Background: an optimization exercise with open tools, aiming at small area. Do not read the settings as production practice.
In this exercise RTL edits were held to simulation tests only and were not proved equivalent to the original.
Some runs may be left out. An edit can pass the tests and still lose a function that they never use.

==> design/flow/flow/run.sh <==
#!/bin/bash
# Standard synthesis; then the combinational logic alone is re-synthesised for area with ABC
# (&deepsyn from several seeds in parallel, area mapping, smallest result kept). Registers, their
# names and cell types are left exactly as the standard synthesis made them. Then the standard
# layout, with the smallest buffer cell for the port buffers.
set -euo pipefail
R=orfs/results/${FLOW_PLATFORM}/game/base
L=orfs/logs/${FLOW_PLATFORM}/game/base
LIB=${FLOW_HOME}/platforms/${FLOW_PLATFORM}/lib/sky130_fd_sc_hd__tt_025C_1v80.lib
DST=${DEEPSYN_T:-30}
bash standard.sh synth > standard_synth.log 2>&1
cp $R/1_2_yosys.v standard_1_2_yosys.v
python3 flow/mkcells.py cells_comb.v > mkcells.log 2>&1
DU=$(grep -o -- "-dont_use [^ ]*" $L/1_2_yosys.log | sort -u | tr '\n' ' ')
remap() { # $1 = tag, $2 = abc script
  printf '%s\n' "$2" | tr ';' '\n' > remap_$1.abc
  yosys -l remap_$1_yosys.log -p "read_liberty -lib $LIB; \
    read_verilog standard_1_2_yosys.v; hierarchy -top ${FLOW_TOP}; techmap -map cells_comb.v; \
    opt -purge; techmap; opt -fast -purge; \
    abc -liberty $LIB $DU -script remap_$1.abc; opt_clean -purge; \
    hilomap -singleton -hicell sky130_fd_sc_hd__conb_1 HI -locell sky130_fd_sc_hd__conb_1 LO; \
    splitnets; opt_clean -purge; check -assert; tee -o remap_$1.stat stat -liberty $LIB; \
    write_verilog -noattr -noexpr -nohex -nodec remapped_$1.v" > /dev/null 2>&1 || true
}
remap a "strash; dc2; dch -f; map -a; strash; dch -f; amap" &
for S in 1 2 3; do
  remap s$S "strash; &get -n; &deepsyn -T $DST -S $S; &put; dch -f; amap" &
done
wait
best=""; besta=""
for t in a s1 s2 s3; do
  [[ -s remapped_$t.v && -s remap_$t.stat ]] || continue
  a=$(grep -i "chip area" remap_$t.stat | awk '{print $NF}')
  echo "$t $a" >> remap_areas.log
  if [[ -z "$best" ]] || python3 -c "import sys; sys.exit(0 if $a < $besta else 1)"; then best=$t; besta=$a; fi
done
echo "best $best $besta" >> remap_areas.log
cp remapped_$best.v $R/1_2_yosys.v
bash standard.sh BUFFER_PORTS_ARGS="-buffer_cell sky130_fd_sc_hd__buf_1" finish > standard_finish.log 2>&1
==> design/flow/flow/mkcells.py <==
# Write Verilog models (assign from the liberty 'function') of the combinational sky130hd cells.
import re, sys
lib = open('/OpenROAD-flow-scripts/flow/platforms/sky130hd/lib/sky130_fd_sc_hd__tt_025C_1v80.lib').read()
out = []
for m in re.finditer(r'\n\s*cell\s*\(\s*"?(sky130_fd_sc_hd__\w+)"?\s*\)\s*\{', lib):
    name = m.group(1)
    start = m.end()
    # find the cell body by brace matching
    depth = 1; i = start
    while depth:
        c = lib[i]
        if c == '{': depth += 1
        elif c == '}': depth -= 1
        i += 1
    body = lib[start:i]
    if re.search(r'\b(ff|latch|statetable)\s*\(', body): continue
    pins = []
    for pm in re.finditer(r'\n\s*pin\s*\(\s*"?(\w+)"?\s*\)\s*\{', body):
        s = pm.end(); d = 1; j = s
        while d:
            if body[j] == '{': d += 1
            elif body[j] == '}': d -= 1
            j += 1
        pb = body[s:j]
        dirm = re.search(r'direction\s*:\s*"?(\w+)"?', pb)
        fm = re.search(r'function\s*:\s*"([^"]*)"', pb)
        pins.append((pm.group(1), dirm.group(1) if dirm else None, fm.group(1) if fm else None))
    outs = [p for p in pins if p[1] == 'output']
    ins = [p for p in pins if p[1] == 'input']
    if not outs or any(o[2] is None for o in outs): continue
    def conv(f):
        f = f.replace('!', '~').replace('+', '|').replace('*', '&').replace('^', '^')
        # implicit AND by space between operands
        f = re.sub(r'(\w|\))\s+(?=[\w(~])', r'\1 & ', f)
        return f
    ports = ', '.join(['input ' + p[0] for p in ins] + ['output ' + o[0] for o in outs])
    lines = ['module %s(%s);' % (name, ports)]
    for o in outs: lines.append('  assign %s = %s;' % (o[0], conv(o[2])))
    lines.append('endmodule')
    out.append('\n'.join(lines))
open(sys.argv[1], 'w').write('\n'.join(out) + '\n')
print(len(out), 'cells')
==> design/flow/standard.sh <==
#!/bin/bash
# synth_recipe.tcl (not shown) runs the flow's synth.tcl, then flattens the netlist and writes it again
# the make line also repeats each setting of config.mk as NAME=value (left out here)
make -C /OpenROAD-flow-scripts/flow DESIGN_CONFIG=/design/flow/config.mk WORK_HOME=/design/flow/orfs CLKGATE_MAP_FILE= SYNTH_SCRIPT=/design/flow/synth_recipe.tcl "${@:-finish}"
==> design/flow/config.mk <==
export PLATFORM = sky130hd
export DESIGN_NAME = game
export DESIGN_NICKNAME = game
export VERILOG_FILES = /design/flow/design.v
export SDC_FILE = /design/flow/constraint.sdc
export NUM_CORES = 4
export LEC_CHECK = 0
export ABC_AREA = 1
export CAP_MARGIN = 0
export CORE_MARGIN = 2
export CORE_UTILIZATION = 35
export CTS_BUF_LIST = sky130_fd_sc_hd__clkbuf_4 sky130_fd_sc_hd__clkbuf_8
export SLEW_MARGIN = 0
==> design/flow/constraint.sdc <==
create_clock -name core_clock -period 10.0 [get_ports {clk}]
set_input_delay 2.0000 -clock core_clock [delete_from_list [all_inputs] [get_ports {clk}]]
set_output_delay 2.0000 -clock core_clock [all_outputs]
set_load 0.01 [all_outputs]
==> design/flow/design.v <==
`timescale 1ns / 1ps
module game(
	input clk,
	input move_en,
	input load,
	input [3:0] load_stage,
	input [9:0] load_x, load_y,
	input load_grav, load_ckpt,
	input bright,
	input rst,
	input up, input down, input left, input right,
	input [9:0] hCount, vCount,
	output reg [11:0] rgb,
	output [9:0] char_x, char_y,
	output [3:0] level
	);
	reg [9:0] xPos, yPos;
	reg [3:0] stage;  
	reg gravity, checkpointFlag;
	assign char_x = xPos;
	assign char_y = yPos;
	assign level = stage;
	wire s8 = stage[3];
	wire s0 = ~stage[3] & (stage[2:0] == 3'd0);
	wire s1 = stage[2:0] == 3'd1;
	wire s2 = stage[2:0] == 3'd2;
	wire s3 = stage[2:0] == 3'd3;
	wire s4 = stage[2:0] == 3'd4;
	wire s5 = stage[2:0] == 3'd5;
	wire s6 = stage[2:0] == 3'd6;
	wire s7 = stage[2:0] == 3'd7;
	wire vs = s8 ? up : gravity;
	wire ge_h_144 = hCount >= 10'd144;
	wire ge_h_161 = hCount >= 10'd161;
	wire ge_h_177 = hCount >= 10'd177;
	wire ge_h_208 = hCount >= 10'd208;
	wire ge_h_209 = hCount >= 10'd209;
	wire ge_h_224 = hCount >= 10'd224;
	wire ge_h_225 = hCount >= 10'd225;
	wire ge_h_240 = hCount >= 10'd240;
	wire ge_h_241 = hCount >= 10'd241;
	wire ge_h_257 = hCount >= 10'd257;
	wire ge_h_272 = hCount >= 10'd272;
	wire ge_h_273 = hCount >= 10'd273;
	wire ge_h_288 = hCount >= 10'd288;
	wire ge_h_289 = hCount >= 10'd289;
	wire ge_h_304 = hCount >= 10'd304;
	wire ge_h_305 = hCount >= 10'd305;
	wire ge_h_320 = hCount >= 10'd320;
	wire ge_h_321 = hCount >= 10'd321;
	wire ge_h_336 = hCount >= 10'd336;
	wire ge_h_337 = hCount >= 10'd337;
	wire ge_h_352 = hCount >= 10'd352;
	wire ge_h_353 = hCount >= 10'd353;
	wire ge_h_369 = hCount >= 10'd369;
	wire ge_h_384 = hCount >= 10'd384;
	wire ge_h_385 = hCount >= 10'd385;
	wire ge_h_400 = hCount >= 10'd400;
	wire ge_h_401 = hCount >= 10'd401;
	wire ge_h_416 = hCount >= 10'd416;
	wire ge_h_417 = hCount >= 10'd417;
	wire ge_h_432 = hCount >= 10'd432;
	wire ge_h_433 = hCount >= 10'd433;
	wire ge_h_448 = hCount >= 10'd448;
	wire ge_h_465 = hCount >= 10'd465;
	wire ge_h_481 = hCount >= 10'd481;
	wire ge_h_497 = hCount >= 10'd497;
	wire ge_h_512 = hCount >= 10'd512;
	wire ge_h_513 = hCount >= 10'd513;
	wire ge_h_528 = hCount >= 10'd528;
	wire ge_h_529 = hCount >= 10'd529;
	wire ge_h_545 = hCount >= 10'd545;
	wire ge_h_561 = hCount >= 10'd561;
	wire ge_h_577 = hCount >= 10'd577;
	wire ge_h_592 = hCount >= 10'd592;
	wire ge_h_593 = hCount >= 10'd593;
	wire ge_h_608 = hCount >= 10'd608;
	wire ge_h_609 = hCount >= 10'd609;
	wire ge_h_624 = hCount >= 10'd624;
	wire ge_h_625 = hCount >= 10'd625;
	wire ge_h_639 = hCount >= 10'd639;
	wire ge_h_641 = hCount >= 10'd641;
	wire ge_h_657 = hCount >= 10'd657;
	wire ge_h_673 = hCount >= 10'd673;
	wire ge_h_687 = hCount >= 10'd687;
	wire ge_h_689 = hCount >= 10'd689;
	wire ge_h_703 = hCount >= 10'd703;
	wire ge_h_704 = hCount >= 10'd704;
	wire ge_h_719 = hCount >= 10'd719;
	wire ge_h_721 = hCount >= 10'd721;
	wire ge_h_767 = hCount >= 10'd767;
	wire ge_h_768 = hCount >= 10'd768;
	wire ge_h_785 = hCount >= 10'd785;
	wire ge_v_35 = vCount >= 10'd35;
	wire ge_v_52 = vCount >= 10'd52;
	wire ge_v_68 = vCount >= 10'd68;
	wire ge_v_100 = vCount >= 10'd100;
	wire ge_v_115 = vCount >= 10'd115;
	wire ge_v_116 = vCount >= 10'd116;
	wire ge_v_131 = vCount >= 10'd131;
	wire ge_v_132 = vCount >= 10'd132;
	wire ge_v_147 = vCount >= 10'd147;
	wire ge_v_163 = vCount >= 10'd163;
	wire ge_v_164 = vCount >= 10'd164;
	wire ge_v_179 = vCount >= 10'd179;
	wire ge_v_180 = vCount >= 10'd180;
	wire ge_v_195 = vCount >= 10'd195;
	wire ge_v_196 = vCount >= 10'd196;
	wire ge_v_211 = vCount >= 10'd211;
	wire ge_v_212 = vCount >= 10'd212;
	wire ge_v_227 = vCount >= 10'd227;
	wire ge_v_228 = vCount >= 10'd228;
	wire ge_v_242 = vCount >= 10'd242;
	wire ge_v_243 = vCount >= 10'd243;
	wire ge_v_244 = vCount >= 10'd244;
	wire ge_v_258 = vCount >= 10'd258;
	wire ge_v_259 = vCount >= 10'd259;
	wire ge_v_260 = vCount >= 10'd260;
	wire ge_v_274 = vCount >= 10'd274;
	wire ge_v_275 = vCount >= 10'd275;
	wire ge_v_276 = vCount >= 10'd276;
	wire ge_v_290 = vCount >= 10'd290;
	wire ge_v_291 = vCount >= 10'd291;
	wire ge_v_292 = vCount >= 10'd292;
	wire ge_v_306 = vCount >= 10'd306;
	wire ge_v_307 = vCount >= 10'd307;
	wire ge_v_322 = vCount >= 10'd322;
	wire ge_v_323 = vCount >= 10'd323;
	wire ge_v_324 = vCount >= 10'd324;
	wire ge_v_338 = vCount >= 10'd338;
	wire ge_v_340 = vCount >= 10'd340;
	wire ge_v_354 = vCount >= 10'd354;
	wire ge_v_355 = vCount >= 10'd355;
	wire ge_v_356 = vCount >= 10'd356;
	wire ge_v_370 = vCount >= 10'd370;
	wire ge_v_371 = vCount >= 10'd371;
	wire ge_v_372 = vCount >= 10'd372;
	wire ge_v_386 = vCount >= 10'd386;
	wire ge_v_387 = vCount >= 10'd387;
	wire ge_v_388 = vCount >= 10'd388;
	wire ge_v_402 = vCount >= 10'd402;
	wire ge_v_404 = vCount >= 10'd404;
	wire ge_v_418 = vCount >= 10'd418;
	wire ge_v_419 = vCount >= 10'd419;
	wire ge_v_420 = vCount >= 10'd420;
	wire ge_v_434 = vCount >= 10'd434;
	wire ge_v_436 = vCount >= 10'd436;
	wire ge_v_451 = vCount >= 10'd451;
	wire ge_v_468 = vCount >= 10'd468;
	wire ge_v_499 = vCount >= 10'd499;
	wire ge_v_516 = vCount >= 10'd516;
	wire ge_x_139 = xPos >= 10'd139;
	wire ge_x_144 = xPos >= 10'd144;
	wire ge_x_150 = xPos >= 10'd150;
	wire ge_x_151 = xPos >= 10'd151;
	wire ge_x_161 = xPos >= 10'd161;
	wire ge_x_177 = xPos >= 10'd177;
	wire ge_x_182 = xPos >= 10'd182;
	wire ge_x_184 = xPos >= 10'd184;
	wire ge_x_204 = xPos >= 10'd204;
	wire ge_x_209 = xPos >= 10'd209;
	wire ge_x_214 = xPos >= 10'd214;
	wire ge_x_216 = xPos >= 10'd216;
	wire ge_x_224 = xPos >= 10'd224;
	wire ge_x_234 = xPos >= 10'd234;
	wire ge_x_236 = xPos >= 10'd236;
	wire ge_x_240 = xPos >= 10'd240;
	wire ge_x_241 = xPos >= 10'd241;
	wire ge_x_248 = xPos >= 10'd248;
	wire ge_x_265 = xPos >= 10'd265;
	wire ge_x_267 = xPos >= 10'd267;
	wire ge_x_272 = xPos >= 10'd272;
	wire ge_x_273 = xPos >= 10'd273;
	wire ge_x_278 = xPos >= 10'd278;
	wire ge_x_279 = xPos >= 10'd279;
	wire ge_x_280 = xPos >= 10'd280;
	wire ge_x_288 = xPos >= 10'd288;
	wire ge_x_289 = xPos >= 10'd289;
	wire ge_x_305 = xPos >= 10'd305;
	wire ge_x_321 = xPos >= 10'd321;
	wire ge_x_336 = xPos >= 10'd336;
	wire ge_x_337 = xPos >= 10'd337;
	wire ge_x_342 = xPos >= 10'd342;
	wire ge_x_344 = xPos >= 10'd344;
	wire ge_x_353 = xPos >= 10'd353;
	wire ge_x_362 = xPos >= 10'd362;
	wire ge_x_369 = xPos >= 10'd369;
	wire ge_x_374 = xPos >= 10'd374;
	wire ge_x_376 = xPos >= 10'd376;
	wire ge_x_377 = xPos >= 10'd377;
	wire ge_x_379 = xPos >= 10'd379;
	wire ge_x_385 = xPos >= 10'd385;
	wire ge_x_391 = xPos >= 10'd391;
	wire ge_x_394 = xPos >= 10'd394;
	wire ge_x_400 = xPos >= 10'd400;
	wire ge_x_401 = xPos >= 10'd401;
	wire ge_x_406 = xPos >= 10'd406;
	wire ge_x_408 = xPos >= 10'd408;
	wire ge_x_417 = xPos >= 10'd417;
	wire ge_x_425 = xPos >= 10'd425;
	wire ge_x_427 = xPos >= 10'd427;
	wire ge_x_432 = xPos >= 10'd432;
	wire ge_x_433 = xPos >= 10'd433;
	wire ge_x_439 = xPos >= 10'd439;
	wire ge_x_448 = xPos >= 10'd448;
	wire ge_x_465 = xPos >= 10'd465;
	wire ge_x_470 = xPos >= 10'd470;
	wire ge_x_472 = xPos >= 10'd472;
	wire ge_x_474 = xPos >= 10'd474;
	wire ge_x_481 = xPos >= 10'd481;
	wire ge_x_488 = xPos >= 10'd488;
	wire ge_x_490 = xPos >= 10'd490;
	wire ge_x_497 = xPos >= 10'd497;
	wire ge_x_504 = xPos >= 10'd504;
	wire ge_x_512 = xPos >= 10'd512;
	wire ge_x_513 = xPos >= 10'd513;
	wire ge_x_521 = xPos >= 10'd521;
	wire ge_x_522 = xPos >= 10'd522;
	wire ge_x_524 = xPos >= 10'd524;
	wire ge_x_528 = xPos >= 10'd528;
	wire ge_x_529 = xPos >= 10'd529;
	wire ge_x_534 = xPos >= 10'd534;
	wire ge_x_535 = xPos >= 10'd535;
	wire ge_x_536 = xPos >= 10'd536;
	wire ge_x_538 = xPos >= 10'd538;
	wire ge_x_545 = xPos >= 10'd545;
	wire ge_x_550 = xPos >= 10'd550;
	wire ge_x_552 = xPos >= 10'd552;
	wire ge_x_556 = xPos >= 10'd556;
	wire ge_x_561 = xPos >= 10'd561;
	wire ge_x_570 = xPos >= 10'd570;
	wire ge_x_577 = xPos >= 10'd577;
	wire ge_x_582 = xPos >= 10'd582;
	wire ge_x_584 = xPos >= 10'd584;
	wire ge_x_585 = xPos >= 10'd585;
	wire ge_x_586 = xPos >= 10'd586;
	wire ge_x_587 = xPos >= 10'd587;
	wire ge_x_588 = xPos >= 10'd588;
	wire ge_x_592 = xPos >= 10'd592;
	wire ge_x_593 = xPos >= 10'd593;
	wire ge_x_600 = xPos >= 10'd600;
	wire ge_x_601 = xPos >= 10'd601;
	wire ge_x_603 = xPos >= 10'd603;
	wire ge_x_609 = xPos >= 10'd609;
	wire ge_x_618 = xPos >= 10'd618;
	wire ge_x_620 = xPos >= 10'd620;
	wire ge_x_624 = xPos >= 10'd624;
	wire ge_x_625 = xPos >= 10'd625;
	wire ge_x_632 = xPos >= 10'd632;
	wire ge_x_634 = xPos >= 10'd634;
	wire ge_x_650 = xPos >= 10'd650;
	wire ge_x_657 = xPos >= 10'd657;
	wire ge_x_662 = xPos >= 10'd662;
	wire ge_x_664 = xPos >= 10'd664;
	wire ge_x_687 = xPos >= 10'd687;
	wire ge_x_696 = xPos >= 10'd696;
	wire ge_x_698 = xPos >= 10'd698;
	wire ge_x_704 = xPos >= 10'd704;
	wire ge_x_712 = xPos >= 10'd712;
	wire ge_x_714 = xPos >= 10'd714;
	wire ge_x_719 = xPos >= 10'd719;
	wire ge_x_720 = xPos >= 10'd720;
	wire ge_x_721 = xPos >= 10'd721;
	wire ge_x_724 = xPos >= 10'd724;
	wire ge_x_726 = xPos >= 10'd726;
	wire ge_x_767 = xPos >= 10'd767;
	wire ge_x_768 = xPos >= 10'd768;
	wire ge_x_778 = xPos >= 10'd778;
	wire ge_x_779 = xPos >= 10'd779;
	wire ge_x_785 = xPos >= 10'd785;
	wire ge_x_790 = xPos >= 10'd790;
	wire ge_y_30 = yPos >= 10'd30;
	wire ge_y_35 = yPos >= 10'd35;
	wire ge_y_41 = yPos >= 10'd41;
	wire ge_y_42 = yPos >= 10'd42;
	wire ge_y_52 = yPos >= 10'd52;
	wire ge_y_68 = yPos >= 10'd68;
	wire ge_y_95 = yPos >= 10'd95;
	wire ge_y_100 = yPos >= 10'd100;
	wire ge_y_105 = yPos >= 10'd105;
	wire ge_y_107 = yPos >= 10'd107;
	wire ge_y_111 = yPos >= 10'd111;
	wire ge_y_116 = yPos >= 10'd116;
	wire ge_y_123 = yPos >= 10'd123;
	wire ge_y_132 = yPos >= 10'd132;
	wire ge_y_140 = yPos >= 10'd140;
	wire ge_y_142 = yPos >= 10'd142;
	wire ge_y_154 = yPos >= 10'd154;
	wire ge_y_157 = yPos >= 10'd157;
	wire ge_y_159 = yPos >= 10'd159;
	wire ge_y_164 = yPos >= 10'd164;
	wire ge_y_169 = yPos >= 10'd169;
	wire ge_y_171 = yPos >= 10'd171;
	wire ge_y_180 = yPos >= 10'd180;
	wire ge_y_187 = yPos >= 10'd187;
	wire ge_y_196 = yPos >= 10'd196;
	wire ge_y_211 = yPos >= 10'd211;
	wire ge_y_212 = yPos >= 10'd212;
	wire ge_y_220 = yPos >= 10'd220;
	wire ge_y_222 = yPos >= 10'd222;
	wire ge_y_227 = yPos >= 10'd227;
	wire ge_y_228 = yPos >= 10'd228;
	wire ge_y_234 = yPos >= 10'd234;
	wire ge_y_237 = yPos >= 10'd237;
	wire ge_y_239 = yPos >= 10'd239;
	wire ge_y_242 = yPos >= 10'd242;
	wire ge_y_244 = yPos >= 10'd244;
	wire ge_y_251 = yPos >= 10'd251;
	wire ge_y_252 = yPos >= 10'd252;
	wire ge_y_253 = yPos >= 10'd253;
	wire ge_y_254 = yPos >= 10'd254;
	wire ge_y_258 = yPos >= 10'd258;
	wire ge_y_260 = yPos >= 10'd260;
	wire ge_y_264 = yPos >= 10'd264;
	wire ge_y_265 = yPos >= 10'd265;
	wire ge_y_266 = yPos >= 10'd266;
	wire ge_y_267 = yPos >= 10'd267;
	wire ge_y_268 = yPos >= 10'd268;
	wire ge_y_269 = yPos >= 10'd269;
	wire ge_y_270 = yPos >= 10'd270;
	wire ge_y_274 = yPos >= 10'd274;
	wire ge_y_276 = yPos >= 10'd276;
	wire ge_y_281 = yPos >= 10'd281;
	wire ge_y_282 = yPos >= 10'd282;
	wire ge_y_283 = yPos >= 10'd283;
	wire ge_y_290 = yPos >= 10'd290;
	wire ge_y_292 = yPos >= 10'd292;
	wire ge_y_296 = yPos >= 10'd296;
	wire ge_y_298 = yPos >= 10'd298;
	wire ge_y_306 = yPos >= 10'd306;
	wire ge_y_307 = yPos >= 10'd307;
	wire ge_y_316 = yPos >= 10'd316;
	wire ge_y_317 = yPos >= 10'd317;
	wire ge_y_318 = yPos >= 10'd318;
	wire ge_y_319 = yPos >= 10'd319;
	wire ge_y_322 = yPos >= 10'd322;
	wire ge_y_323 = yPos >= 10'd323;
	wire ge_y_324 = yPos >= 10'd324;
	wire ge_y_328 = yPos >= 10'd328;
	wire ge_y_329 = yPos >= 10'd329;
	wire ge_y_330 = yPos >= 10'd330;
	wire ge_y_331 = yPos >= 10'd331;
	wire ge_y_333 = yPos >= 10'd333;
	wire ge_y_338 = yPos >= 10'd338;
	wire ge_y_345 = yPos >= 10'd345;
	wire ge_y_347 = yPos >= 10'd347;
	wire ge_y_354 = yPos >= 10'd354;
	wire ge_y_355 = yPos >= 10'd355;
	wire ge_y_356 = yPos >= 10'd356;
	wire ge_y_360 = yPos >= 10'd360;
	wire ge_y_361 = yPos >= 10'd361;
	wire ge_y_362 = yPos >= 10'd362;
	wire ge_y_370 = yPos >= 10'd370;
	wire ge_y_371 = yPos >= 10'd371;
	wire ge_y_372 = yPos >= 10'd372;
	wire ge_y_379 = yPos >= 10'd379;
	wire ge_y_380 = yPos >= 10'd380;
	wire ge_y_381 = yPos >= 10'd381;
	wire ge_y_382 = yPos >= 10'd382;
	wire ge_y_386 = yPos >= 10'd386;
	wire ge_y_387 = yPos >= 10'd387;
	wire ge_y_388 = yPos >= 10'd388;
	wire ge_y_392 = yPos >= 10'd392;
	wire ge_y_393 = yPos >= 10'd393;
	wire ge_y_394 = yPos >= 10'd394;
	wire ge_y_395 = yPos >= 10'd395;
	wire ge_y_402 = yPos >= 10'd402;
	wire ge_y_414 = yPos >= 10'd414;
	wire ge_y_418 = yPos >= 10'd418;
	wire ge_y_419 = yPos >= 10'd419;
	wire ge_y_433 = yPos >= 10'd433;
	wire ge_y_434 = yPos >= 10'd434;
	wire ge_y_444 = yPos >= 10'd444;
	wire ge_y_446 = yPos >= 10'd446;
	wire ge_y_451 = yPos >= 10'd451;
	wire ge_y_456 = yPos >= 10'd456;
	wire ge_y_468 = yPos >= 10'd468;
	wire ge_y_499 = yPos >= 10'd499;
	wire ge_y_509 = yPos >= 10'd509;
	wire ge_y_510 = yPos >= 10'd510;
	wire ge_y_516 = yPos >= 10'd516;
	wire ge_y_521 = yPos >= 10'd521;
	wire r0 = ge_h_144 & ~ge_h_209 & ge_v_35 & ~ge_v_516;
	wire r1 = ge_h_144 & ~ge_h_785 & ge_v_35 & ~ge_v_116;
	wire r2 = ge_h_144 & ~ge_h_401 & ge_v_259 & ~ge_v_516;
	wire r3 = ge_h_561 & ~ge_h_785 & ge_v_387 & ~ge_v_516;
	wire r4 = ge_h_639 & ~ge_h_785 & ge_v_35 & ~ge_v_164;
	wire r5 = ge_h_703 & ~ge_h_785 & ge_v_227 & ~ge_v_516;
	wire r6 = ge_h_144 & ~ge_h_337 & ge_v_35 & ~ge_v_164;
	wire r7 = ge_h_144 & ~ge_h_401 & ge_v_227 & ~ge_v_516;
	wire r8 = ge_h_529 & ~ge_h_657 & ge_v_227 & ~ge_v_516;
	wire r9 = ge_h_593 & ~ge_h_657 & ge_v_35 & ~ge_v_164;
	wire r10 = ge_h_529 & ~ge_h_785 & ge_v_386 & ~ge_v_516;
	wire r11 = ge_h_719 & ~ge_h_785 & ge_v_35 & ~ge_v_324;
	wire r12 = ge_h_144 & ~ge_h_401 & ge_v_35 & ~ge_v_516;
	wire r13 = ge_h_529 & ~ge_h_785 & ge_v_35 & ~ge_v_516;
	wire r14 = ge_h_144 & ~ge_h_401 & ge_v_35 & ~ge_v_100;
	wire r15 = ge_h_144 & ~ge_h_785 & ge_v_451 & ~ge_v_516;
	wire r16 = ge_h_272 & ~ge_h_785 & ge_v_164 & ~ge_v_276;
	wire r17 = ge_h_529 & ~ge_h_785 & ge_v_35 & ~ge_v_276;
	wire r18 = ge_h_719 & ~ge_h_785 & ge_v_35 & ~ge_v_388;
	wire r19 = ge_h_144 & ~ge_h_465 & ge_v_35 & ~ge_v_323;
	wire r20 = ge_h_144 & ~ge_h_337 & ge_v_35 & ~ge_v_387;
	wire r21 = ge_h_144 & ~ge_h_401 & ge_v_35 & ~ge_v_355;
	wire r22 = ge_h_144 & ~ge_h_657 & ge_v_35 & ~ge_v_259;
	wire r23 = ge_h_144 & ~ge_h_529 & ge_v_35 & ~ge_v_291;
	wire r24 = ge_h_592 & ~ge_h_785 & ge_v_323 & ~ge_v_516;
	wire r25 = ge_h_721 & ~ge_h_785 & ge_v_35 & ~ge_v_516;
	wire r26 = ge_h_144 & ~ge_h_657 & ge_v_35 & ~ge_v_100;
	wire r27 = ge_h_144 & ~ge_h_657 & ge_v_451 & ~ge_v_516;
	wire r28 = ge_h_272 & ~ge_h_785 & ge_v_227 & ~ge_v_324;
	wire r29 = ge_h_272 & ~ge_h_401 & ge_v_227 & ~ge_v_356;
	wire r30 = ge_h_384 & ~ge_h_577 & ge_v_147 & ~ge_v_164;
	wire r31 = ge_h_528 & ~ge_h_657 & ge_v_419 & ~ge_v_516;
	wire r32 = ge_h_719 & ~ge_h_785 & ge_v_35 & ~ge_v_516;
	wire r33 = ge_h_144 & ~ge_h_785 & ge_v_35 & ~ge_v_100;
	wire r34 = ge_h_144 & ~ge_h_177 & ge_v_35 & ~ge_v_324;
	wire r35 = ge_h_144 & ~ge_h_209 & ge_v_386 & ~ge_v_516;
	wire r36 = ge_h_241 & ~ge_h_369 & ge_v_35 & ~ge_v_164;
	wire r37 = ge_h_432 & ~ge_h_545 & ge_v_244 & ~ge_v_260;
	wire r38 = ge_h_481 & ~ge_h_497 & ge_v_35 & ~ge_v_260;
	wire r39 = ge_h_608 & ~ge_h_785 & ge_v_275 & ~ge_v_340;
	wire r40 = ge_h_144 & ~ge_h_305 & ge_v_35 & ~ge_v_260;
	wire r41 = ge_h_144 & ~ge_h_273 & ge_v_35 & ~ge_v_324;
	wire r42 = ge_h_144 & ~ge_h_657 & ge_v_387 & ~ge_v_516;
	wire r43 = ge_h_144 & ~ge_h_289 & ge_v_35 & ~ge_v_276;
	wire r44 = ge_h_144 & ~ge_h_785 & ge_v_35 & ~ge_v_180;
	wire r45 = ge_h_144 & ~ge_h_337 & ge_v_35 & ~ge_v_228;
	wire r46 = ge_h_144 & ~ge_h_321 & ge_v_35 & ~ge_v_244;
	wire r47 = ge_h_321 & ~ge_h_577 & ge_v_370 & ~ge_v_516;
	wire r48 = ge_h_144 & ~ge_h_353 & ge_v_35 & ~ge_v_212;
	wire r49 = ge_h_337 & ~ge_h_561 & ge_v_354 & ~ge_v_516;
	wire r50 = ge_h_144 & ~ge_h_369 & ge_v_35 & ~ge_v_196;
	wire r51 = ge_h_353 & ~ge_h_545 & ge_v_338 & ~ge_v_516;
	wire r52 = ge_h_369 & ~ge_h_529 & ge_v_322 & ~ge_v_516;
	wire r53 = ge_h_385 & ~ge_h_513 & ge_v_306 & ~ge_v_516;
	wire r54 = ge_h_401 & ~ge_h_497 & ge_v_290 & ~ge_v_516;
	wire r55 = ge_h_417 & ~ge_h_481 & ge_v_274 & ~ge_v_516;
	wire r56 = ge_h_433 & ~ge_h_465 & ge_v_258 & ~ge_v_516;
	wire r57 = ge_h_529 & ~ge_h_785 & ge_v_35 & ~ge_v_196;
	wire r58 = ge_h_545 & ~ge_h_785 & ge_v_35 & ~ge_v_212;
	wire r59 = ge_h_561 & ~ge_h_785 & ge_v_35 & ~ge_v_228;
	wire r60 = ge_h_577 & ~ge_h_785 & ge_v_35 & ~ge_v_244;
	wire r61 = ge_h_593 & ~ge_h_785 & ge_v_35 & ~ge_v_260;
	wire r62 = ge_h_609 & ~ge_h_785 & ge_v_35 & ~ge_v_276;
	wire r63 = ge_h_625 & ~ge_h_785 & ge_v_35 & ~ge_v_324;
	wire r64 = ge_h_144 & ~ge_h_561 & ge_v_387 & ~ge_v_516;
	wire r65 = ge_h_144 & ~ge_h_593 & ge_v_35 & ~ge_v_68;
	wire r66 = ge_h_448 & ~ge_h_481 & ge_v_355 & ~ge_v_468;
	wire r67 = ge_h_288 & ~ge_h_385 & ge_v_434 & ~ge_v_516;
	wire r68 = ge_h_400 & ~ge_h_497 & ge_v_164 & ~ge_v_292;
	wire r69 = ge_h_512 & ~ge_h_609 & ge_v_434 & ~ge_v_516;
	wire r70 = ge_h_624 & ~ge_h_719 & ge_v_35 & ~ge_v_292;
	wire r71 = ge_h_337 & ~ge_h_592 & ge_v_434 & ~ge_v_516;
	wire r72 = ge_h_401 & ~ge_h_592 & ge_v_418 & ~ge_v_516;
	wire r73 = ge_h_465 & ~ge_h_592 & ge_v_402 & ~ge_v_516;
	wire r74 = ge_h_529 & ~ge_h_592 & ge_v_386 & ~ge_v_516;
	wire r75 = ge_h_272 & ~ge_h_401 & ge_v_227 & ~ge_v_372;
	wire r76 = ge_h_336 & ~ge_h_625 & ge_v_35 & ~ge_v_116;
	wire r77 = ge_h_432 & ~ge_h_529 & ge_v_211 & ~ge_v_324;
	wire r78 = ge_h_528 & ~ge_h_657 & ge_v_402 & ~ge_v_516;
	wire r79 = ge_h_144 & ~ge_h_721 & ge_v_35 & ~ge_v_132;
	wire r80 = ge_h_144 & ~ge_h_657 & ge_v_418 & ~ge_v_516;
	wire r81 = ge_h_144 & ~ge_h_289 & ge_v_35 & ~ge_v_292;
	wire r82 = ge_h_144 & ~ge_h_305 & ge_v_35 & ~ge_v_276;
	wire r83 = ge_h_144 & ~ge_h_321 & ge_v_35 & ~ge_v_260;
	wire r84 = ge_h_305 & ~ge_h_593 & ge_v_370 & ~ge_v_516;
	wire r85 = ge_h_144 & ~ge_h_337 & ge_v_35 & ~ge_v_244;
	wire r86 = ge_h_321 & ~ge_h_577 & ge_v_354 & ~ge_v_516;
	wire r87 = ge_h_144 & ~ge_h_353 & ge_v_35 & ~ge_v_228;
	wire r88 = ge_h_337 & ~ge_h_561 & ge_v_338 & ~ge_v_516;
	wire r89 = ge_h_144 & ~ge_h_369 & ge_v_35 & ~ge_v_212;
	wire r90 = ge_h_353 & ~ge_h_545 & ge_v_322 & ~ge_v_516;
	wire r91 = ge_h_144 & ~ge_h_385 & ge_v_35 & ~ge_v_196;
	wire r92 = ge_h_369 & ~ge_h_529 & ge_v_306 & ~ge_v_516;
	wire r93 = ge_h_385 & ~ge_h_513 & ge_v_290 & ~ge_v_516;
	wire r94 = ge_h_401 & ~ge_h_497 & ge_v_274 & ~ge_v_516;
	wire r95 = ge_h_417 & ~ge_h_481 & ge_v_258 & ~ge_v_516;
	wire r96 = ge_h_433 & ~ge_h_465 & ge_v_242 & ~ge_v_516;
	wire r97 = ge_h_513 & ~ge_h_529 & ge_v_35 & ~ge_v_196;
	wire r98 = ge_h_529 & ~ge_h_545 & ge_v_35 & ~ge_v_212;
	wire r99 = ge_h_545 & ~ge_h_561 & ge_v_35 & ~ge_v_228;
	wire r100 = ge_h_561 & ~ge_h_577 & ge_v_35 & ~ge_v_244;
	wire r101 = ge_h_577 & ~ge_h_593 & ge_v_35 & ~ge_v_260;
	wire r102 = ge_h_593 & ~ge_h_609 & ge_v_35 & ~ge_v_276;
	wire r103 = ge_h_609 & ~ge_h_625 & ge_v_35 & ~ge_v_292;
	wire r104 = ge_h_767 & ~ge_h_785 & ge_v_35 & ~ge_v_516;
	wire r105 = ge_h_144 & ~ge_h_161 & ge_v_35 & ~ge_v_516;
	wire r106 = ge_h_144 & ~ge_h_529 & ge_v_499 & ~ge_v_516;
	wire r107 = ge_h_144 & ~ge_h_719 & ge_v_35 & ~ge_v_52;
	wire r108 = ge_h_144 & ~ge_h_529 & ge_v_35 & ~ge_v_52;
	wire r109 = ge_h_768 & ~ge_h_785 & ge_v_35 & ~ge_v_516;
	wire r110 = ge_h_144 & ~ge_h_721 & ge_v_35 & ~ge_v_52;
	wire r111 = ge_h_144 & ~ge_h_719 & ge_v_499 & ~ge_v_516;
	wire r112 = ge_h_144 & ~ge_h_721 & ge_v_499 & ~ge_v_516;
	wire r113 = ge_h_687 & ~ge_h_704 & ge_v_307 & ~ge_v_516;
	wire r114 = ge_h_224 & ~ge_h_240 & ge_v_371 & ~ge_v_516;
	wire r115 = ge_h_144 & ~ge_h_304 & ge_v_259 & ~ge_v_292;
	wire r116 = ge_h_208 & ~ge_h_304 & ge_v_195 & ~ge_v_356;
	wire r117 = ge_h_225 & ~ge_h_304 & ge_v_179 & ~ge_v_372;
	wire r118 = ge_h_241 & ~ge_h_304 & ge_v_163 & ~ge_v_388;
	wire r119 = ge_h_257 & ~ge_h_304 & ge_v_147 & ~ge_v_404;
	wire r120 = ge_h_273 & ~ge_h_641 & ge_v_131 & ~ge_v_132;
	wire r121 = ge_h_273 & ~ge_h_304 & ge_v_131 & ~ge_v_420;
	wire r122 = ge_h_289 & ~ge_h_625 & ge_v_115 & ~ge_v_132;
	wire r123 = ge_h_289 & ~ge_h_625 & ge_v_419 & ~ge_v_436;
	wire r124 = ge_h_320 & ~ge_h_337 & ge_v_147 & ~ge_v_212;
	wire r125 = ge_h_320 & ~ge_h_337 & ge_v_291 & ~ge_v_404;
	wire r126 = ge_h_320 & ~ge_h_401 & ge_v_195 & ~ge_v_212;
	wire r127 = ge_h_320 & ~ge_h_401 & ge_v_371 & ~ge_v_388;
	wire r128 = ge_h_320 & ~ge_h_353 & ge_v_371 & ~ge_v_404;
	wire r129 = ge_h_352 & ~ge_h_369 & ge_v_195 & ~ge_v_260;
	wire r130 = ge_h_353 & ~ge_h_369 & ge_v_355 & ~ge_v_388;
	wire r131 = ge_h_369 & ~ge_h_401 & ge_v_371 & ~ge_v_404;
	wire r132 = ge_h_385 & ~ge_h_401 & ge_v_147 & ~ge_v_212;
	wire r133 = ge_h_385 & ~ge_h_401 & ge_v_291 & ~ge_v_404;
	wire r134 = ge_h_416 & ~ge_h_433 & ge_v_147 & ~ge_v_260;
	wire r135 = ge_h_416 & ~ge_h_497 & ge_v_291 & ~ge_v_307;
	wire r136 = ge_h_416 & ~ge_h_497 & ge_v_387 & ~ge_v_404;
	wire r137 = ge_h_416 & ~ge_h_497 & ge_v_147 & ~ge_v_163;
	wire r138 = ge_h_416 & ~ge_h_497 & ge_v_243 & ~ge_v_260;
	wire r139 = ge_h_448 & ~ge_h_465 & ge_v_291 & ~ge_v_404;
	wire r140 = ge_h_481 & ~ge_h_497 & ge_v_147 & ~ge_v_260;
	wire r141 = ge_h_512 & ~ge_h_529 & ge_v_147 & ~ge_v_260;
	wire r142 = ge_h_512 & ~ge_h_529 & ge_v_291 & ~ge_v_404;
	wire r143 = ge_h_512 & ~ge_h_593 & ge_v_243 & ~ge_v_260;
	wire r144 = ge_h_512 & ~ge_h_545 & ge_v_307 & ~ge_v_324;
	wire r145 = ge_h_545 & ~ge_h_561 & ge_v_324 & ~ge_v_372;
	wire r146 = ge_h_561 & ~ge_h_593 & ge_v_372 & ~ge_v_388;
	wire r147 = ge_h_577 & ~ge_h_593 & ge_v_147 & ~ge_v_260;
	wire r148 = ge_h_577 & ~ge_h_593 & ge_v_291 & ~ge_v_404;
	wire r149 = ge_h_609 & ~ge_h_641 & ge_v_131 & ~ge_v_420;
	wire r150 = ge_h_609 & ~ge_h_657 & ge_v_147 & ~ge_v_404;
	wire r151 = ge_h_609 & ~ge_h_673 & ge_v_163 & ~ge_v_388;
	wire r152 = ge_h_609 & ~ge_h_689 & ge_v_179 & ~ge_v_372;
	wire r153 = ge_h_609 & ~ge_h_704 & ge_v_195 & ~ge_v_356;
	wire r154 = ge_h_609 & ~ge_h_785 & ge_v_259 & ~ge_v_292;
	wire r155 = ge_x_139 & ~ge_x_406 & ge_y_252 & ~ge_y_509;
	wire r156 = ge_x_556 & ~ge_x_790 & ge_y_380 & ~ge_y_509;
	wire r157 = ge_x_698 & ~ge_x_790 & ge_y_220 & ~ge_y_509;
	wire r158 = ge_x_139 & ~ge_x_406 & ge_y_220 & ~ge_y_509;
	wire r159 = ge_x_524 & ~ge_x_662 & ge_y_220 & ~ge_y_509;
	wire r160 = ge_x_524 & ~ge_x_790 & ge_y_379 & ~ge_y_509;
	wire r161 = ge_x_204 & ~ge_x_790 & ge_y_444 & ~ge_y_509;
	wire r162 = ge_x_267 & ~ge_x_790 & ge_y_157 & ~ge_y_269;
	wire r163 = ge_x_139 & ~ge_x_790 & ge_y_444 & ~ge_y_509;
	wire r164 = ge_x_587 & ~ge_x_726 & ge_y_316 & ~ge_y_509;
	wire r165 = ge_x_204 & ~ge_x_662 & ge_y_444 & ~ge_y_509;
	wire r166 = ge_x_267 & ~ge_x_724 & ge_y_220 & ~ge_y_317;
	wire r167 = ge_x_379 & ~ge_x_582 & ge_y_140 & ~ge_y_157;
	wire r168 = ge_x_139 & ~ge_x_214 & ge_y_379 & ~ge_y_509;
	wire r169 = ge_x_139 & ~ge_x_662 & ge_y_444 & ~ge_y_509;
	wire r170 = ge_x_427 & ~ge_x_550 & ge_y_237 & ~ge_y_253;
	wire r171 = ge_x_603 & ~ge_x_726 & ge_y_268 & ~ge_y_333;
	wire r172 = ge_x_139 & ~ge_x_662 & ge_y_380 & ~ge_y_509;
	wire r173 = ge_y_510;
	wire r174 = ge_x_204 & ~ge_x_790 & ge_y_42 & ~ge_y_123;
	wire r175 = ge_x_634 & ~ge_x_790 & ge_y_42 & ~ge_y_171;
	wire r176 = ge_x_139 & ~ge_x_662 & ge_y_42 & ~ge_y_68;
	wire r177 = ge_x_139 & ~ge_x_342 & ge_y_42 & ~ge_y_171;
	wire r178 = ge_x_588 & ~ge_x_662 & ge_y_42 & ~ge_y_171;
	wire r179 = ge_x_714 & ~ge_x_790 & ge_y_42 & ~ge_y_331;
	wire r180 = ge_x_139 & ~ge_x_406 & ge_y_42 & ~ge_y_107;
	wire r181 = ge_x_267 & ~ge_x_790 & ge_y_171 & ~ge_y_283;
	wire r182 = ge_x_714 & ~ge_x_790 & ge_y_171 & ~ge_y_395;
	wire r183 = ge_x_139 & ~ge_x_470 & ge_y_42 & ~ge_y_330;
	wire r184 = ge_x_139 & ~ge_x_342 & ge_y_42 & ~ge_y_394;
	wire r185 = ge_x_139 & ~ge_x_406 & ge_y_42 & ~ge_y_362;
	wire r186 = ge_x_139 & ~ge_x_662 & ge_y_42 & ~ge_y_266;
	wire r187 = ge_x_139 & ~ge_x_534 & ge_y_42 & ~ge_y_298;
	wire r188 = ge_x_204 & ~ge_x_662 & ge_y_42 & ~ge_y_107;
	wire r189 = ge_x_267 & ~ge_x_724 & ge_y_234 & ~ge_y_331;
	wire r190 = ge_x_379 & ~ge_x_582 & ge_y_154 & ~ge_y_171;
	wire r191 = ge_x_139 & ~ge_x_726 & ge_y_42 & ~ge_y_107;
	wire r192 = ge_x_139 & ~ge_x_182 & ge_y_42 & ~ge_y_331;
	wire r193 = ge_x_236 & ~ge_x_374 & ge_y_42 & ~ge_y_171;
	wire r194 = ge_x_427 & ~ge_x_550 & ge_y_251 & ~ge_y_267;
	wire r195 = ge_x_603 & ~ge_x_726 & ge_y_282 & ~ge_y_347;
	wire r196 = ge_x_204 & ~ge_x_726 & ge_y_42 & ~ge_y_187;
	wire r197 = ge_x_204 & ~ge_x_278 & ge_y_42 & ~ge_y_331;
	wire r198 = ge_x_620 & ~ge_x_726 & ge_y_42 & ~ge_y_331;
	wire r199 = ~ge_y_41;
	wire r200 = ge_x_151 & ~ge_x_216 & ge_y_30 & ~ge_y_521;
	wire r201 = ge_x_151 & ~ge_x_408 & ge_y_254 & ~ge_y_521;
	wire r202 = ge_x_151 & ~ge_x_344 & ge_y_30 & ~ge_y_169;
	wire r203 = ge_x_151 & ~ge_x_408 & ge_y_222 & ~ge_y_521;
	wire r204 = ge_x_536 & ~ge_x_664 & ge_y_222 & ~ge_y_521;
	wire r205 = ge_x_600 & ~ge_x_664 & ge_y_30 & ~ge_y_169;
	wire r206 = ge_x_151 & ~ge_x_408 & ge_y_30 & ~ge_y_521;
	wire r207 = ge_x_151 & ~ge_x_408 & ge_y_30 & ~ge_y_105;
	wire r208 = ge_x_151 & ~ge_x_536 & ge_y_30 & ~ge_y_296;
	wire r209 = ge_x_151 & ~ge_x_344 & ge_y_30 & ~ge_y_392;
	wire r210 = ge_x_151 & ~ge_x_408 & ge_y_30 & ~ge_y_360;
	wire r211 = ge_x_151 & ~ge_x_472 & ge_y_30 & ~ge_y_328;
	wire r212 = ge_x_151 & ~ge_x_664 & ge_y_30 & ~ge_y_264;
	wire r213 = ge_x_151 & ~ge_x_664 & ge_y_30 & ~ge_y_105;
	wire r214 = ge_x_151 & ~ge_x_664 & ge_y_446 & ~ge_y_521;
	wire r215 = ge_x_279 & ~ge_x_408 & ge_y_319 & ~ge_y_361;
	wire r216 = ge_x_391 & ~ge_x_584 & ge_y_142 & ~ge_y_169;
	wire r217 = ge_x_535 & ~ge_x_664 & ge_y_414 & ~ge_y_521;
	wire r218 = ge_x_151 & ~ge_x_184 & ge_y_95 & ~ge_y_329;
	wire r219 = ge_x_151 & ~ge_x_216 & ge_y_381 & ~ge_y_456;
	wire r220 = ge_x_248 & ~ge_x_376 & ge_y_95 & ~ge_y_169;
	wire r221 = ge_x_439 & ~ge_x_552 & ge_y_239 & ~ge_y_265;
	wire r222 = ge_x_488 & ~ge_x_504 & ge_y_95 & ~ge_y_265;
	wire r223 = ge_x_151 & ~ge_x_280 & ge_y_30 & ~ge_y_329;
	wire r224 = ge_x_151 & ~ge_x_664 & ge_y_382 & ~ge_y_521;
	wire r225 = ~ge_x_150;
	wire r226 = ge_x_632 & ~ge_x_778 & ge_y_111 & ~ge_y_169;
	wire r227 = ge_x_696 & ~ge_x_778 & ge_y_222 & ~ge_y_433;
	wire r228 = ge_x_522 & ~ge_x_650 & ge_y_222 & ~ge_y_521;
	wire r229 = ge_x_586 & ~ge_x_650 & ge_y_30 & ~ge_y_169;
	wire r230 = ge_x_712 & ~ge_x_778 & ge_y_30 & ~ge_y_329;
	wire r231 = ge_x_522 & ~ge_x_778 & ge_y_30 & ~ge_y_521;
	wire r232 = ge_x_265 & ~ge_x_778 & ge_y_159 & ~ge_y_281;
	wire r233 = ge_x_522 & ~ge_x_778 & ge_y_30 & ~ge_y_281;
	wire r234 = ge_x_712 & ~ge_x_778 & ge_y_30 & ~ge_y_393;
	wire r235 = ge_x_585 & ~ge_x_778 & ge_y_318 & ~ge_y_456;
	wire r236 = ge_x_714 & ~ge_x_778 & ge_y_30 & ~ge_y_456;
	wire r237 = ge_x_265 & ~ge_x_778 & ge_y_222 & ~ge_y_329;
	wire r238 = ge_x_265 & ~ge_x_394 & ge_y_222 & ~ge_y_361;
	wire r239 = ge_x_377 & ~ge_x_570 & ge_y_142 & ~ge_y_169;
	wire r240 = ge_x_521 & ~ge_x_650 & ge_y_414 & ~ge_y_456;
	wire r241 = ge_x_712 & ~ge_x_778 & ge_y_30 & ~ge_y_521;
	wire r242 = ge_x_234 & ~ge_x_362 & ge_y_95 & ~ge_y_169;
	wire r243 = ge_x_425 & ~ge_x_538 & ge_y_239 & ~ge_y_265;
	wire r244 = ge_x_474 & ~ge_x_490 & ge_y_95 & ~ge_y_265;
	wire r245 = ge_x_601 & ~ge_x_778 & ge_y_270 & ~ge_y_345;
	wire r246 = ge_x_714 & ~ge_x_778 & ge_y_30 & ~ge_y_521;
	wire r247 = ge_x_618 & ~ge_x_778 & ge_y_30 & ~ge_y_329;
	wire r248 = ge_x_779;
	wire r249 = ge_x_401 & ~ge_x_561 & ge_y_387 & ~ge_y_516;
	wire r250 = ge_x_337 & ~ge_x_593 & ge_y_35 & ~ge_y_68;
	wire r251 = ge_x_448 & ~ge_x_481 & ge_y_355 & ~ge_y_468;
	wire r252 = ge_x_288 & ~ge_x_385 & ge_y_434 & ~ge_y_451;
	wire r253 = ge_x_400 & ~ge_x_497 & ge_y_276 & ~ge_y_292;
	wire r254 = ge_x_512 & ~ge_x_609 & ge_y_434 & ~ge_y_451;
	wire r255 = ge_x_624 & ~ge_x_719 & ge_y_276 & ~ge_y_292;
	wire r256 = ge_x_337 & ~ge_x_592 & ge_y_434 & ~ge_y_451;
	wire r257 = ge_x_401 & ~ge_x_592 & ge_y_418 & ~ge_y_451;
	wire r258 = ge_x_465 & ~ge_x_592 & ge_y_402 & ~ge_y_451;
	wire r259 = ge_x_529 & ~ge_x_592 & ge_y_386 & ~ge_y_451;
	wire r260 = ge_x_272 & ~ge_x_401 & ge_y_356 & ~ge_y_372;
	wire r261 = ge_x_336 & ~ge_x_625 & ge_y_100 & ~ge_y_116;
	wire r262 = ge_x_432 & ~ge_x_529 & ge_y_211 & ~ge_y_227;
	wire r263 = ge_x_528 & ~ge_x_657 & ge_y_402 & ~ge_y_419;
	wire r264 = ge_x_177 & ~ge_x_241 & ge_y_100 & ~ge_y_132;
	wire r265 = ge_x_209 & ~ge_x_657 & ge_y_418 & ~ge_y_451;
	wire r266 = ge_x_369 & ~ge_x_481 & ge_y_100 & ~ge_y_132;
	wire r267 = ge_x_497 & ~ge_x_721 & ge_y_100 & ~ge_y_132;
	wire r268 = ge_x_273 & ~ge_x_289 & ge_y_276 & ~ge_y_292;
	wire r269 = ge_x_289 & ~ge_x_305 & ge_y_260 & ~ge_y_276;
	wire r270 = ge_x_305 & ~ge_x_321 & ge_y_244 & ~ge_y_260;
	wire r271 = ge_x_305 & ~ge_x_321 & ge_y_370 & ~ge_y_387;
	wire r272 = ge_x_321 & ~ge_x_337 & ge_y_228 & ~ge_y_244;
	wire r273 = ge_x_321 & ~ge_x_337 & ge_y_354 & ~ge_y_370;
	wire r274 = ge_x_337 & ~ge_x_353 & ge_y_212 & ~ge_y_228;
	wire r275 = ge_x_337 & ~ge_x_353 & ge_y_338 & ~ge_y_354;
	wire r276 = ge_x_353 & ~ge_x_369 & ge_y_196 & ~ge_y_212;
	wire r277 = ge_x_353 & ~ge_x_369 & ge_y_322 & ~ge_y_338;
	wire r278 = ge_x_369 & ~ge_x_385 & ge_y_180 & ~ge_y_196;
	wire r279 = ge_x_369 & ~ge_x_385 & ge_y_306 & ~ge_y_322;
	wire r280 = ge_x_385 & ~ge_x_401 & ge_y_290 & ~ge_y_306;
	wire r281 = ge_x_401 & ~ge_x_417 & ge_y_274 & ~ge_y_290;
	wire r282 = ge_x_417 & ~ge_x_433 & ge_y_258 & ~ge_y_274;
	wire r283 = ge_x_433 & ~ge_x_465 & ge_y_242 & ~ge_y_258;
	wire r284 = ge_x_465 & ~ge_x_481 & ge_y_258 & ~ge_y_274;
	wire r285 = ge_x_481 & ~ge_x_497 & ge_y_274 & ~ge_y_290;
	wire r286 = ge_x_497 & ~ge_x_513 & ge_y_290 & ~ge_y_306;
	wire r287 = ge_x_513 & ~ge_x_529 & ge_y_180 & ~ge_y_196;
	wire r288 = ge_x_513 & ~ge_x_529 & ge_y_306 & ~ge_y_322;
	wire r289 = ge_x_529 & ~ge_x_545 & ge_y_196 & ~ge_y_212;
	wire r290 = ge_x_529 & ~ge_x_545 & ge_y_322 & ~ge_y_338;
	wire r291 = ge_x_545 & ~ge_x_561 & ge_y_212 & ~ge_y_228;
	wire r292 = ge_x_545 & ~ge_x_561 & ge_y_338 & ~ge_y_354;
	wire r293 = ge_x_561 & ~ge_x_577 & ge_y_228 & ~ge_y_244;
	wire r294 = ge_x_561 & ~ge_x_577 & ge_y_354 & ~ge_y_370;
	wire r295 = ge_x_577 & ~ge_x_593 & ge_y_244 & ~ge_y_260;
	wire r296 = ge_x_577 & ~ge_x_593 & ge_y_370 & ~ge_y_387;
	wire r297 = ge_x_593 & ~ge_x_609 & ge_y_260 & ~ge_y_276;
	wire r298 = ge_x_609 & ~ge_x_720 & ge_y_276 & ~ge_y_292;
	wire r299 = ge_x_767 & ~ge_x_785 & ge_y_164 & ~ge_y_227;
	wire r300 = ge_x_401 & ~ge_x_529 & ge_y_499 & ~ge_y_516;
	wire r301 = ge_x_657 & ~ge_x_721 & ge_y_35 & ~ge_y_52;
	wire r302 = ge_x_144 & ~ge_x_161 & ge_y_164 & ~ge_y_227;
	wire r303 = ge_x_767 & ~ge_x_785 & ge_y_324 & ~ge_y_388;
	wire r304 = ge_x_401 & ~ge_x_529 & ge_y_35 & ~ge_y_52;
	wire r305 = ge_x_768 & ~ge_x_785 & ge_y_388 & ~ge_y_451;
	wire r306 = ge_x_144 & ~ge_x_161 & ge_y_387 & ~ge_y_451;
	wire r307 = ge_x_687 & ~ge_x_704 & ge_y_307 & ~ge_y_323;
	wire r308 = ge_x_657 & ~ge_x_719 & ge_y_35 & ~ge_y_52;
	wire r309 = ge_x_657 & ~ge_x_719 & ge_y_499 & ~ge_y_516;
	wire r310 = ge_x_144 & ~ge_x_161 & ge_y_323 & ~ge_y_386;
	wire r311 = ge_x_657 & ~ge_x_721 & ge_y_499 & ~ge_y_516;
	wire r312 = ge_x_224 & ~ge_x_240 & ge_y_371 & ~ge_y_387;
	wire dB = ((s0 | s3 | s5 | s7) & r0) | (s0 & r1) | (s0 & r2) | (s0 & r3) | (s0 & r4) | (s0 & r5) | (s1 & r6) | (s1 & r7) | (s1 & r8) | (s1 & r9) | (s1 & r10) | (s1 & r11) | (s2 & r12) | (s2 & r13) | (s3 & r14) | ((s3 | s4) & r15) | (s3 & r16) | (s3 & r17) | (s3 & r18) | (s4 & r19) | (s4 & r20) | (s4 & r21) | (s4 & r22) | (s4 & r23) | (s4 & r24) | ((s4 | s6 | s7) & r25) | (s5 & r26) | ((s5 | s6) & r27) | (s5 & r28) | (s5 & r29) | (s5 & r30) | (s5 & r31) | (s5 & r32) | (s6 & r33) | (s6 & r34) | (s6 & r35) | (s6 & r36) | (s6 & r37) | (s6 & r38) | (s6 & r39) | (s7 & r40) | (s7 & r41) | (s7 & r42) | (s7 & r43) | (s7 & r44) | (s7 & r45) | (s7 & r46) | (s7 & r47) | (s7 & r48) | (s7 & r49) | (s7 & r50) | (s7 & r51) | (s7 & r52) | (s7 & r53) | (s7 & r54) | (s7 & r55) | (s7 & r56) | (s7 & r57) | (s7 & r58) | (s7 & r59) | (s7 & r60) | (s7 & r61) | (s7 & r62) | (s7 & r63);
	wire dR = (s0 & r64) | (s1 & r65) | (s2 & r66) | (s3 & r67) | (s3 & r68) | (s3 & r69) | (s3 & r70) | (s4 & r71) | (s4 & r72) | (s4 & r73) | (s4 & r74) | (s5 & r75) | (s5 & r76) | (s5 & r77) | (s5 & r78) | (s6 & r79) | (s6 & r80) | (s7 & r81) | (s7 & r82) | (s7 & r83) | (s7 & r84) | (s7 & r85) | (s7 & r86) | (s7 & r87) | (s7 & r88) | (s7 & r89) | (s7 & r90) | (s7 & r91) | (s7 & r92) | (s7 & r93) | (s7 & r94) | (s7 & r95) | (s7 & r96) | (s7 & r97) | (s7 & r98) | (s7 & r99) | (s7 & r100) | (s7 & r101) | (s7 & r102) | (s7 & r103);
	wire dG = ((s0 | s1) & r104) | ((s1 | s4 | s6) & r105) | ((s1 | s2) & r106) | ((s1 | s5) & r107) | ((s2 | s3) & r108) | (s3 & r109) | (s4 & r110) | (s5 & r111) | ((s6 | s7) & r112);
	wire dP = (s4 & r113);
	wire dY = (s7 & r114) | (s8 & r115) | (s8 & r116) | (s8 & r117) | (s8 & r118) | (s8 & r119) | (s8 & r120) | (s8 & r121) | (s8 & r122) | (s8 & r123) | (s8 & r124) | (s8 & r125) | (s8 & r126) | (s8 & r127) | (s8 & r128) | (s8 & r129) | (s8 & r130) | (s8 & r131) | (s8 & r132) | (s8 & r133) | (s8 & r134) | (s8 & r135) | (s8 & r136) | (s8 & r137) | (s8 & r138) | (s8 & r139) | (s8 & r140) | (s8 & r141) | (s8 & r142) | (s8 & r143) | (s8 & r144) | (s8 & r145) | (s8 & r146) | (s8 & r147) | (s8 & r148) | (s8 & r149) | (s8 & r150) | (s8 & r151) | (s8 & r152) | (s8 & r153) | (s8 & r154);
	wire cD = (s0 & r155) | (s0 & r156) | (s0 & r157) | (s1 & r158) | (s1 & r159) | (s1 & r160) | (s3 & r161) | (s3 & r162) | (s4 & r163) | (s4 & r164) | (s5 & r165) | (s5 & r166) | (s5 & r167) | (s6 & r168) | (s6 & r169) | (s6 & r170) | (s6 & r171) | (s7 & r172) | (s8 & r173);
	wire cU = (s0 & r174) | (s0 & r175) | (s1 & r176) | (s1 & r177) | (s1 & r178) | (s1 & r179) | (s3 & r180) | (s3 & r181) | (s3 & r182) | (s4 & r183) | (s4 & r184) | (s4 & r185) | (s4 & r186) | (s4 & r187) | (s5 & r188) | (s5 & r189) | (s5 & r190) | (s6 & r191) | (s6 & r192) | (s6 & r193) | (s6 & r194) | (s6 & r195) | (s7 & r196) | (s7 & r197) | (s7 & r198) | (s8 & r199);
	wire cL = ((s0 | s3 | s5 | s7) & r200) | (s0 & r201) | (s1 & r202) | (s1 & r203) | (s1 & r204) | (s1 & r205) | (s2 & r206) | (s3 & r207) | (s4 & r208) | (s4 & r209) | (s4 & r210) | (s4 & r211) | (s4 & r212) | (s5 & r213) | (s5 & r214) | (s5 & r215) | (s5 & r216) | (s5 & r217) | (s6 & r218) | (s6 & r219) | (s6 & r220) | (s6 & r221) | (s6 & r222) | (s7 & r223) | (s7 & r224) | (s8 & r225);
	wire cR = (s0 & r226) | (s0 & r227) | (s1 & r228) | (s1 & r229) | (s1 & r230) | (s2 & r231) | (s3 & r232) | (s3 & r233) | (s3 & r234) | (s4 & r235) | (s4 & r236) | (s5 & r237) | (s5 & r238) | (s5 & r239) | (s5 & r240) | (s5 & r241) | (s6 & r242) | (s6 & r243) | (s6 & r244) | (s6 & r245) | ((s6 | s7) & r246) | (s7 & r247) | (s8 & r248);
	wire lava = (s0 & r249) | (s1 & r250) | (s2 & r251) | (s3 & r252) | (s3 & r253) | (s3 & r254) | (s3 & r255) | (s4 & r256) | (s4 & r257) | (s4 & r258) | (s4 & r259) | (s5 & r260) | (s5 & r261) | (s5 & r262) | (s5 & r263) | (s6 & r264) | (s6 & r265) | (s6 & r266) | (s6 & r267) | (s7 & r268) | (s7 & r269) | (s7 & r270) | (s7 & r271) | (s7 & r272) | (s7 & r273) | (s7 & r274) | (s7 & r275) | (s7 & r276) | (s7 & r277) | (s7 & r278) | (s7 & r279) | (s7 & r280) | (s7 & r281) | (s7 & r282) | (s7 & r283) | (s7 & r284) | (s7 & r285) | (s7 & r286) | (s7 & r287) | (s7 & r288) | (s7 & r289) | (s7 & r290) | (s7 & r291) | (s7 & r292) | (s7 & r293) | (s7 & r294) | (s7 & r295) | (s7 & r296) | (s7 & r297) | (s7 & r298);
	wire t12 = (s0 & r299);
	wire t23 = (s1 & r300);
	wire t28 = (s1 & r301);
	wire t21 = (s1 & r302);
	wire t27 = (s1 & r303);
	wire t34 = (s2 & r300);
	wire t32 = (s2 & r304);
	wire t45 = (s3 & r305);
	wire t43 = (s3 & r304);
	wire t56 = (s4 & r301);
	wire t54 = (s4 & r306);
	wire ck = (s4 & r307);
	wire t67 = (s5 & r308);
	wire t65 = (s5 & r309);
	wire t72 = (s6 & r310);
	wire t76 = (s6 & r311);
	wire t82 = (s7 & r311);
	wire vic = (s7 & r312);
	wire cRd = dR & ~dB;
	wire cGr = dG & ~dB & ~dR;
	wire cPu = dP & ~dB & ~dR & ~dG;
	wire cYe = dY & ~dB & ~dR & ~dG;
	wire mB = dB | cPu;
	wire mRL = cRd | cYe;
	wire mRH = mRL | cPu;
	wire mG = cGr | cYe;
	wire [10:0] chb, cvb;
	wire [9:0] dh, dv;
	assign chb[0] = 1'b1;
	assign cvb[0] = 1'b1;
	genvar j;
	generate for (j = 0; j < 10; j = j + 1) begin : sub
		assign dh[j] = hCount[j] ^ ~xPos[j] ^ chb[j];
		assign chb[j + 1] = (hCount[j] & ~xPos[j]) | (hCount[j] & chb[j]) | (~xPos[j] & chb[j]);
		assign dv[j] = vCount[j] ^ ~yPos[j] ^ cvb[j];
		assign cvb[j + 1] = (vCount[j] & ~yPos[j]) | (vCount[j] & cvb[j]) | (~yPos[j] & cvb[j]);
	end endgenerate
	wire inh = (xPos >= 10'd5) & ((chb[10] & ~|dh[9:3] & (dh[2:0] <= 3'd5)) | (~chb[10] & &dh[9:3] & (dh[2:0] >= 3'd3)));
	wire inv = (yPos >= 10'd5) & ((cvb[10] & ~|dv[9:3] & (dv[2:0] <= 3'd5)) | (~cvb[10] & &dv[9:3] & (dv[2:0] >= 3'd3)));
	wire main_charac = inh & inv;
	always @(*) begin
		if (~bright) rgb = 12'h000;
		else if (main_charac) rgb = 12'hF70;
		else rgb = {mRH, mRL, mRH, mRL, mG, mG, mG, mG, mB, mB, mB, mB};
	end
	wire cV = vs ? cU : cD;
	wire cH = right ? cR : cL;
	wire mvV = ~cV & (~s8 | (up ^ down));
	wire mvH = (right ^ left) & ~cH;
	wire flip = ~s8 & up & cV;
	wire e28 = t28 & ~t23;
	wire e21 = t21 & ~t23 & ~t28;
	wire e27 = t27 & ~t23 & ~t28 & ~t21;
	wire e32 = t32 & ~t34;
	wire e43 = t43 & ~t45;
	wire e54 = t54 & ~t56;
	wire eck = ck & ~t56 & ~t54;
	wire e65 = t65 & ~t67;
	wire e76 = t76 & ~t72;
	wire evic = vic & ~t82;
	wire lv = lava & ~(t12 | t23 | t28 | t21 | t27 | t34 | t32 | t45 | t43 | t56 | t54 | t67 | t65 | t72 | t76 | t82 | vic);
	wire lv0 = lv & ~checkpointFlag, lv1 = lv & checkpointFlag;
	wire x176 = t12;
	wire x758 = e21 | e54 | t72;
	wire x170 = e27 | t45;
	wire x464 = evic;
	wire xhold = t23 | e28 | t34 | e32 | e43 | t56 | t67 | e65 | e76 | t82;
	wire xconst = lv | x176 | x758 | x170 | x464;
	wire [9:0] xc = ({10{lv0}} & 10'd304) | ({10{lv1}} & 10'd695) | ({10{x176}} & 10'd176) |
		({10{x758}} & 10'd758) | ({10{x170}} & 10'd170) | ({10{x464}} & 10'd464);
	wire xstep = mvH & ~xconst & ~xhold;
	wire y61 = t23 | t34 | e65 | e76 | t82;
	wire y489 = e28 | e32 | e43 | t56 | t67;
	wire y275 = evic;
	wire yhold = t12 | e21 | e27 | t45 | e54 | t72;
	wire yconst = lv | y61 | y489 | y275;
	wire [9:0] yc = ({10{lv0}} & 10'd220) | ({10{lv1}} & 10'd307) | ({10{y61}} & 10'd61) |
		({10{y489}} & 10'd489) | ({10{y275}} & 10'd275);
	wire ystep = mvV & ~yconst & ~yhold;
	wire [9:0] xs, ys;
	wire [10:0] xcy, ycy;
	assign xcy[1] = xstep; assign ycy[1] = ystep;
	assign xs[0] = xPos[0]; assign ys[0] = yPos[0];
	genvar i;
	generate for (i = 1; i < 10; i = i + 1) begin : cnt
		assign xs[i] = xPos[i] ^ xcy[i];
		assign xcy[i + 1] = xcy[i] & (xPos[i] ^ ~right);
		assign ys[i] = yPos[i] ^ ycy[i];
		assign ycy[i + 1] = ycy[i] & (yPos[i] ^ vs);
	end endgenerate
	wire [9:0] nx = xconst ? xc : xs;
	wire [9:0] ny = yconst ? yc : ys;
	wire st1 = t12 | e32 | t72 | t82;
	wire st2 = t23 | e43;
	wire st3 = t34 | e54;
	wire st4 = lv1 | t45 | e65;
	wire st5 = t56 | e76;
	wire st6 = e27 | t67;
	wire st7 = e28;
	wire st8 = evic;
	wire st0 = lv0 | e21;
	wire stc = st0 | st1 | st2 | st3 | st4 | st5 | st6 | st7 | st8;
	wire [3:0] nst = stc ? {st8, st4 | st5 | st6 | st7, st2 | st3 | st6 | st7, st1 | st3 | st5 | st7} : stage;
	wire g0 = t23 | t34 | e65 | e76;
	wire g1 = e28 | e32 | e43 | t56 | t67;
	wire ng = g1 | (~g0 & ~lava & (gravity ^ flip));
	wire nc = checkpointFlag | eck;
	always @(posedge clk or posedge rst) begin
		if (rst) begin
			xPos <= 10'd304;
			yPos <= 10'd220;
			stage <= 4'd0;
			gravity <= 1'b0;
			checkpointFlag <= 1'b0;
		end else if (load) begin
			xPos <= load_x;
			yPos <= load_y;
			stage <= (load_stage <= 4'd8) ? load_stage : 4'd0;
			gravity <= load_grav;
			checkpointFlag <= load_ckpt;
		end else if (move_en) begin
			xPos <= nx;
			yPos <= ny;
			stage <= nst;
			gravity <= ng;
			checkpointFlag <= nc;
		end
	end
endmodule
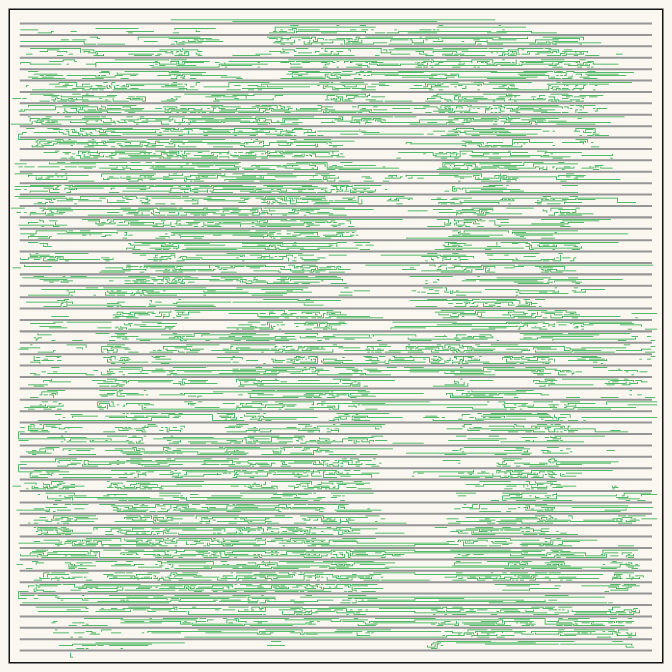
*Signal wires on met1, run 1*
Supply wires on this layer in gray.
share of all routed wire: 32%
main direction: horizontal
wire length on this layer: 18800 µm
nets with wire on the layer: 1577
longest straight run: 77.3 µm
vias: 13739
Global Route met1 Usage: 0.510
drt total wl: 58600 µm

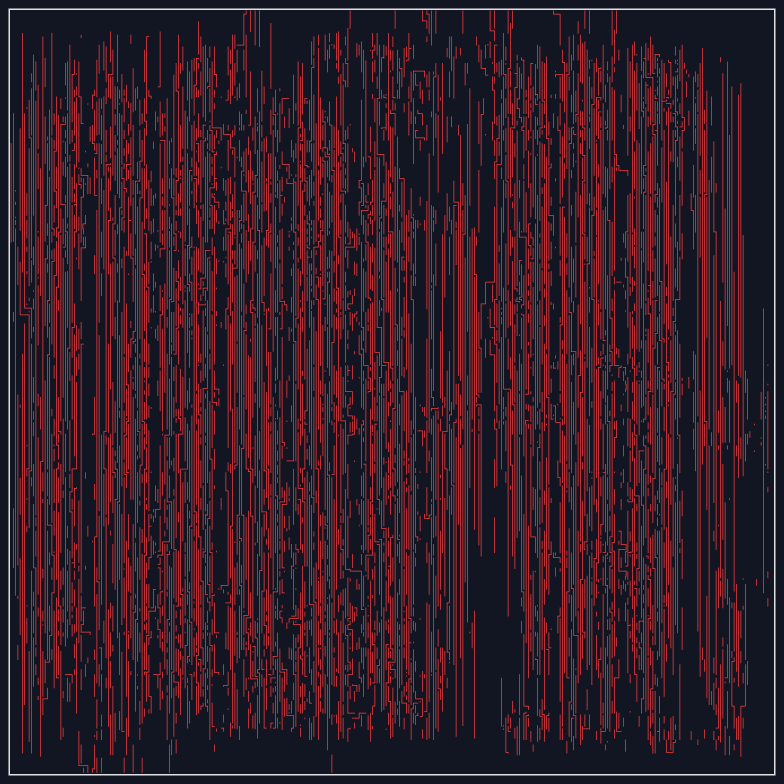
*Met2 routing, run 1*
main direction: vertical
longest straight run: 86.5 µm
wire length on this layer: 25.6 mm
share of all routed wire: 44%
M2 GR Usage: 0.765

==> impl_summary.log, run 1 <==
INFO  metric placed_cells_incl_taps = between 1500 and 2000
INFO  metric totalNegativeSetupSlack = 0 ns
INFO  metric die_height = around 160 µm
INFO  metric critical_path_class = in -> out
INFO  metric mostFrequentLayoutCell = sky130_fd_sc_hd__nor2_1
INFO  metric die_width = 156 µm
INFO  metric post_synth.cell_area_avg = about 5.4 µm²
INFO  metric clock-root-buffer = sky130_fd_sc_hd__clkbuf_8
INFO  metric post_layout_nonfiller_instances = roughly 1900
INFO  metric worst-endpoint-arrival = 7.23 ns
INFO  metric ctsResizeCount = 0
INFO  metric dr.pass1.iters = 8
INFO  metric place.detailed.hpwl = between 40000 and 50000 µm
INFO  metric grt_first_pass_wirelength = approximately 84000 µm
INFO  metric timing.critical_path.cells = buf_1 > clkinv_1 > nor2_1 > nor2_1 > clkinv_1 > o21ai_0 > nand2_1 > clkinv_1 > nand2_1 > o21ai_0 > nor2_1 > a2111oi_0 > o22a_1 > o221a_1 > o21bai_1 > or2_0 > nor4_1 > o21a_1 > buf_1
INFO  metric gr-total-overflow = 0
INFO  metric report.final.setup_viol = 0
INFO  metric grt_use_total = 0.472
INFO  metric area_growth = 12.2%
INFO  metric outcome = timing/DRC/antenna clean
INFO  metric critPathRequiredTime = 8.00 ns
INFO  metric cpMaxStageDelayCell = sky130_fd_sc_hd__nor2_1
INFO  metric setup.worst_path.start = hCount[8]
INFO  metric worst_clock_skew = approximately 0.0069 ns
INFO  metric layout.cell_area.non_filler = about 9000 µm²
INFO  metric setup.worst_path.start_class = input pin
INFO  metric clock-sinks = 26
INFO  metric rows = 55
INFO  metric antenna_violations_before_repair = 5
INFO  metric start_util = 0.356
INFO  metric rsz_0062_raised_after_global_routing = no
INFO  metric cts_post_setup_buffers_inserted = 0
INFO  metric remaining_drc_errors = 0
INFO  metric largest_net_degree_at_the_start_of_global_routing = 29
INFO  metric routed_via_density = between 7 and 8
INFO  metric insertion_delay = around 0.30 ns
INFO  metric min_period_over_period = 0.923
INFO  metric htree_levels = 1
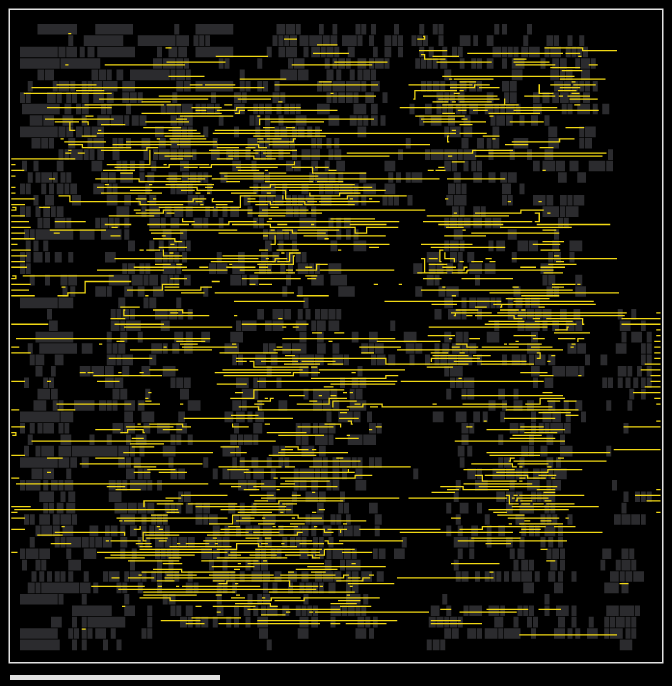
*The metal 3 layer, run 1*
Bar = 50 µm.
wire length on this layer: 7500 µm
share of all routed wire: 13%
main direction: horizontal

-- run 1: registers in the layout, summed over array words and instances (netlist names) --
signal and cells:
stage 4, checkpointFlag 1, gravity 1, xPos 10
yPos 10
-- run 1: metal layers --
metal / GRT usage / share of wire
met3: 0.133 / 0.13
met2: 0.765 / 0.44
met4: 0.398 / 0.11
met1: 0.510 / 0.32
met5: 0 / 0.00019
-- run 1: per-stage QoR --
stage / util / hold slack (ns) / setup WS (ns)
floorplan: - / 0.522 / 2.52
global placement: 0.396 / 0.547 / 1.04
detailed placement: 0.396 / 0.549 / 1.14
CTS: 0.399 / 0.573 / 1.13
global route: 0.399 / 0.610 / 0.500
finish: 0.400 / 0.571 / 0.769
-- run 1: cell type report --
type | instances | area, µm²
Clock buffer | 3 | 41.3
Multi-Input combinational cell | 1264 | 6650
Clock inverter | 1 | 30.0
Timing Repair Buffer | 118 | 548
Inverter | 195 | 732
Antenna cell | 3 | 7.51
Sequential cell | 26 | 661
Tap cell | 285 | 357
Fill cell | 2609 | 13500
-- run 1: worst max-delay path: cells and delay by family --
kind,cells,cell delay [ns]
buf+inv,5,1.30
compound gates,7,2.06
simple gates,7,1.86
-- run 1: how the worst min path moves through the flow --
stage	startpoint	cells after the start	endpoint
finish	checkpointFlag	1	checkpointFlag
detailed placement	checkpointFlag	1	checkpointFlag
global placement	checkpointFlag	1	checkpointFlag
global route	checkpointFlag	1	checkpointFlag
CTS	checkpointFlag	1	checkpointFlag
floorplan	checkpointFlag	1	checkpointFlag
## Run 2: what changed since run 1
--- a/design/flow/flow/run.sh
+++ b/design/flow/flow/run.sh
@@ -8,5 +8,5 @@
 L=orfs/logs/${FLOW_PLATFORM}/game/base
 LIB=${FLOW_HOME}/platforms/${FLOW_PLATFORM}/lib/sky130_fd_sc_hd__tt_025C_1v80.lib
-DST=${DEEPSYN_T:-30}
+DST=${DEEPSYN_T:-900}
 bash standard.sh synth > standard_synth.log 2>&1
 cp $R/1_2_yosys.v standard_1_2_yosys.v
@@ -24,10 +24,10 @@
 }
 remap a "strash; dc2; dch -f; map -a; strash; dch -f; amap" &
-for S in 1 2 3; do
+for S in 5 6 7 8; do
   remap s$S "strash; &get -n; &deepsyn -T $DST -S $S; &put; dch -f; amap" &
 done
 wait
 best=""; besta=""
-for t in a s1 s2 s3; do
+for t in a s5 s6 s7 s8; do
   [[ -s remapped_$t.v && -s remap_$t.stat ]] || continue
   a=$(grep -i "chip area" remap_$t.stat | awk '{print $NF}')
--- a/design/flow/config.mk
+++ b/design/flow/config.mk
@@ -11,3 +11,4 @@
 export CORE_UTILIZATION = 35
 export CTS_BUF_LIST = sky130_fd_sc_hd__clkbuf_4 sky130_fd_sc_hd__clkbuf_8
+export GPL_TIMING_DRIVEN = 0
 export SLEW_MARGIN = 0
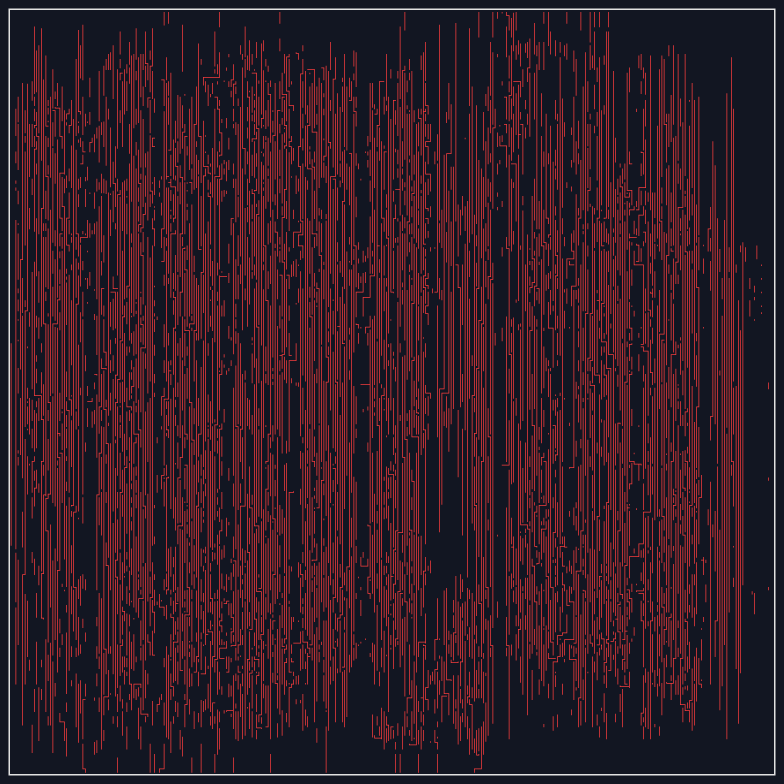
*Met2 routing, run 2*
share of all routed wire: 44%
main direction: vertical
nets with wire on the layer: 1363
drt total wl: 54000 µm
vias: 12550
M2 GR Usage: 0.744

==> run 2 against run 1 <==
  * Still clean
  * Critical path depth increased by 5
  * Clock-buffer cell count increased by 1
  * First-iteration DRC count decreased by 11%
  * Fmax decreased by 4.7%
  * Highest routed layer unchanged
  * Sequential cell count unchanged
  * Via count decreased by 8.7%
  * Critical endpoint is now rgb[2]
  * Wire length decreased by 7.9%
==> impl_summary.log, run 2 <==
INFO  metric critPathRequiredTime = 8.00 ns (about the same)
INFO  metric remaining_drc_errors = 0 (unchanged)
INFO  metric min_period_over_period = 0.968 (+0.0453)
INFO  metric final.hold.worst_slack = 0.604 ns (+0.0329 ns)
INFO  metric fin_crit = between 9 and 10 ns
INFO  metric routedWlPerCell = about 30 µm
INFO  metric most_used_cells_in_the_layout_excluding_fill_and_tap_cells = sky130_fd_sc_hd__nor2_1 (413), sky130_fd_sc_hd__clkinv_1 (194), sky130_fd_sc_hd__nand2_1 (128)
INFO  metric worst-endpoint-arrival = 7.68 ns (+0.45 ns)
INFO  metric post_synth.cell_area_avg = 5.31 µm² (-1.9%)
INFO  metric grtUsageMet3 = 0.129 (-0.00374)
INFO  metric antenna_violations_before_repair = 1 (-4)
INFO  metric clock-root-buffer = sky130_fd_sc_hd__clkbuf_8
INFO  metric outcome = timing/DRC/antenna clean
INFO  metric cts_post_setup_buffers_inserted = 0 (unchanged)
INFO  metric post_layout_nonfiller_instances = 1815 (-4.2%)
INFO  metric place.detailed.hpwl = 41700 µm (-8.4%)
INFO  metric worst_clock_skew = 0.00405 ns (-0.00284 ns)
INFO  metric place.gp.congestion = around 1.1
INFO  metric postSynthCellCount = 1439
INFO  metric placed_cells_incl_taps = 1810 (-4.1%)
INFO  metric hold_end = checkpointFlag
INFO  metric grt_use_total = 0.466 (-0.00553)
INFO  metric cpMaxStageDelayCell = sky130_fd_sc_hd__a22oi_2
INFO  metric timing.rr.end = yPos[9]
INFO  metric critical_path_class = in -> out
INFO  metric cp_num_buf_inv = 5 (unchanged)
INFO  metric report.final.setup_viol = 0 (unchanged)
INFO  metric min-delay-path-class = reg -> reg
INFO  metric insertion_delay = 0.28 ns (-0.02 ns)
INFO  metric dr.pass1.iters = 6 (-2)
INFO  metric clock-sinks = 26 (unchanged)
INFO  metric met1_usage = 0.503 (-0.00727)
INFO  metric start_util = 0.353 (-0.00274)
INFO  metric critical-path-top-delay-family = compound AO/OA/AOI/OAI gates
INFO  metric setup.worst_path.start_class = input pin
INFO  metric grt_first_pass_wirelength = 77700 µm (-8.0%)
INFO  metric ant_nets = 0
INFO  metric gr-total-overflow = 0 (unchanged)
INFO  metric holdPathStages = 2 (+1)
INFO  metric n_antenna_cell = 0 (-3)
INFO  metric most_used_layer_global_route = met2
INFO  metric fin_nets = 1591
INFO  metric holdCritStartpoint = checkpointFlag
INFO  metric largest_net_degree_at_the_start_of_global_routing = 27 (-6.9%)
INFO  metric ys.warnings.count = 1
INFO  metric routed_via_density = 6.91 (-4.6%)
INFO  metric timing_limited_maximum_frequency = slightly above 100 MHz
INFO  metric timing.critical_path.cells = buf_1 > clkinv_1 > nor2_1 > clkinv_1 > nor2_1 > nor2_1 > a22oi_2 > o21ai_1 > clkinv_1 > a21oi_1 > a311oi_4 > or2_0 > a31oi_1 > o21bai_1 > o2111a_1 > o21a_1 > o221a_1 > nor2_1 > nor4_1 > o31ai_1 > nor4_1 > nor2_1 > nor3_1 > buf_1
INFO  metric largestRegisters = xPos (10), yPos (10), stage (4)
INFO  metric mostFrequentLayoutCell = sky130_fd_sc_hd__nor2_1
INFO  metric mappedNetlistArea = about 7600 µm²
INFO  metric hold_viol_final = 0
INFO  metric worst-r2r-cell-count = 28
INFO  metric area_growth = 10.5%
INFO  metric htree_levels = 1 (unchanged)
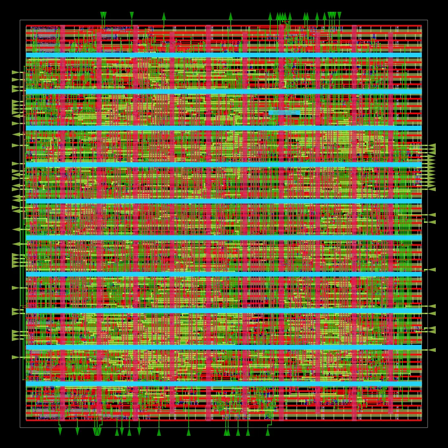
*Finished layout with every layer on, run 2*
Die Y: 152 µm
number of cell rows: 54
x dimension of the die: 152 µm
total die area: 23000 µm²

## run 2: timing repair
action	in CTS	in global routing
gates resized for setup	3	7
pin swaps	0	1
endpoints found under the setup margin	12	12
## run 2: layout make-up
class | count | area (µm²)
Fill cell | 2586 | 13200
Clock buffer | 4 | 55.1
Sequential cell | 26 | 661
Multi-Input combinational cell | 1217 | 6280
Inverter | 196 | 741
Timing Repair Buffer | 92 | 357
Tap cell | 280 | 350
## run 2: per-stage QoR
step	area, µm²	setup WS (ns)	TNS, ns	util
2_1_floorplan	7640	1.95	0	-
6_report	8440	0.316	0	0.391
4_1_cts	8400	0.131	0	0.389
3_3_place_gp	8330	-0.819	-9.02	0.385
5_1_grt	8440	-0.0180	-0.0611	0.391
3_5_place_dp	8340	-0.583	-6.03	0.386
## run 2: how the worst max path moves through the flow
stage | end | cells past startpoint | from
after floorplan | rgb[0] | 22 | hCount[6]
after global placement | rgb[4] | 26 | hCount[6]
after detailed placement | rgb[0] | 24 | hCount[6]
after CTS | rgb[0] | 24 | hCount[6]
after global routing | rgb[1] | 24 | hCount[5]
final | rgb[2] | 24 | hCount[5]
## run 2: tightest hold or removal path, cell delays in order, from the launching register on
cell	delay, ns
sky130_fd_sc_hd__dfrtp_1	0.40
sky130_fd_sc_hd__nor2_1	0.05
sky130_fd_sc_hd__a21oi_1	0.12
## run 2: layer usage
metal  vias to the layer above  share of wire
li1                       5415              -
met1                      5688           0.33
met2                      1063           0.44
met3                       382           0.12
met4                         2           0.11
met5                         -        0.00019
## Run 3: what changed since run 2
--- a/design/flow/flow/run.sh
+++ b/design/flow/flow/run.sh
@@ -24,10 +24,10 @@
 }
 remap a "strash; dc2; dch -f; map -a; strash; dch -f; amap" &
-for S in 5 6 7 8; do
+for S in 1 2 3 4; do
   remap s$S "strash; &get -n; &deepsyn -T $DST -S $S; &put; dch -f; amap" &
 done
 wait
 best=""; besta=""
-for t in a s5 s6 s7 s8; do
+for t in a s1 s2 s3 s4; do
   [[ -s remapped_$t.v && -s remap_$t.stat ]] || continue
   a=$(grep -i "chip area" remap_$t.stat | awk '{print $NF}')
--- a/design/flow/config.mk
+++ b/design/flow/config.mk
@@ -7,8 +7,9 @@
 export LEC_CHECK = 0
 export ABC_AREA = 1
-export CAP_MARGIN = 0
+export CAP_MARGIN = 10
 export CORE_MARGIN = 2
 export CORE_UTILIZATION = 35
 export CTS_BUF_LIST = sky130_fd_sc_hd__clkbuf_4 sky130_fd_sc_hd__clkbuf_8
 export GPL_TIMING_DRIVEN = 0
-export SLEW_MARGIN = 0
+export SETUP_SLACK_MARGIN = 0.1
+export SLEW_MARGIN = 10
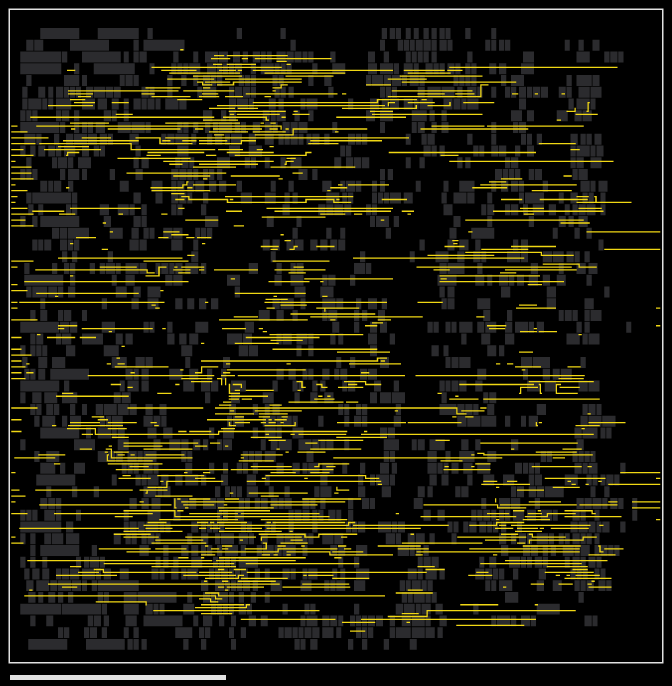
*The metal 3 layer, run 3*
Bar = 50 µm.
wire length on this layer: 6310 µm
longest straight run: 56.6 µm
share of all routed wire: 12%
nets with wire on the layer: 426
vias: 12638
M3 GR Usage: 0.130

==> run 3 against run 2 <==
  * Final area decreased by 1.1%
  * Final cell count decreased by 1.8%
  * Register-to-register slack worse by 0.41 ns
  * Critical path depth shrank 5
  * Sequential share of layout area up 0.086 points
  * Global-route usage grew 0.83 points
  * Via count up 0.70%
  * Still clean on timing, DRC and antenna
  * Synthesized cell count fell by 2.2%
  * Non-clock buffer count up 1
  * Sequential cell count unchanged
==> impl_summary.log, run 3 <==
INFO  metric largest_net_degree_at_the_start_of_global_routing = 27 (unchanged)
INFO  metric mostFrequentLayoutCell = sky130_fd_sc_hd__nor2_1
INFO  metric clk_transition_reported_paths = around 0.090 ns
INFO  metric remaining_drc_errors = 0 (unchanged)
INFO  metric hold_viol_final = 0 (unchanged)
INFO  metric routedWlPerCell = 30.3 µm (+1.9%)
INFO  metric worst-endpoint-arrival = 7.58 ns (-0.10 ns)
INFO  metric dr.pass1.iters = 8 (+2)
INFO  metric ant_nets = 0 (unchanged)
INFO  metric worstSetupPathDepth = 19 (-21%)
INFO  metric clock-root-buffer = sky130_fd_sc_hd__clkbuf_8
INFO  metric grt_first_pass_wirelength = 78600 µm (+1.1%)
INFO  metric report.final.setup_viol = 0 (unchanged)
INFO  metric cts_post_setup_buffers_inserted = 0 (unchanged)
INFO  metric worst-r2r-cell-count = 23 (-18%)
INFO  metric fin_crit = 9.58 ns (-0.105 ns)
INFO  metric totalNegativeSetupSlack = 0 ns (unchanged)
INFO  metric drt_wl_total = 54000 µm (about the same)
INFO  metric die_height = 151 µm (-0.51%)
INFO  metric grt_use_total = 0.475 (+0.00826)
INFO  metric min_period_over_period = 0.958 (-0.0105)
INFO  metric mappedNetlistArea = 7560 µm² (-1.0%)
INFO  metric fin_nets = 1561 (-1.9%)
INFO  metric worst_clock_skew = 0.00910 ns (+0.00505 ns)
INFO  metric timing.critical_path.cells = buf_1 > clkinv_1 > nor2_1 > o21ai_0 > clkinv_1 > o21ai_0 > clkinv_1 > o32ai_1 > a221oi_1 > nor3_1 > nor3_1 > o221a_1 > a21oi_1 > nor3_1 > nor2b_1 > nor3b_2 > nor2_1 > nor3_1 > buf_1
INFO  metric area_growth = 10.5% (about the same)
INFO  metric post_synth.cell_area_avg = 5.37 µm² (+1.1%)
INFO  metric start_util = 0.359 (+0.00514)
INFO  metric largestRegisters = xPos (10), yPos (10), stage (4)
INFO  metric place.detailed.hpwl = 42000 µm (+0.67%)
INFO  metric worst_slack = 0.421 ns (+0.105 ns)
INFO  metric cpMaxStageDelayCell = sky130_fd_sc_hd__clkinv_1
INFO  metric antenna_violations_before_repair = 5 (+4)
INFO  metric setup.worst_path.start = vCount[6]
INFO  metric cts.hold.buffers_added = 0
INFO  metric timing.rr.end = yPos[9]
INFO  metric critical_path.endpoint = rgb[2]
INFO  metric routed_via_density = 7.09 (+2.6%)
INFO  metric max-cap-violations = 0
INFO  metric critical_path_class = in -> out
INFO  metric die_width = 151 µm (-0.51%)
INFO  metric cp_num_buf_inv = 5 (unchanged)
INFO  metric postSynthCellCount = 1408 (-2.2%)
INFO  metric timing_limited_maximum_frequency = 104 MHz (+1.1%)
INFO  metric outcome = timing/DRC/antenna clean
INFO  metric clock-sinks = 26 (unchanged)
INFO  metric most_used_cells_in_the_layout_excluding_fill_and_tap_cells = sky130_fd_sc_hd__nor2_1 (390), sky130_fd_sc_hd__clkinv_1 (182), sky130_fd_sc_hd__o21ai_0 (133)
INFO  metric htree_levels = 1 (unchanged)
INFO  metric insertion_delay = 0.29 ns (about the same)
INFO  metric min-delay-path-class = reg -> reg
INFO  metric max_stage_delay = between 0.6 and 0.7 ns
INFO  metric place.gp.congestion = 1.08 (-4.9%)
INFO  metric setup.worst_path.start_class = input pin
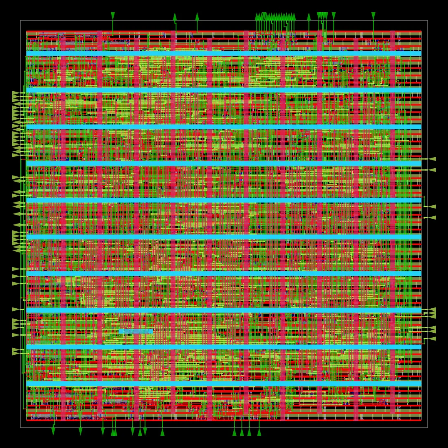
*Finished layout with every layer on, run 3*
end-of-flow core utilization: 0.396
number of cell rows: 53
total die area: 22800 µm²

[run 3: layout make-up]
type / instances / area (µm²)
fill: 2443 / 12700
multi-input combinational: 1200 / 6250
inverter: 182 / 683
sequential: 26 / 661
timing repair buffer: 93 / 358
tap: 275 / 344
clock buffer: 4 / 48.8
antenna: 2 / 5.00
[run 3: worst min-delay path by stage]
stage | from | to | cells after the start
6_report | checkpointFlag | checkpointFlag | 1
3_3_place_gp | checkpointFlag | checkpointFlag | 1
3_5_place_dp | checkpointFlag | checkpointFlag | 1
2_1_floorplan | checkpointFlag | checkpointFlag | 1
4_1_cts | checkpointFlag | checkpointFlag | 1
5_1_grt | checkpointFlag | checkpointFlag | 1
[run 3: per-stage QoR]
stage	cells	hold slack [ns]	utilization	instance area, µm²
2_1_floorplan	1408	0.517	-	7560
3_3_place_gp	1773	0.532	0.391	8240
3_5_place_dp	1773	0.539	0.391	8250
4_1_cts	1777	0.557	0.393	8300
5_1_grt	1781	0.575	0.396	8350
6_report	1782	0.558	0.396	8350
[run 3: per-layer routing]
metal / vias up / share of wire / wire length [µm] / track usage
met3: 389 / 0.12 / 6310 / 0.130
li1: 5383 / - / - / -
met5: - / 0.00020 / 11 / 0
met2: 1169 / 0.44 / 23900 / 0.760
met1: 5695 / 0.33 / 17600 / 0.517
met4: 2 / 0.12 / 6250 / 0.410
[run 3: timing repair]
| action | in CTS | in global routing |
|---|---|---|
| hold endpoints to repair | 0 | 0 |
| endpoints found under the setup margin | 0 | 4 |
| gates resized for setup | 0 | 2 |
[run 3: worst register-to-register path, cell delays in order, from the launching register on]
cell	delay, ns
sky130_fd_sc_hd__dfrtp_1	0.92
sky130_fd_sc_hd__clkinv_1	0.95
sky130_fd_sc_hd__nand2_1	0.80
sky130_fd_sc_hd__nor2_1	0.23
sky130_fd_sc_hd__nor2_1	0.22
sky130_fd_sc_hd__a21oi_1	0.17
sky130_fd_sc_hd__clkinv_1	0.17
sky130_fd_sc_hd__o21ai_0	0.22
sky130_fd_sc_hd__o21ai_0	0.52
sky130_fd_sc_hd__o21ai_0	0.17
sky130_fd_sc_hd__o21a_1	0.14
sky130_fd_sc_hd__or4_1	0.46
sky130_fd_sc_hd__nor2_1	0.12
sky130_fd_sc_hd__nor2b_1	0.09
sky130_fd_sc_hd__nor3_1	0.26
sky130_fd_sc_hd__o221ai_1	0.24
sky130_fd_sc_hd__nor2_1	0.20
sky130_fd_sc_hd__o21ai_0	0.27
sky130_fd_sc_hd__a221oi_1	0.58
sky130_fd_sc_hd__o221ai_1	0.27
sky130_fd_sc_hd__nand2_1	0.11
sky130_fd_sc_hd__o21ai_0	0.11
sky130_fd_sc_hd__a222oi_1	0.32
sky130_fd_sc_hd__clkinv_1	0.12
## Run 4: what changed since run 3
--- a/design/flow/flow/run.sh
+++ b/design/flow/flow/run.sh
@@ -8,5 +8,5 @@
 L=orfs/logs/${FLOW_PLATFORM}/game/base
 LIB=${FLOW_HOME}/platforms/${FLOW_PLATFORM}/lib/sky130_fd_sc_hd__tt_025C_1v80.lib
-DST=${DEEPSYN_T:-900}
+DST=${DEEPSYN_T:-1200}
 bash standard.sh synth > standard_synth.log 2>&1
 cp $R/1_2_yosys.v standard_1_2_yosys.v
@@ -23,11 +23,11 @@
     write_verilog -noattr -noexpr -nohex -nodec remapped_$1.v" > /dev/null 2>&1 || true
 }
-remap a "strash; dc2; dch -f; map -a; strash; dch -f; amap" &
-for S in 1 2 3 4; do
+
+for S in 11 12 13 14; do
   remap s$S "strash; &get -n; &deepsyn -T $DST -S $S; &put; dch -f; amap" &
 done
 wait
 best=""; besta=""
-for t in a s1 s2 s3 s4; do
+for t in s11 s12 s13 s14; do
   [[ -s remapped_$t.v && -s remap_$t.stat ]] || continue
   a=$(grep -i "chip area" remap_$t.stat | awk '{print $NF}')
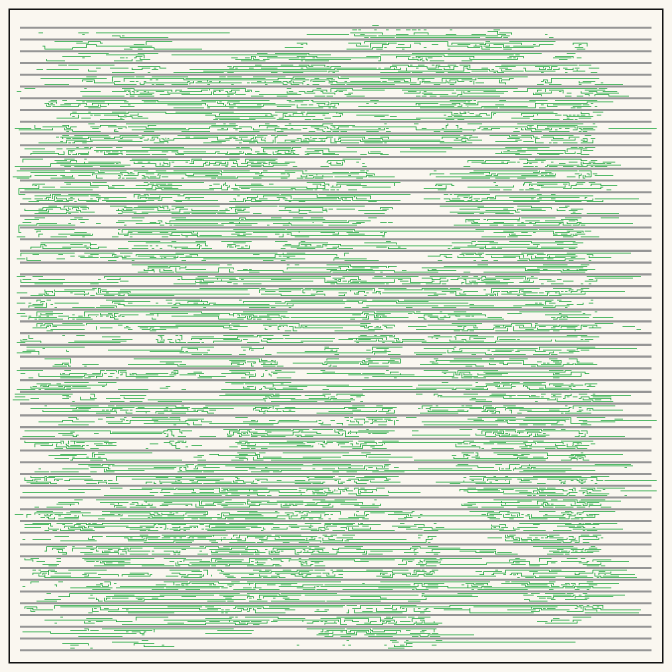
*Signal wires on met1, run 4*
Supply wires on this layer in gray.
share of all routed wire: 34%
nets with wire on the layer: 1467

==> run 4 against run 3 <==
  * Still clean
  * First-iteration DRC count is 15% lower
  * Synthesized area about the same
  * Fmax down 1.0%
  * Global-route usage decreased by 0.90 points
  * Worst setup slack got worse by 0.098 ns
  * Non-clock buffer count decreased by 2
  * Sequential share of layout area is essentially flat
==> impl_summary.log, run 4 <==
INFO  metric critical_path.most_common_cell = sky130_fd_sc_hd__clkinv_1
INFO  metric fillCellCount = 2471 (+1.1%)
INFO  metric timing.critical_path.cells = buf_1 > clkinv_1 > nand2_1 > o21ai_0 > clkinv_1 > o21ai_0 > nor2_1 > nor3_1 > a2111oi_0 > nor2_1 > o22ai_1 > a31oi_1 > a211o_1 > or3_1 > or2_0 > nor3_1 > clkinv_1 > a21oi_1 > buf_1
INFO  metric drt_iter0_drcs = roughly 1700
INFO  metric ant_nets = 0 (unchanged)
INFO  metric fin_crit = 9.68 ns (+0.0978 ns)
INFO  metric grt_first_pass_wirelength = 77200 µm (-1.8%)
INFO  metric grt_pass1_vias = about 12000
INFO  metric cts_post_setup_buffers_inserted = 0 (unchanged)
INFO  metric rsz_0062_raised_after_global_routing = no
INFO  metric ctsResizeCount = 0 (unchanged)
INFO  metric min-delay-path-class = reg -> reg
INFO  metric mostFrequentLayoutCell = sky130_fd_sc_hd__nor2_1
INFO  metric post_layout_nonfiller_instances = 1777 (-0.28%)
INFO  metric cts_inserted_buffers = 3
INFO  metric max_stage_delay = 0.74 ns (+0.12 ns)
INFO  metric die_width = 151 µm (about the same)
INFO  metric portBuffers = 90
INFO  metric largest_net_degree_at_the_start_of_global_routing = 27 (unchanged)
INFO  metric coreArea = around 21000 µm²
INFO  metric totalNegativeSetupSlack = 0 ns (unchanged)
INFO  metric postSynthNetCount = 1457
INFO  metric die_height = 151 µm (about the same)
INFO  metric antenna_violations_before_repair = 8 (+3)
INFO  metric dr.pass1.iters = 6 (-2)
INFO  metric max-cap-violations = 0 (unchanged)
INFO  metric start_util = 0.359 (about the same)
INFO  metric most_used_cells_in_the_layout_excluding_fill_and_tap_cells = sky130_fd_sc_hd__nor2_1 (396), sky130_fd_sc_hd__clkinv_1 (190), sky130_fd_sc_hd__o21ai_0 (119)
INFO  metric grt_use_total = 0.466 (-0.00897)
INFO  metric area_growth = 10.2%
INFO  metric place.gp.congestion = 1.15 (+6.4%)
INFO  metric hold_viol_final = 0 (unchanged)
INFO  metric report.final.setup_viol = 0 (unchanged)
INFO  metric crit_path_max_fanout = 17
INFO  metric remaining_drc_errors = 0 (unchanged)
INFO  metric clock-root-buffer = sky130_fd_sc_hd__clkbuf_8
INFO  metric ys.warnings.count = 1
INFO  metric worst-endpoint-arrival = 7.68 ns (+0.10 ns)
INFO  metric clk_transition_reported_paths = 0.09 ns (about the same)
INFO  metric clock-sinks = 26 (unchanged)
INFO  metric timing_limited_maximum_frequency = 103 MHz (-1.0%)
INFO  metric routedWlPerCell = 29.6 µm (-2.4%)
INFO  metric cpMaxStageDelayCell = sky130_fd_sc_hd__clkinv_1
INFO  metric cp-end-kind = output port
INFO  metric clock_tree_from_tritoncts = yes
INFO  metric post_synth.cell_area_avg = 5.39 µm² (+0.44%)
INFO  metric placed_cells_incl_taps = 1767 (-0.34%)
INFO  metric place.detailed.hpwl = 40200 µm (-4.3%)
INFO  metric via_count = 12509 (-1.0%)
INFO  metric insertion_delay = 0.28 ns (about the same)
INFO  metric drive_gt1_frac = 0.0114
INFO  metric cts_max_path_buffers = 2
INFO  metric cts.hold.buffers_added = 0 (unchanged)
INFO  metric rows = 53 (unchanged)
INFO  metric gr-total-overflow = 0
INFO  metric outcome = timing/DRC/antenna clean
INFO  metric htree_levels = 1 (unchanged)
INFO  metric worst_tran_pin_value = about 1.3 ns
INFO  metric critPathRequiredTime = 8.00 ns
INFO  metric routed_via_density = 7.04 (-0.74%)
INFO  metric critical-path-top-delay-family = buffers and inverters
INFO  metric worst_clock_skew = 0.00893 ns (-0.000177 ns)
INFO  metric min_period_over_period = 0.968 (+0.00978)
INFO  metric fin_nets = 1553 (-0.51%)
INFO  metric critical_path_class = in -> out
INFO  metric timing_max_transition_violations_final = 0
INFO  metric die_area = 22800 µm² (about the same)
INFO  metric largestRegisters = xPos (10), yPos (10), stage (4)
INFO  metric mappedNetlistArea = 7560 µm² (about the same)
INFO  metric postSynthCellCount = 1402 (-0.43%)
INFO  metric relSlewSlack = 0.102
INFO  metric pin_count = 91
INFO  metric setup.worst_path.start_class = input pin
INFO  metric cp_num_buf_inv = 5 (unchanged)
INFO  metric drt_wl_total = 52600 µm (-2.7%)
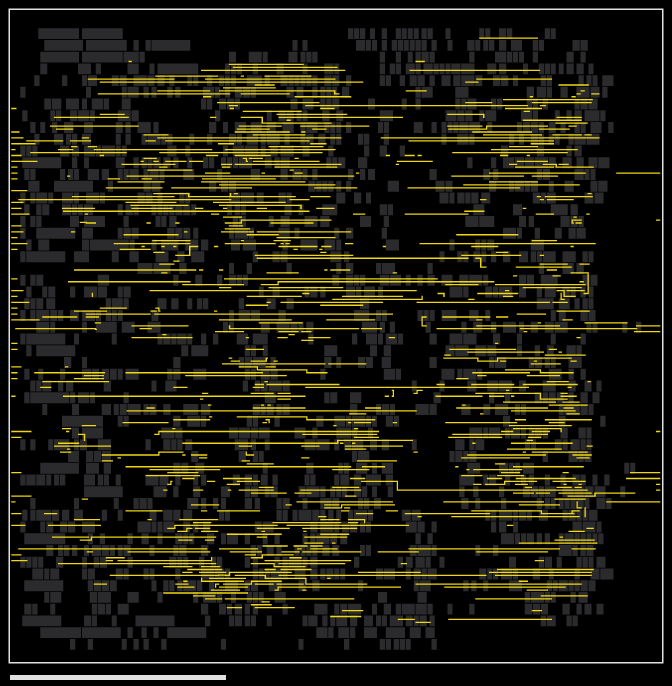
*The metal 3 layer, run 4*
Bar = 50 µm.
wire length on this layer: 6120 µm
main direction: horizontal
nets with wire on the layer: 385

[run 4: per-layer routing]
metal | track usage | wire length [µm] | vias up
met4 | 0.393 | 5720 | 6
li1 | - | - | 5337
met2 | 0.730 | 23000 | 1080
met1 | 0.503 | 17700 | 5721
met3 | 0.162 | 6120 | 365
met5 | 0 | 41 | -
[run 4: worst paths after layout]
path                                startpoint              to  slack, ns  depth (start not counted)
worst max register to register         xPos[7]         yPos[9]       1.59                         20
max in group asynchronous                  rst         yPos[0]       7.75                          2
min in group asynchronous                  rst         xPos[9]       1.78                          2
worst min register to register  checkpointFlag  checkpointFlag       0.56                          2
worst max-delay path                 vCount[7]          rgb[9]       0.32                         19
worst min-delay path            checkpointFlag  checkpointFlag       0.56                          2
[run 4: metrics by stage]
step           hold slack [ns]  setup slack, ns  cell area, µm²   util
5_1_grt                  0.606            0.188            8320  0.395
3_5_place_dp             0.537            0.352            8240  0.391
4_1_cts                  0.555            0.332            8290  0.393
6_report                 0.561            0.323            8330  0.395
3_3_place_gp             0.535            0.223            8240  0.391
2_1_floorplan            0.517             2.34            7560      -
[run 4: worst min-delay path, delay by kind of cell (launching register included)]
| family | cells | cell delay (ns) |
|---|---|---|
| compound gates | 1 | 0.07 |
| buf+inv | 1 | 0.06 |
| flops | 1 | 0.39 |
[run 4: final cells by class]
| class | instances | area, µm² | area share |
|---|---|---|---|
| clock buffer | 4 | 48.8 | 0.00586 |
| antenna | 5 | 12.5 | 0.00150 |
| tap | 275 | 344 | 0.0413 |
| inverter | 191 | 721 | 0.0865 |
| sequential | 26 | 661 | 0.0793 |
| timing repair buffer | 91 | 345 | 0.0414 |
| multi-input combinational | 1185 | 6200 | 0.744 |
==> run 5: too many edits to list; what changed since run 4 <==
design/flow/design.v: 834 -> 805 lines; modules unchanged: 0
  game: edited, 833 -> 804 lines
--- a/design/flow/flow/run.sh
+++ b/design/flow/flow/run.sh
@@ -8,5 +8,5 @@
 L=orfs/logs/${FLOW_PLATFORM}/game/base
 LIB=${FLOW_HOME}/platforms/${FLOW_PLATFORM}/lib/sky130_fd_sc_hd__tt_025C_1v80.lib
-DST=${DEEPSYN_T:-1200}
+DST=${DEEPSYN_T:-900}
 bash standard.sh synth > standard_synth.log 2>&1
 cp $R/1_2_yosys.v standard_1_2_yosys.v
@@ -24,10 +24,10 @@
 }
 
-for S in 11 12 13 14; do
+for S in 21 22 23 24 25 26 27; do
   remap s$S "strash; &get -n; &deepsyn -T $DST -S $S; &put; dch -f; amap" &
 done
 wait
 best=""; besta=""
-for t in s11 s12 s13 s14; do
+for t in s21 s22 s23 s24 s25 s26 s27; do
   [[ -s remapped_$t.v && -s remap_$t.stat ]] || continue
   a=$(grep -i "chip area" remap_$t.stat | awk '{print $NF}')
--- a/design/flow/config.mk
+++ b/design/flow/config.mk
@@ -10,6 +10,6 @@
 export CORE_MARGIN = 2
 export CORE_UTILIZATION = 35
-export CTS_BUF_LIST = sky130_fd_sc_hd__clkbuf_4 sky130_fd_sc_hd__clkbuf_8
+export CTS_BUF_LIST = sky130_fd_sc_hd__clkbuf_8
 export GPL_TIMING_DRIVEN = 0
-export SETUP_SLACK_MARGIN = 0.1
+export SETUP_SLACK_MARGIN = 0.3
 export SLEW_MARGIN = 10
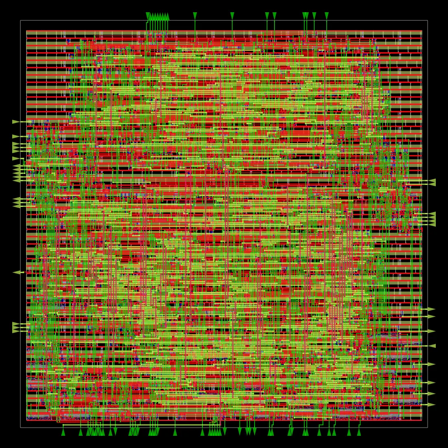
*The routed nets, run 5*
total routed wire length on the met1 layer: 20700 µm
met2 wirelength from detailed routing: 18500 µm
routed length on met3: 8610 µm
total global-route track usage: 0.427

==> run 5 against run 4 <==
  * Synthesized cell count up 0.50%
  * Non-clock buffer count unchanged
  * Final area rose by 0.32%
  * Die area shrank 0.30%
  * Register-to-register slack improved by 0.05 ns
==> impl_summary.log, run 5 <==
INFO  metric clock_tree_from_tritoncts = yes
INFO  metric min-delay-path-class = reg -> reg
INFO  metric cp_num_buf_inv = 6 (+1)
INFO  metric postSynthCellCount = 1409 (+0.50%)
INFO  metric insertion_delay = 0.30 ns (+0.02 ns)
INFO  metric dr.pass1.iters = 6 (unchanged)
INFO  metric drt_wl_total = 49600 µm (-5.6%)
INFO  metric coreArea = 21100 µm² (unchanged)
INFO  metric timing_max_transition_violations_final = 0 (unchanged)
INFO  metric largestRegisters = xPos (10), yPos (10), stage (4)
INFO  metric worst_clock_skew = 0.0102 ns (+0.00132 ns)
INFO  metric min_period_over_period = 0.936 (-0.0316)
INFO  metric fin_nets = 1560 (+0.45%)
INFO  metric die_height = 151 µm (-0.15%)
INFO  metric max_stage_delay = 0.57 ns (-0.17 ns)
INFO  metric worst_tran_pin_value = 1.32 ns (-0.0109 ns)
INFO  metric worst-endpoint-arrival = 7.36 ns (-0.32 ns)
INFO  metric die_area = 22700 µm² (-0.30%)
INFO  metric outcome = timing/DRC/antenna clean
INFO  metric crit_path_max_fanout = 10 (-7)
INFO  metric reg2reg_slack = 1.64 ns (+0.05 ns)
INFO  metric rows = 53 (unchanged)
INFO  metric critical_path_class = in -> out
INFO  metric drive_gt1_frac = 0.0193 (+0.00793)
INFO  metric n_antenna_cell = 0 (-5)
INFO  metric rsz_0062_raised_after_global_routing = no
INFO  metric max-cap-violations = 0 (unchanged)
INFO  metric cpMaxStageDelayCell = sky130_fd_sc_hd__a2111oi_0
INFO  metric critical-path-top-delay-family = simple AND/OR/NAND/NOR gates
INFO  metric critPathRequiredTime = 8.00 ns (about the same)
INFO  metric remaining_drc_errors = 0 (unchanged)
INFO  metric place.gp.congestion = 1.08 (-6.1%)
INFO  metric pin_count = 91 (unchanged)
INFO  metric fin_crit = 9.36 ns (-0.316 ns)
INFO  metric ys.warnings.count = 1 (unchanged)
INFO  metric critical_path.most_common_cell = sky130_fd_sc_hd__nor2_1
INFO  metric fillCellCount = 2480 (+0.36%)
INFO  metric clock-sinks = 26 (unchanged)
INFO  metric portBuffers = 90 (unchanged)
INFO  metric htree_levels = 1 (unchanged)
INFO  metric antenna_violations_before_repair = 1 (-7)
INFO  metric gr-total-overflow = 0 (unchanged)
INFO  metric mostFrequentLayoutCell = sky130_fd_sc_hd__nor2_1
INFO  metric timing.critical_path.cells = buf_1 > clkinv_1 > nor2_1 > clkinv_1 > nor2_1 > nor2_1 > clkinv_1 > nor2_1 > o21ai_0 > nor2_1 > a2111oi_0 > o221ai_1 > nor2_1 > o21ai_0 > nor2_1 > clkinv_1 > or2_0 > nor2_1 > nand2_1 > a211oi_2 > buf_1
INFO  metric totalNegativeSetupSlack = 0 ns (unchanged)
INFO  metric clk_transition_reported_paths = 0.10 ns (about the same)
INFO  metric postSynthNetCount = 1464 (+0.48%)
INFO  metric cts_post_setup_buffers_inserted = 0 (unchanged)
INFO  metric cts_inserted_buffers = 3 (unchanged)
INFO  metric clock-root-buffer = sky130_fd_sc_hd__clkbuf_8
INFO  metric cts_max_path_buffers = 2 (unchanged)
INFO  metric area_growth = 10.9%
INFO  metric hold_viol_final = 0 (unchanged)
INFO  metric grt_first_pass_wirelength = 71700 µm (-7.1%)
INFO  metric setup_slack_placement = 0.112 ns (-0.240 ns)
INFO  metric worst_slack = 0.639 ns (+0.316 ns)
INFO  metric most_used_cells_in_the_layout_excluding_fill_and_tap_cells = sky130_fd_sc_hd__nor2_1 (386), sky130_fd_sc_hd__clkinv_1 (191), sky130_fd_sc_hd__o21ai_0 (130)
INFO  metric routed_via_density = 6.93 (-1.5%)
INFO  metric grt_pass1_vias = 10991 (-5.8%)
INFO  metric largest_net_degree_at_the_start_of_global_routing = 27 (unchanged)
INFO  metric routedWlPerCell = 27.9 µm (-5.7%)
INFO  metric place.detailed.hpwl = 40300 µm (+0.26%)
INFO  metric die_width = 151 µm (-0.15%)
INFO  metric timing_limited_maximum_frequency = 107 MHz (+3.4%)
INFO  metric report.final.setup_viol = 0 (unchanged)
INFO  metric mappedNetlistArea = 7540 µm² (-0.31%)
INFO  metric setup.worst_path.start_class = input pin
INFO  metric ant_nets = 0 (unchanged)
INFO  metric relSlewSlack = 0.112 (+0.00991)
INFO  metric cp-end-kind = output port
INFO  metric via_count = 12330 (-1.4%)
INFO  metric drt_iter0_drcs = 1990 (+19%)
INFO  metric post_synth.cell_area_avg = 5.35 µm² (-0.81%)
INFO  metric start_util = 0.357 (-0.00113)
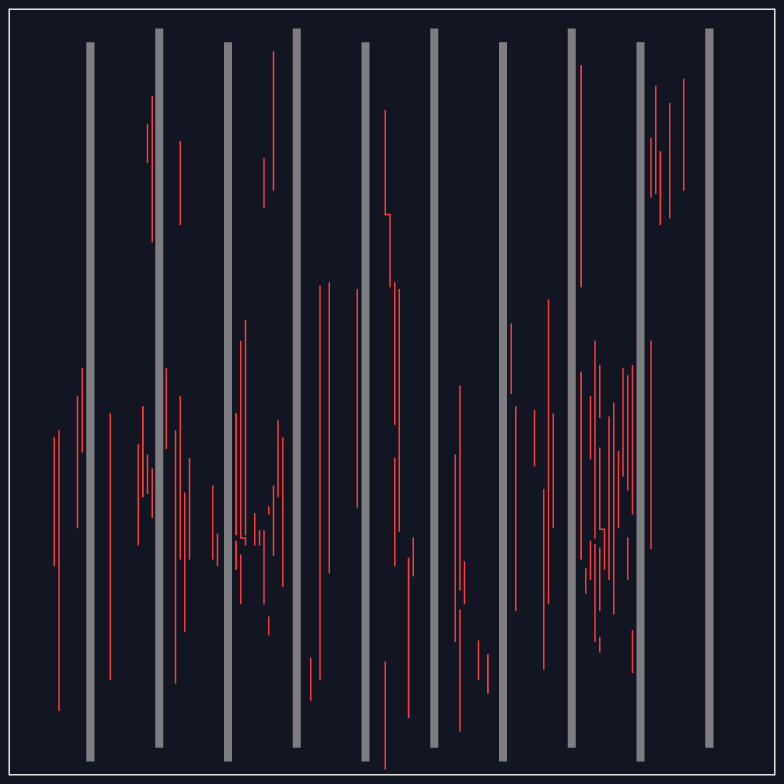
*M4 wires, run 5*
Supply wires on this layer in gray.
nets with wire on the layer: 74
main direction: vertical
share of all routed wire: 3.8%
longest straight run: 77.5 µm
wire length on this layer: 1900 µm

## run 5: final timing paths
kind | start | end | cells past startpoint
max reg2reg | yPos[8] | xPos[9] | 24
min | gravity | gravity | 2
min in group asynchronous | rst | yPos[1] | 2
min reg2reg | gravity | gravity | 2
max | vCount[6] | rgb[3] | 21
max in group asynchronous | rst | stage[3] | 2
## run 5: metal layers
layer	GRT usage	wire, µm	vias to the layer above
li1	-	-	5330
met1	0.619	20700	5709
met2	0.572	18500	1114
met3	0.185	8610	177
met4	0.107	1900	0
met5	0	0	-
## run 5: area by class of cell
cell class	count	area, µm²	share of cell area
multi-input cells	1190	6210	0.742
inverters	193	729	0.0873
flip-flops and latches	26	661	0.0790
repair buffers	91	348	0.0416
well taps	275	344	0.0412
clock buffers	3	41.3	0.00494
clock inverters	1	30.0	0.00359
## run 5: repair_timing
item                       in CTS  in global routing
hold buffers                    0                  0
cloned                          0                  0
gates resized for setup         4                 13
setup endpoints to repair       4                 11
## run 5: per-stage QoR
step / hold WS (ns) / std cells / util / instance area, µm²
after floorplan: 0.514 / 1409 / - / 7540
after global placement: 0.541 / 1774 / 0.390 / 8220
after detailed placement: 0.546 / 1775 / 0.390 / 8230
after CTS: 0.561 / 1779 / 0.395 / 8320
after global routing: 0.599 / 1779 / 0.396 / 8360
final: 0.563 / 1779 / 0.396 / 8360
## run 5: worst register-to-register path: stages, from the launching register on
cell                        delay [ns]
sky130_fd_sc_hd__dfrtp_1          1.09
sky130_fd_sc_hd__clkinv_1         0.88
sky130_fd_sc_hd__nor2_1           0.53
sky130_fd_sc_hd__nor2_1           0.27
sky130_fd_sc_hd__nand3_1          0.29
sky130_fd_sc_hd__nor3_1           0.21
sky130_fd_sc_hd__a311oi_1         0.65
sky130_fd_sc_hd__or2_0            0.26
sky130_fd_sc_hd__o21a_1           0.18
sky130_fd_sc_hd__nor2_1           0.05
sky130_fd_sc_hd__a211oi_1         0.25
sky130_fd_sc_hd__a21oi_1          0.07
sky130_fd_sc_hd__a41o_1           0.21
sky130_fd_sc_hd__o311ai_0         0.33
sky130_fd_sc_hd__nand3_1          0.13
sky130_fd_sc_hd__nor2_1           0.10
sky130_fd_sc_hd__nor2_1           0.05
sky130_fd_sc_hd__nor3b_1          0.66
sky130_fd_sc_hd__o221ai_1         0.35
sky130_fd_sc_hd__nor2_1           0.38
sky130_fd_sc_hd__clkinv_1         0.22
sky130_fd_sc_hd__o21a_1           0.21
sky130_fd_sc_hd__nor2_1           0.20
sky130_fd_sc_hd__clkinv_1         0.21
sky130_fd_sc_hd__a2111oi_0        0.47

==> layout pictures side by side <==
Finished layout with every layer on.
picture 1
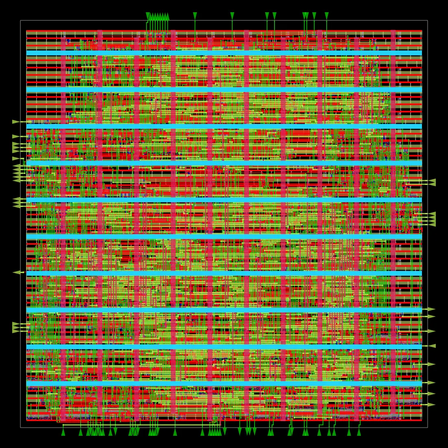
picture 2
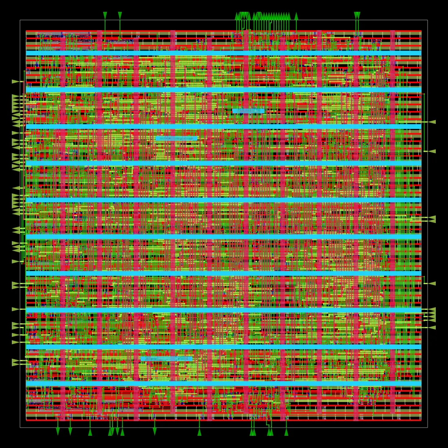
picture 3
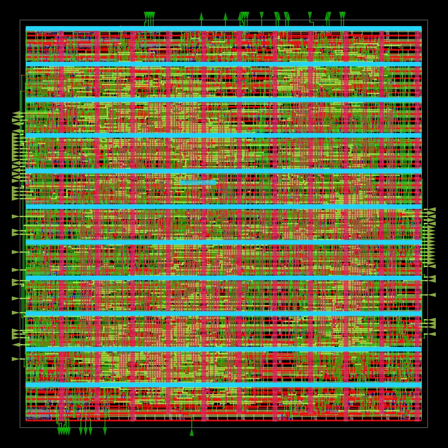
picture 3: run 1
picture 2: run 4
picture 1: run 5

## port drivers added, routing unchanged
The results above use ideal ports. As a check the final layouts listed here were re-extracted and re-timed, cells and wires unchanged. Step 1 (the two cells are an assumption about what drives the block):
set clk [get_ports {clk}]
set_driving_cell -lib_cell sky130_fd_sc_hd__clkbuf_16 $clk
set_driving_cell -lib_cell sky130_fd_sc_hd__buf_2 [delete_from_list [all_inputs] $clk]
Step 2 moves the port delays by t, midway between the first and last clock arrival at a register: inputs arrive t later, outputs are due t later. That takes back most of the time a late clock gives input paths. Three values: ideal ports, drivers, drivers and shift; two values: the first two.
| run | t (ns) | setup slack, ns | worst setup path after step 2 |
|---|---|---|---|
| run 1 | 0.322 | 0.769 / 0.735 / 0.735 | input to output |
| run 2 | 0.313 | 0.316 / 0.284 / 0.284 | input to output |
| run 3 | 0.316 | 0.421 / 0.387 / 0.387 | input to output |
| run 4 | 0.310 | 0.323 / 0.286 / 0.286 | input to output |
| run 5 | 0.323 | 0.639 / 0.614 / 0.460 | input to register |
After both steps every run listed still meets setup and hold. For run 5, which loses most, drivers alone change the setup slack by -0.025 ns; drivers and shift together by -0.179 ns.
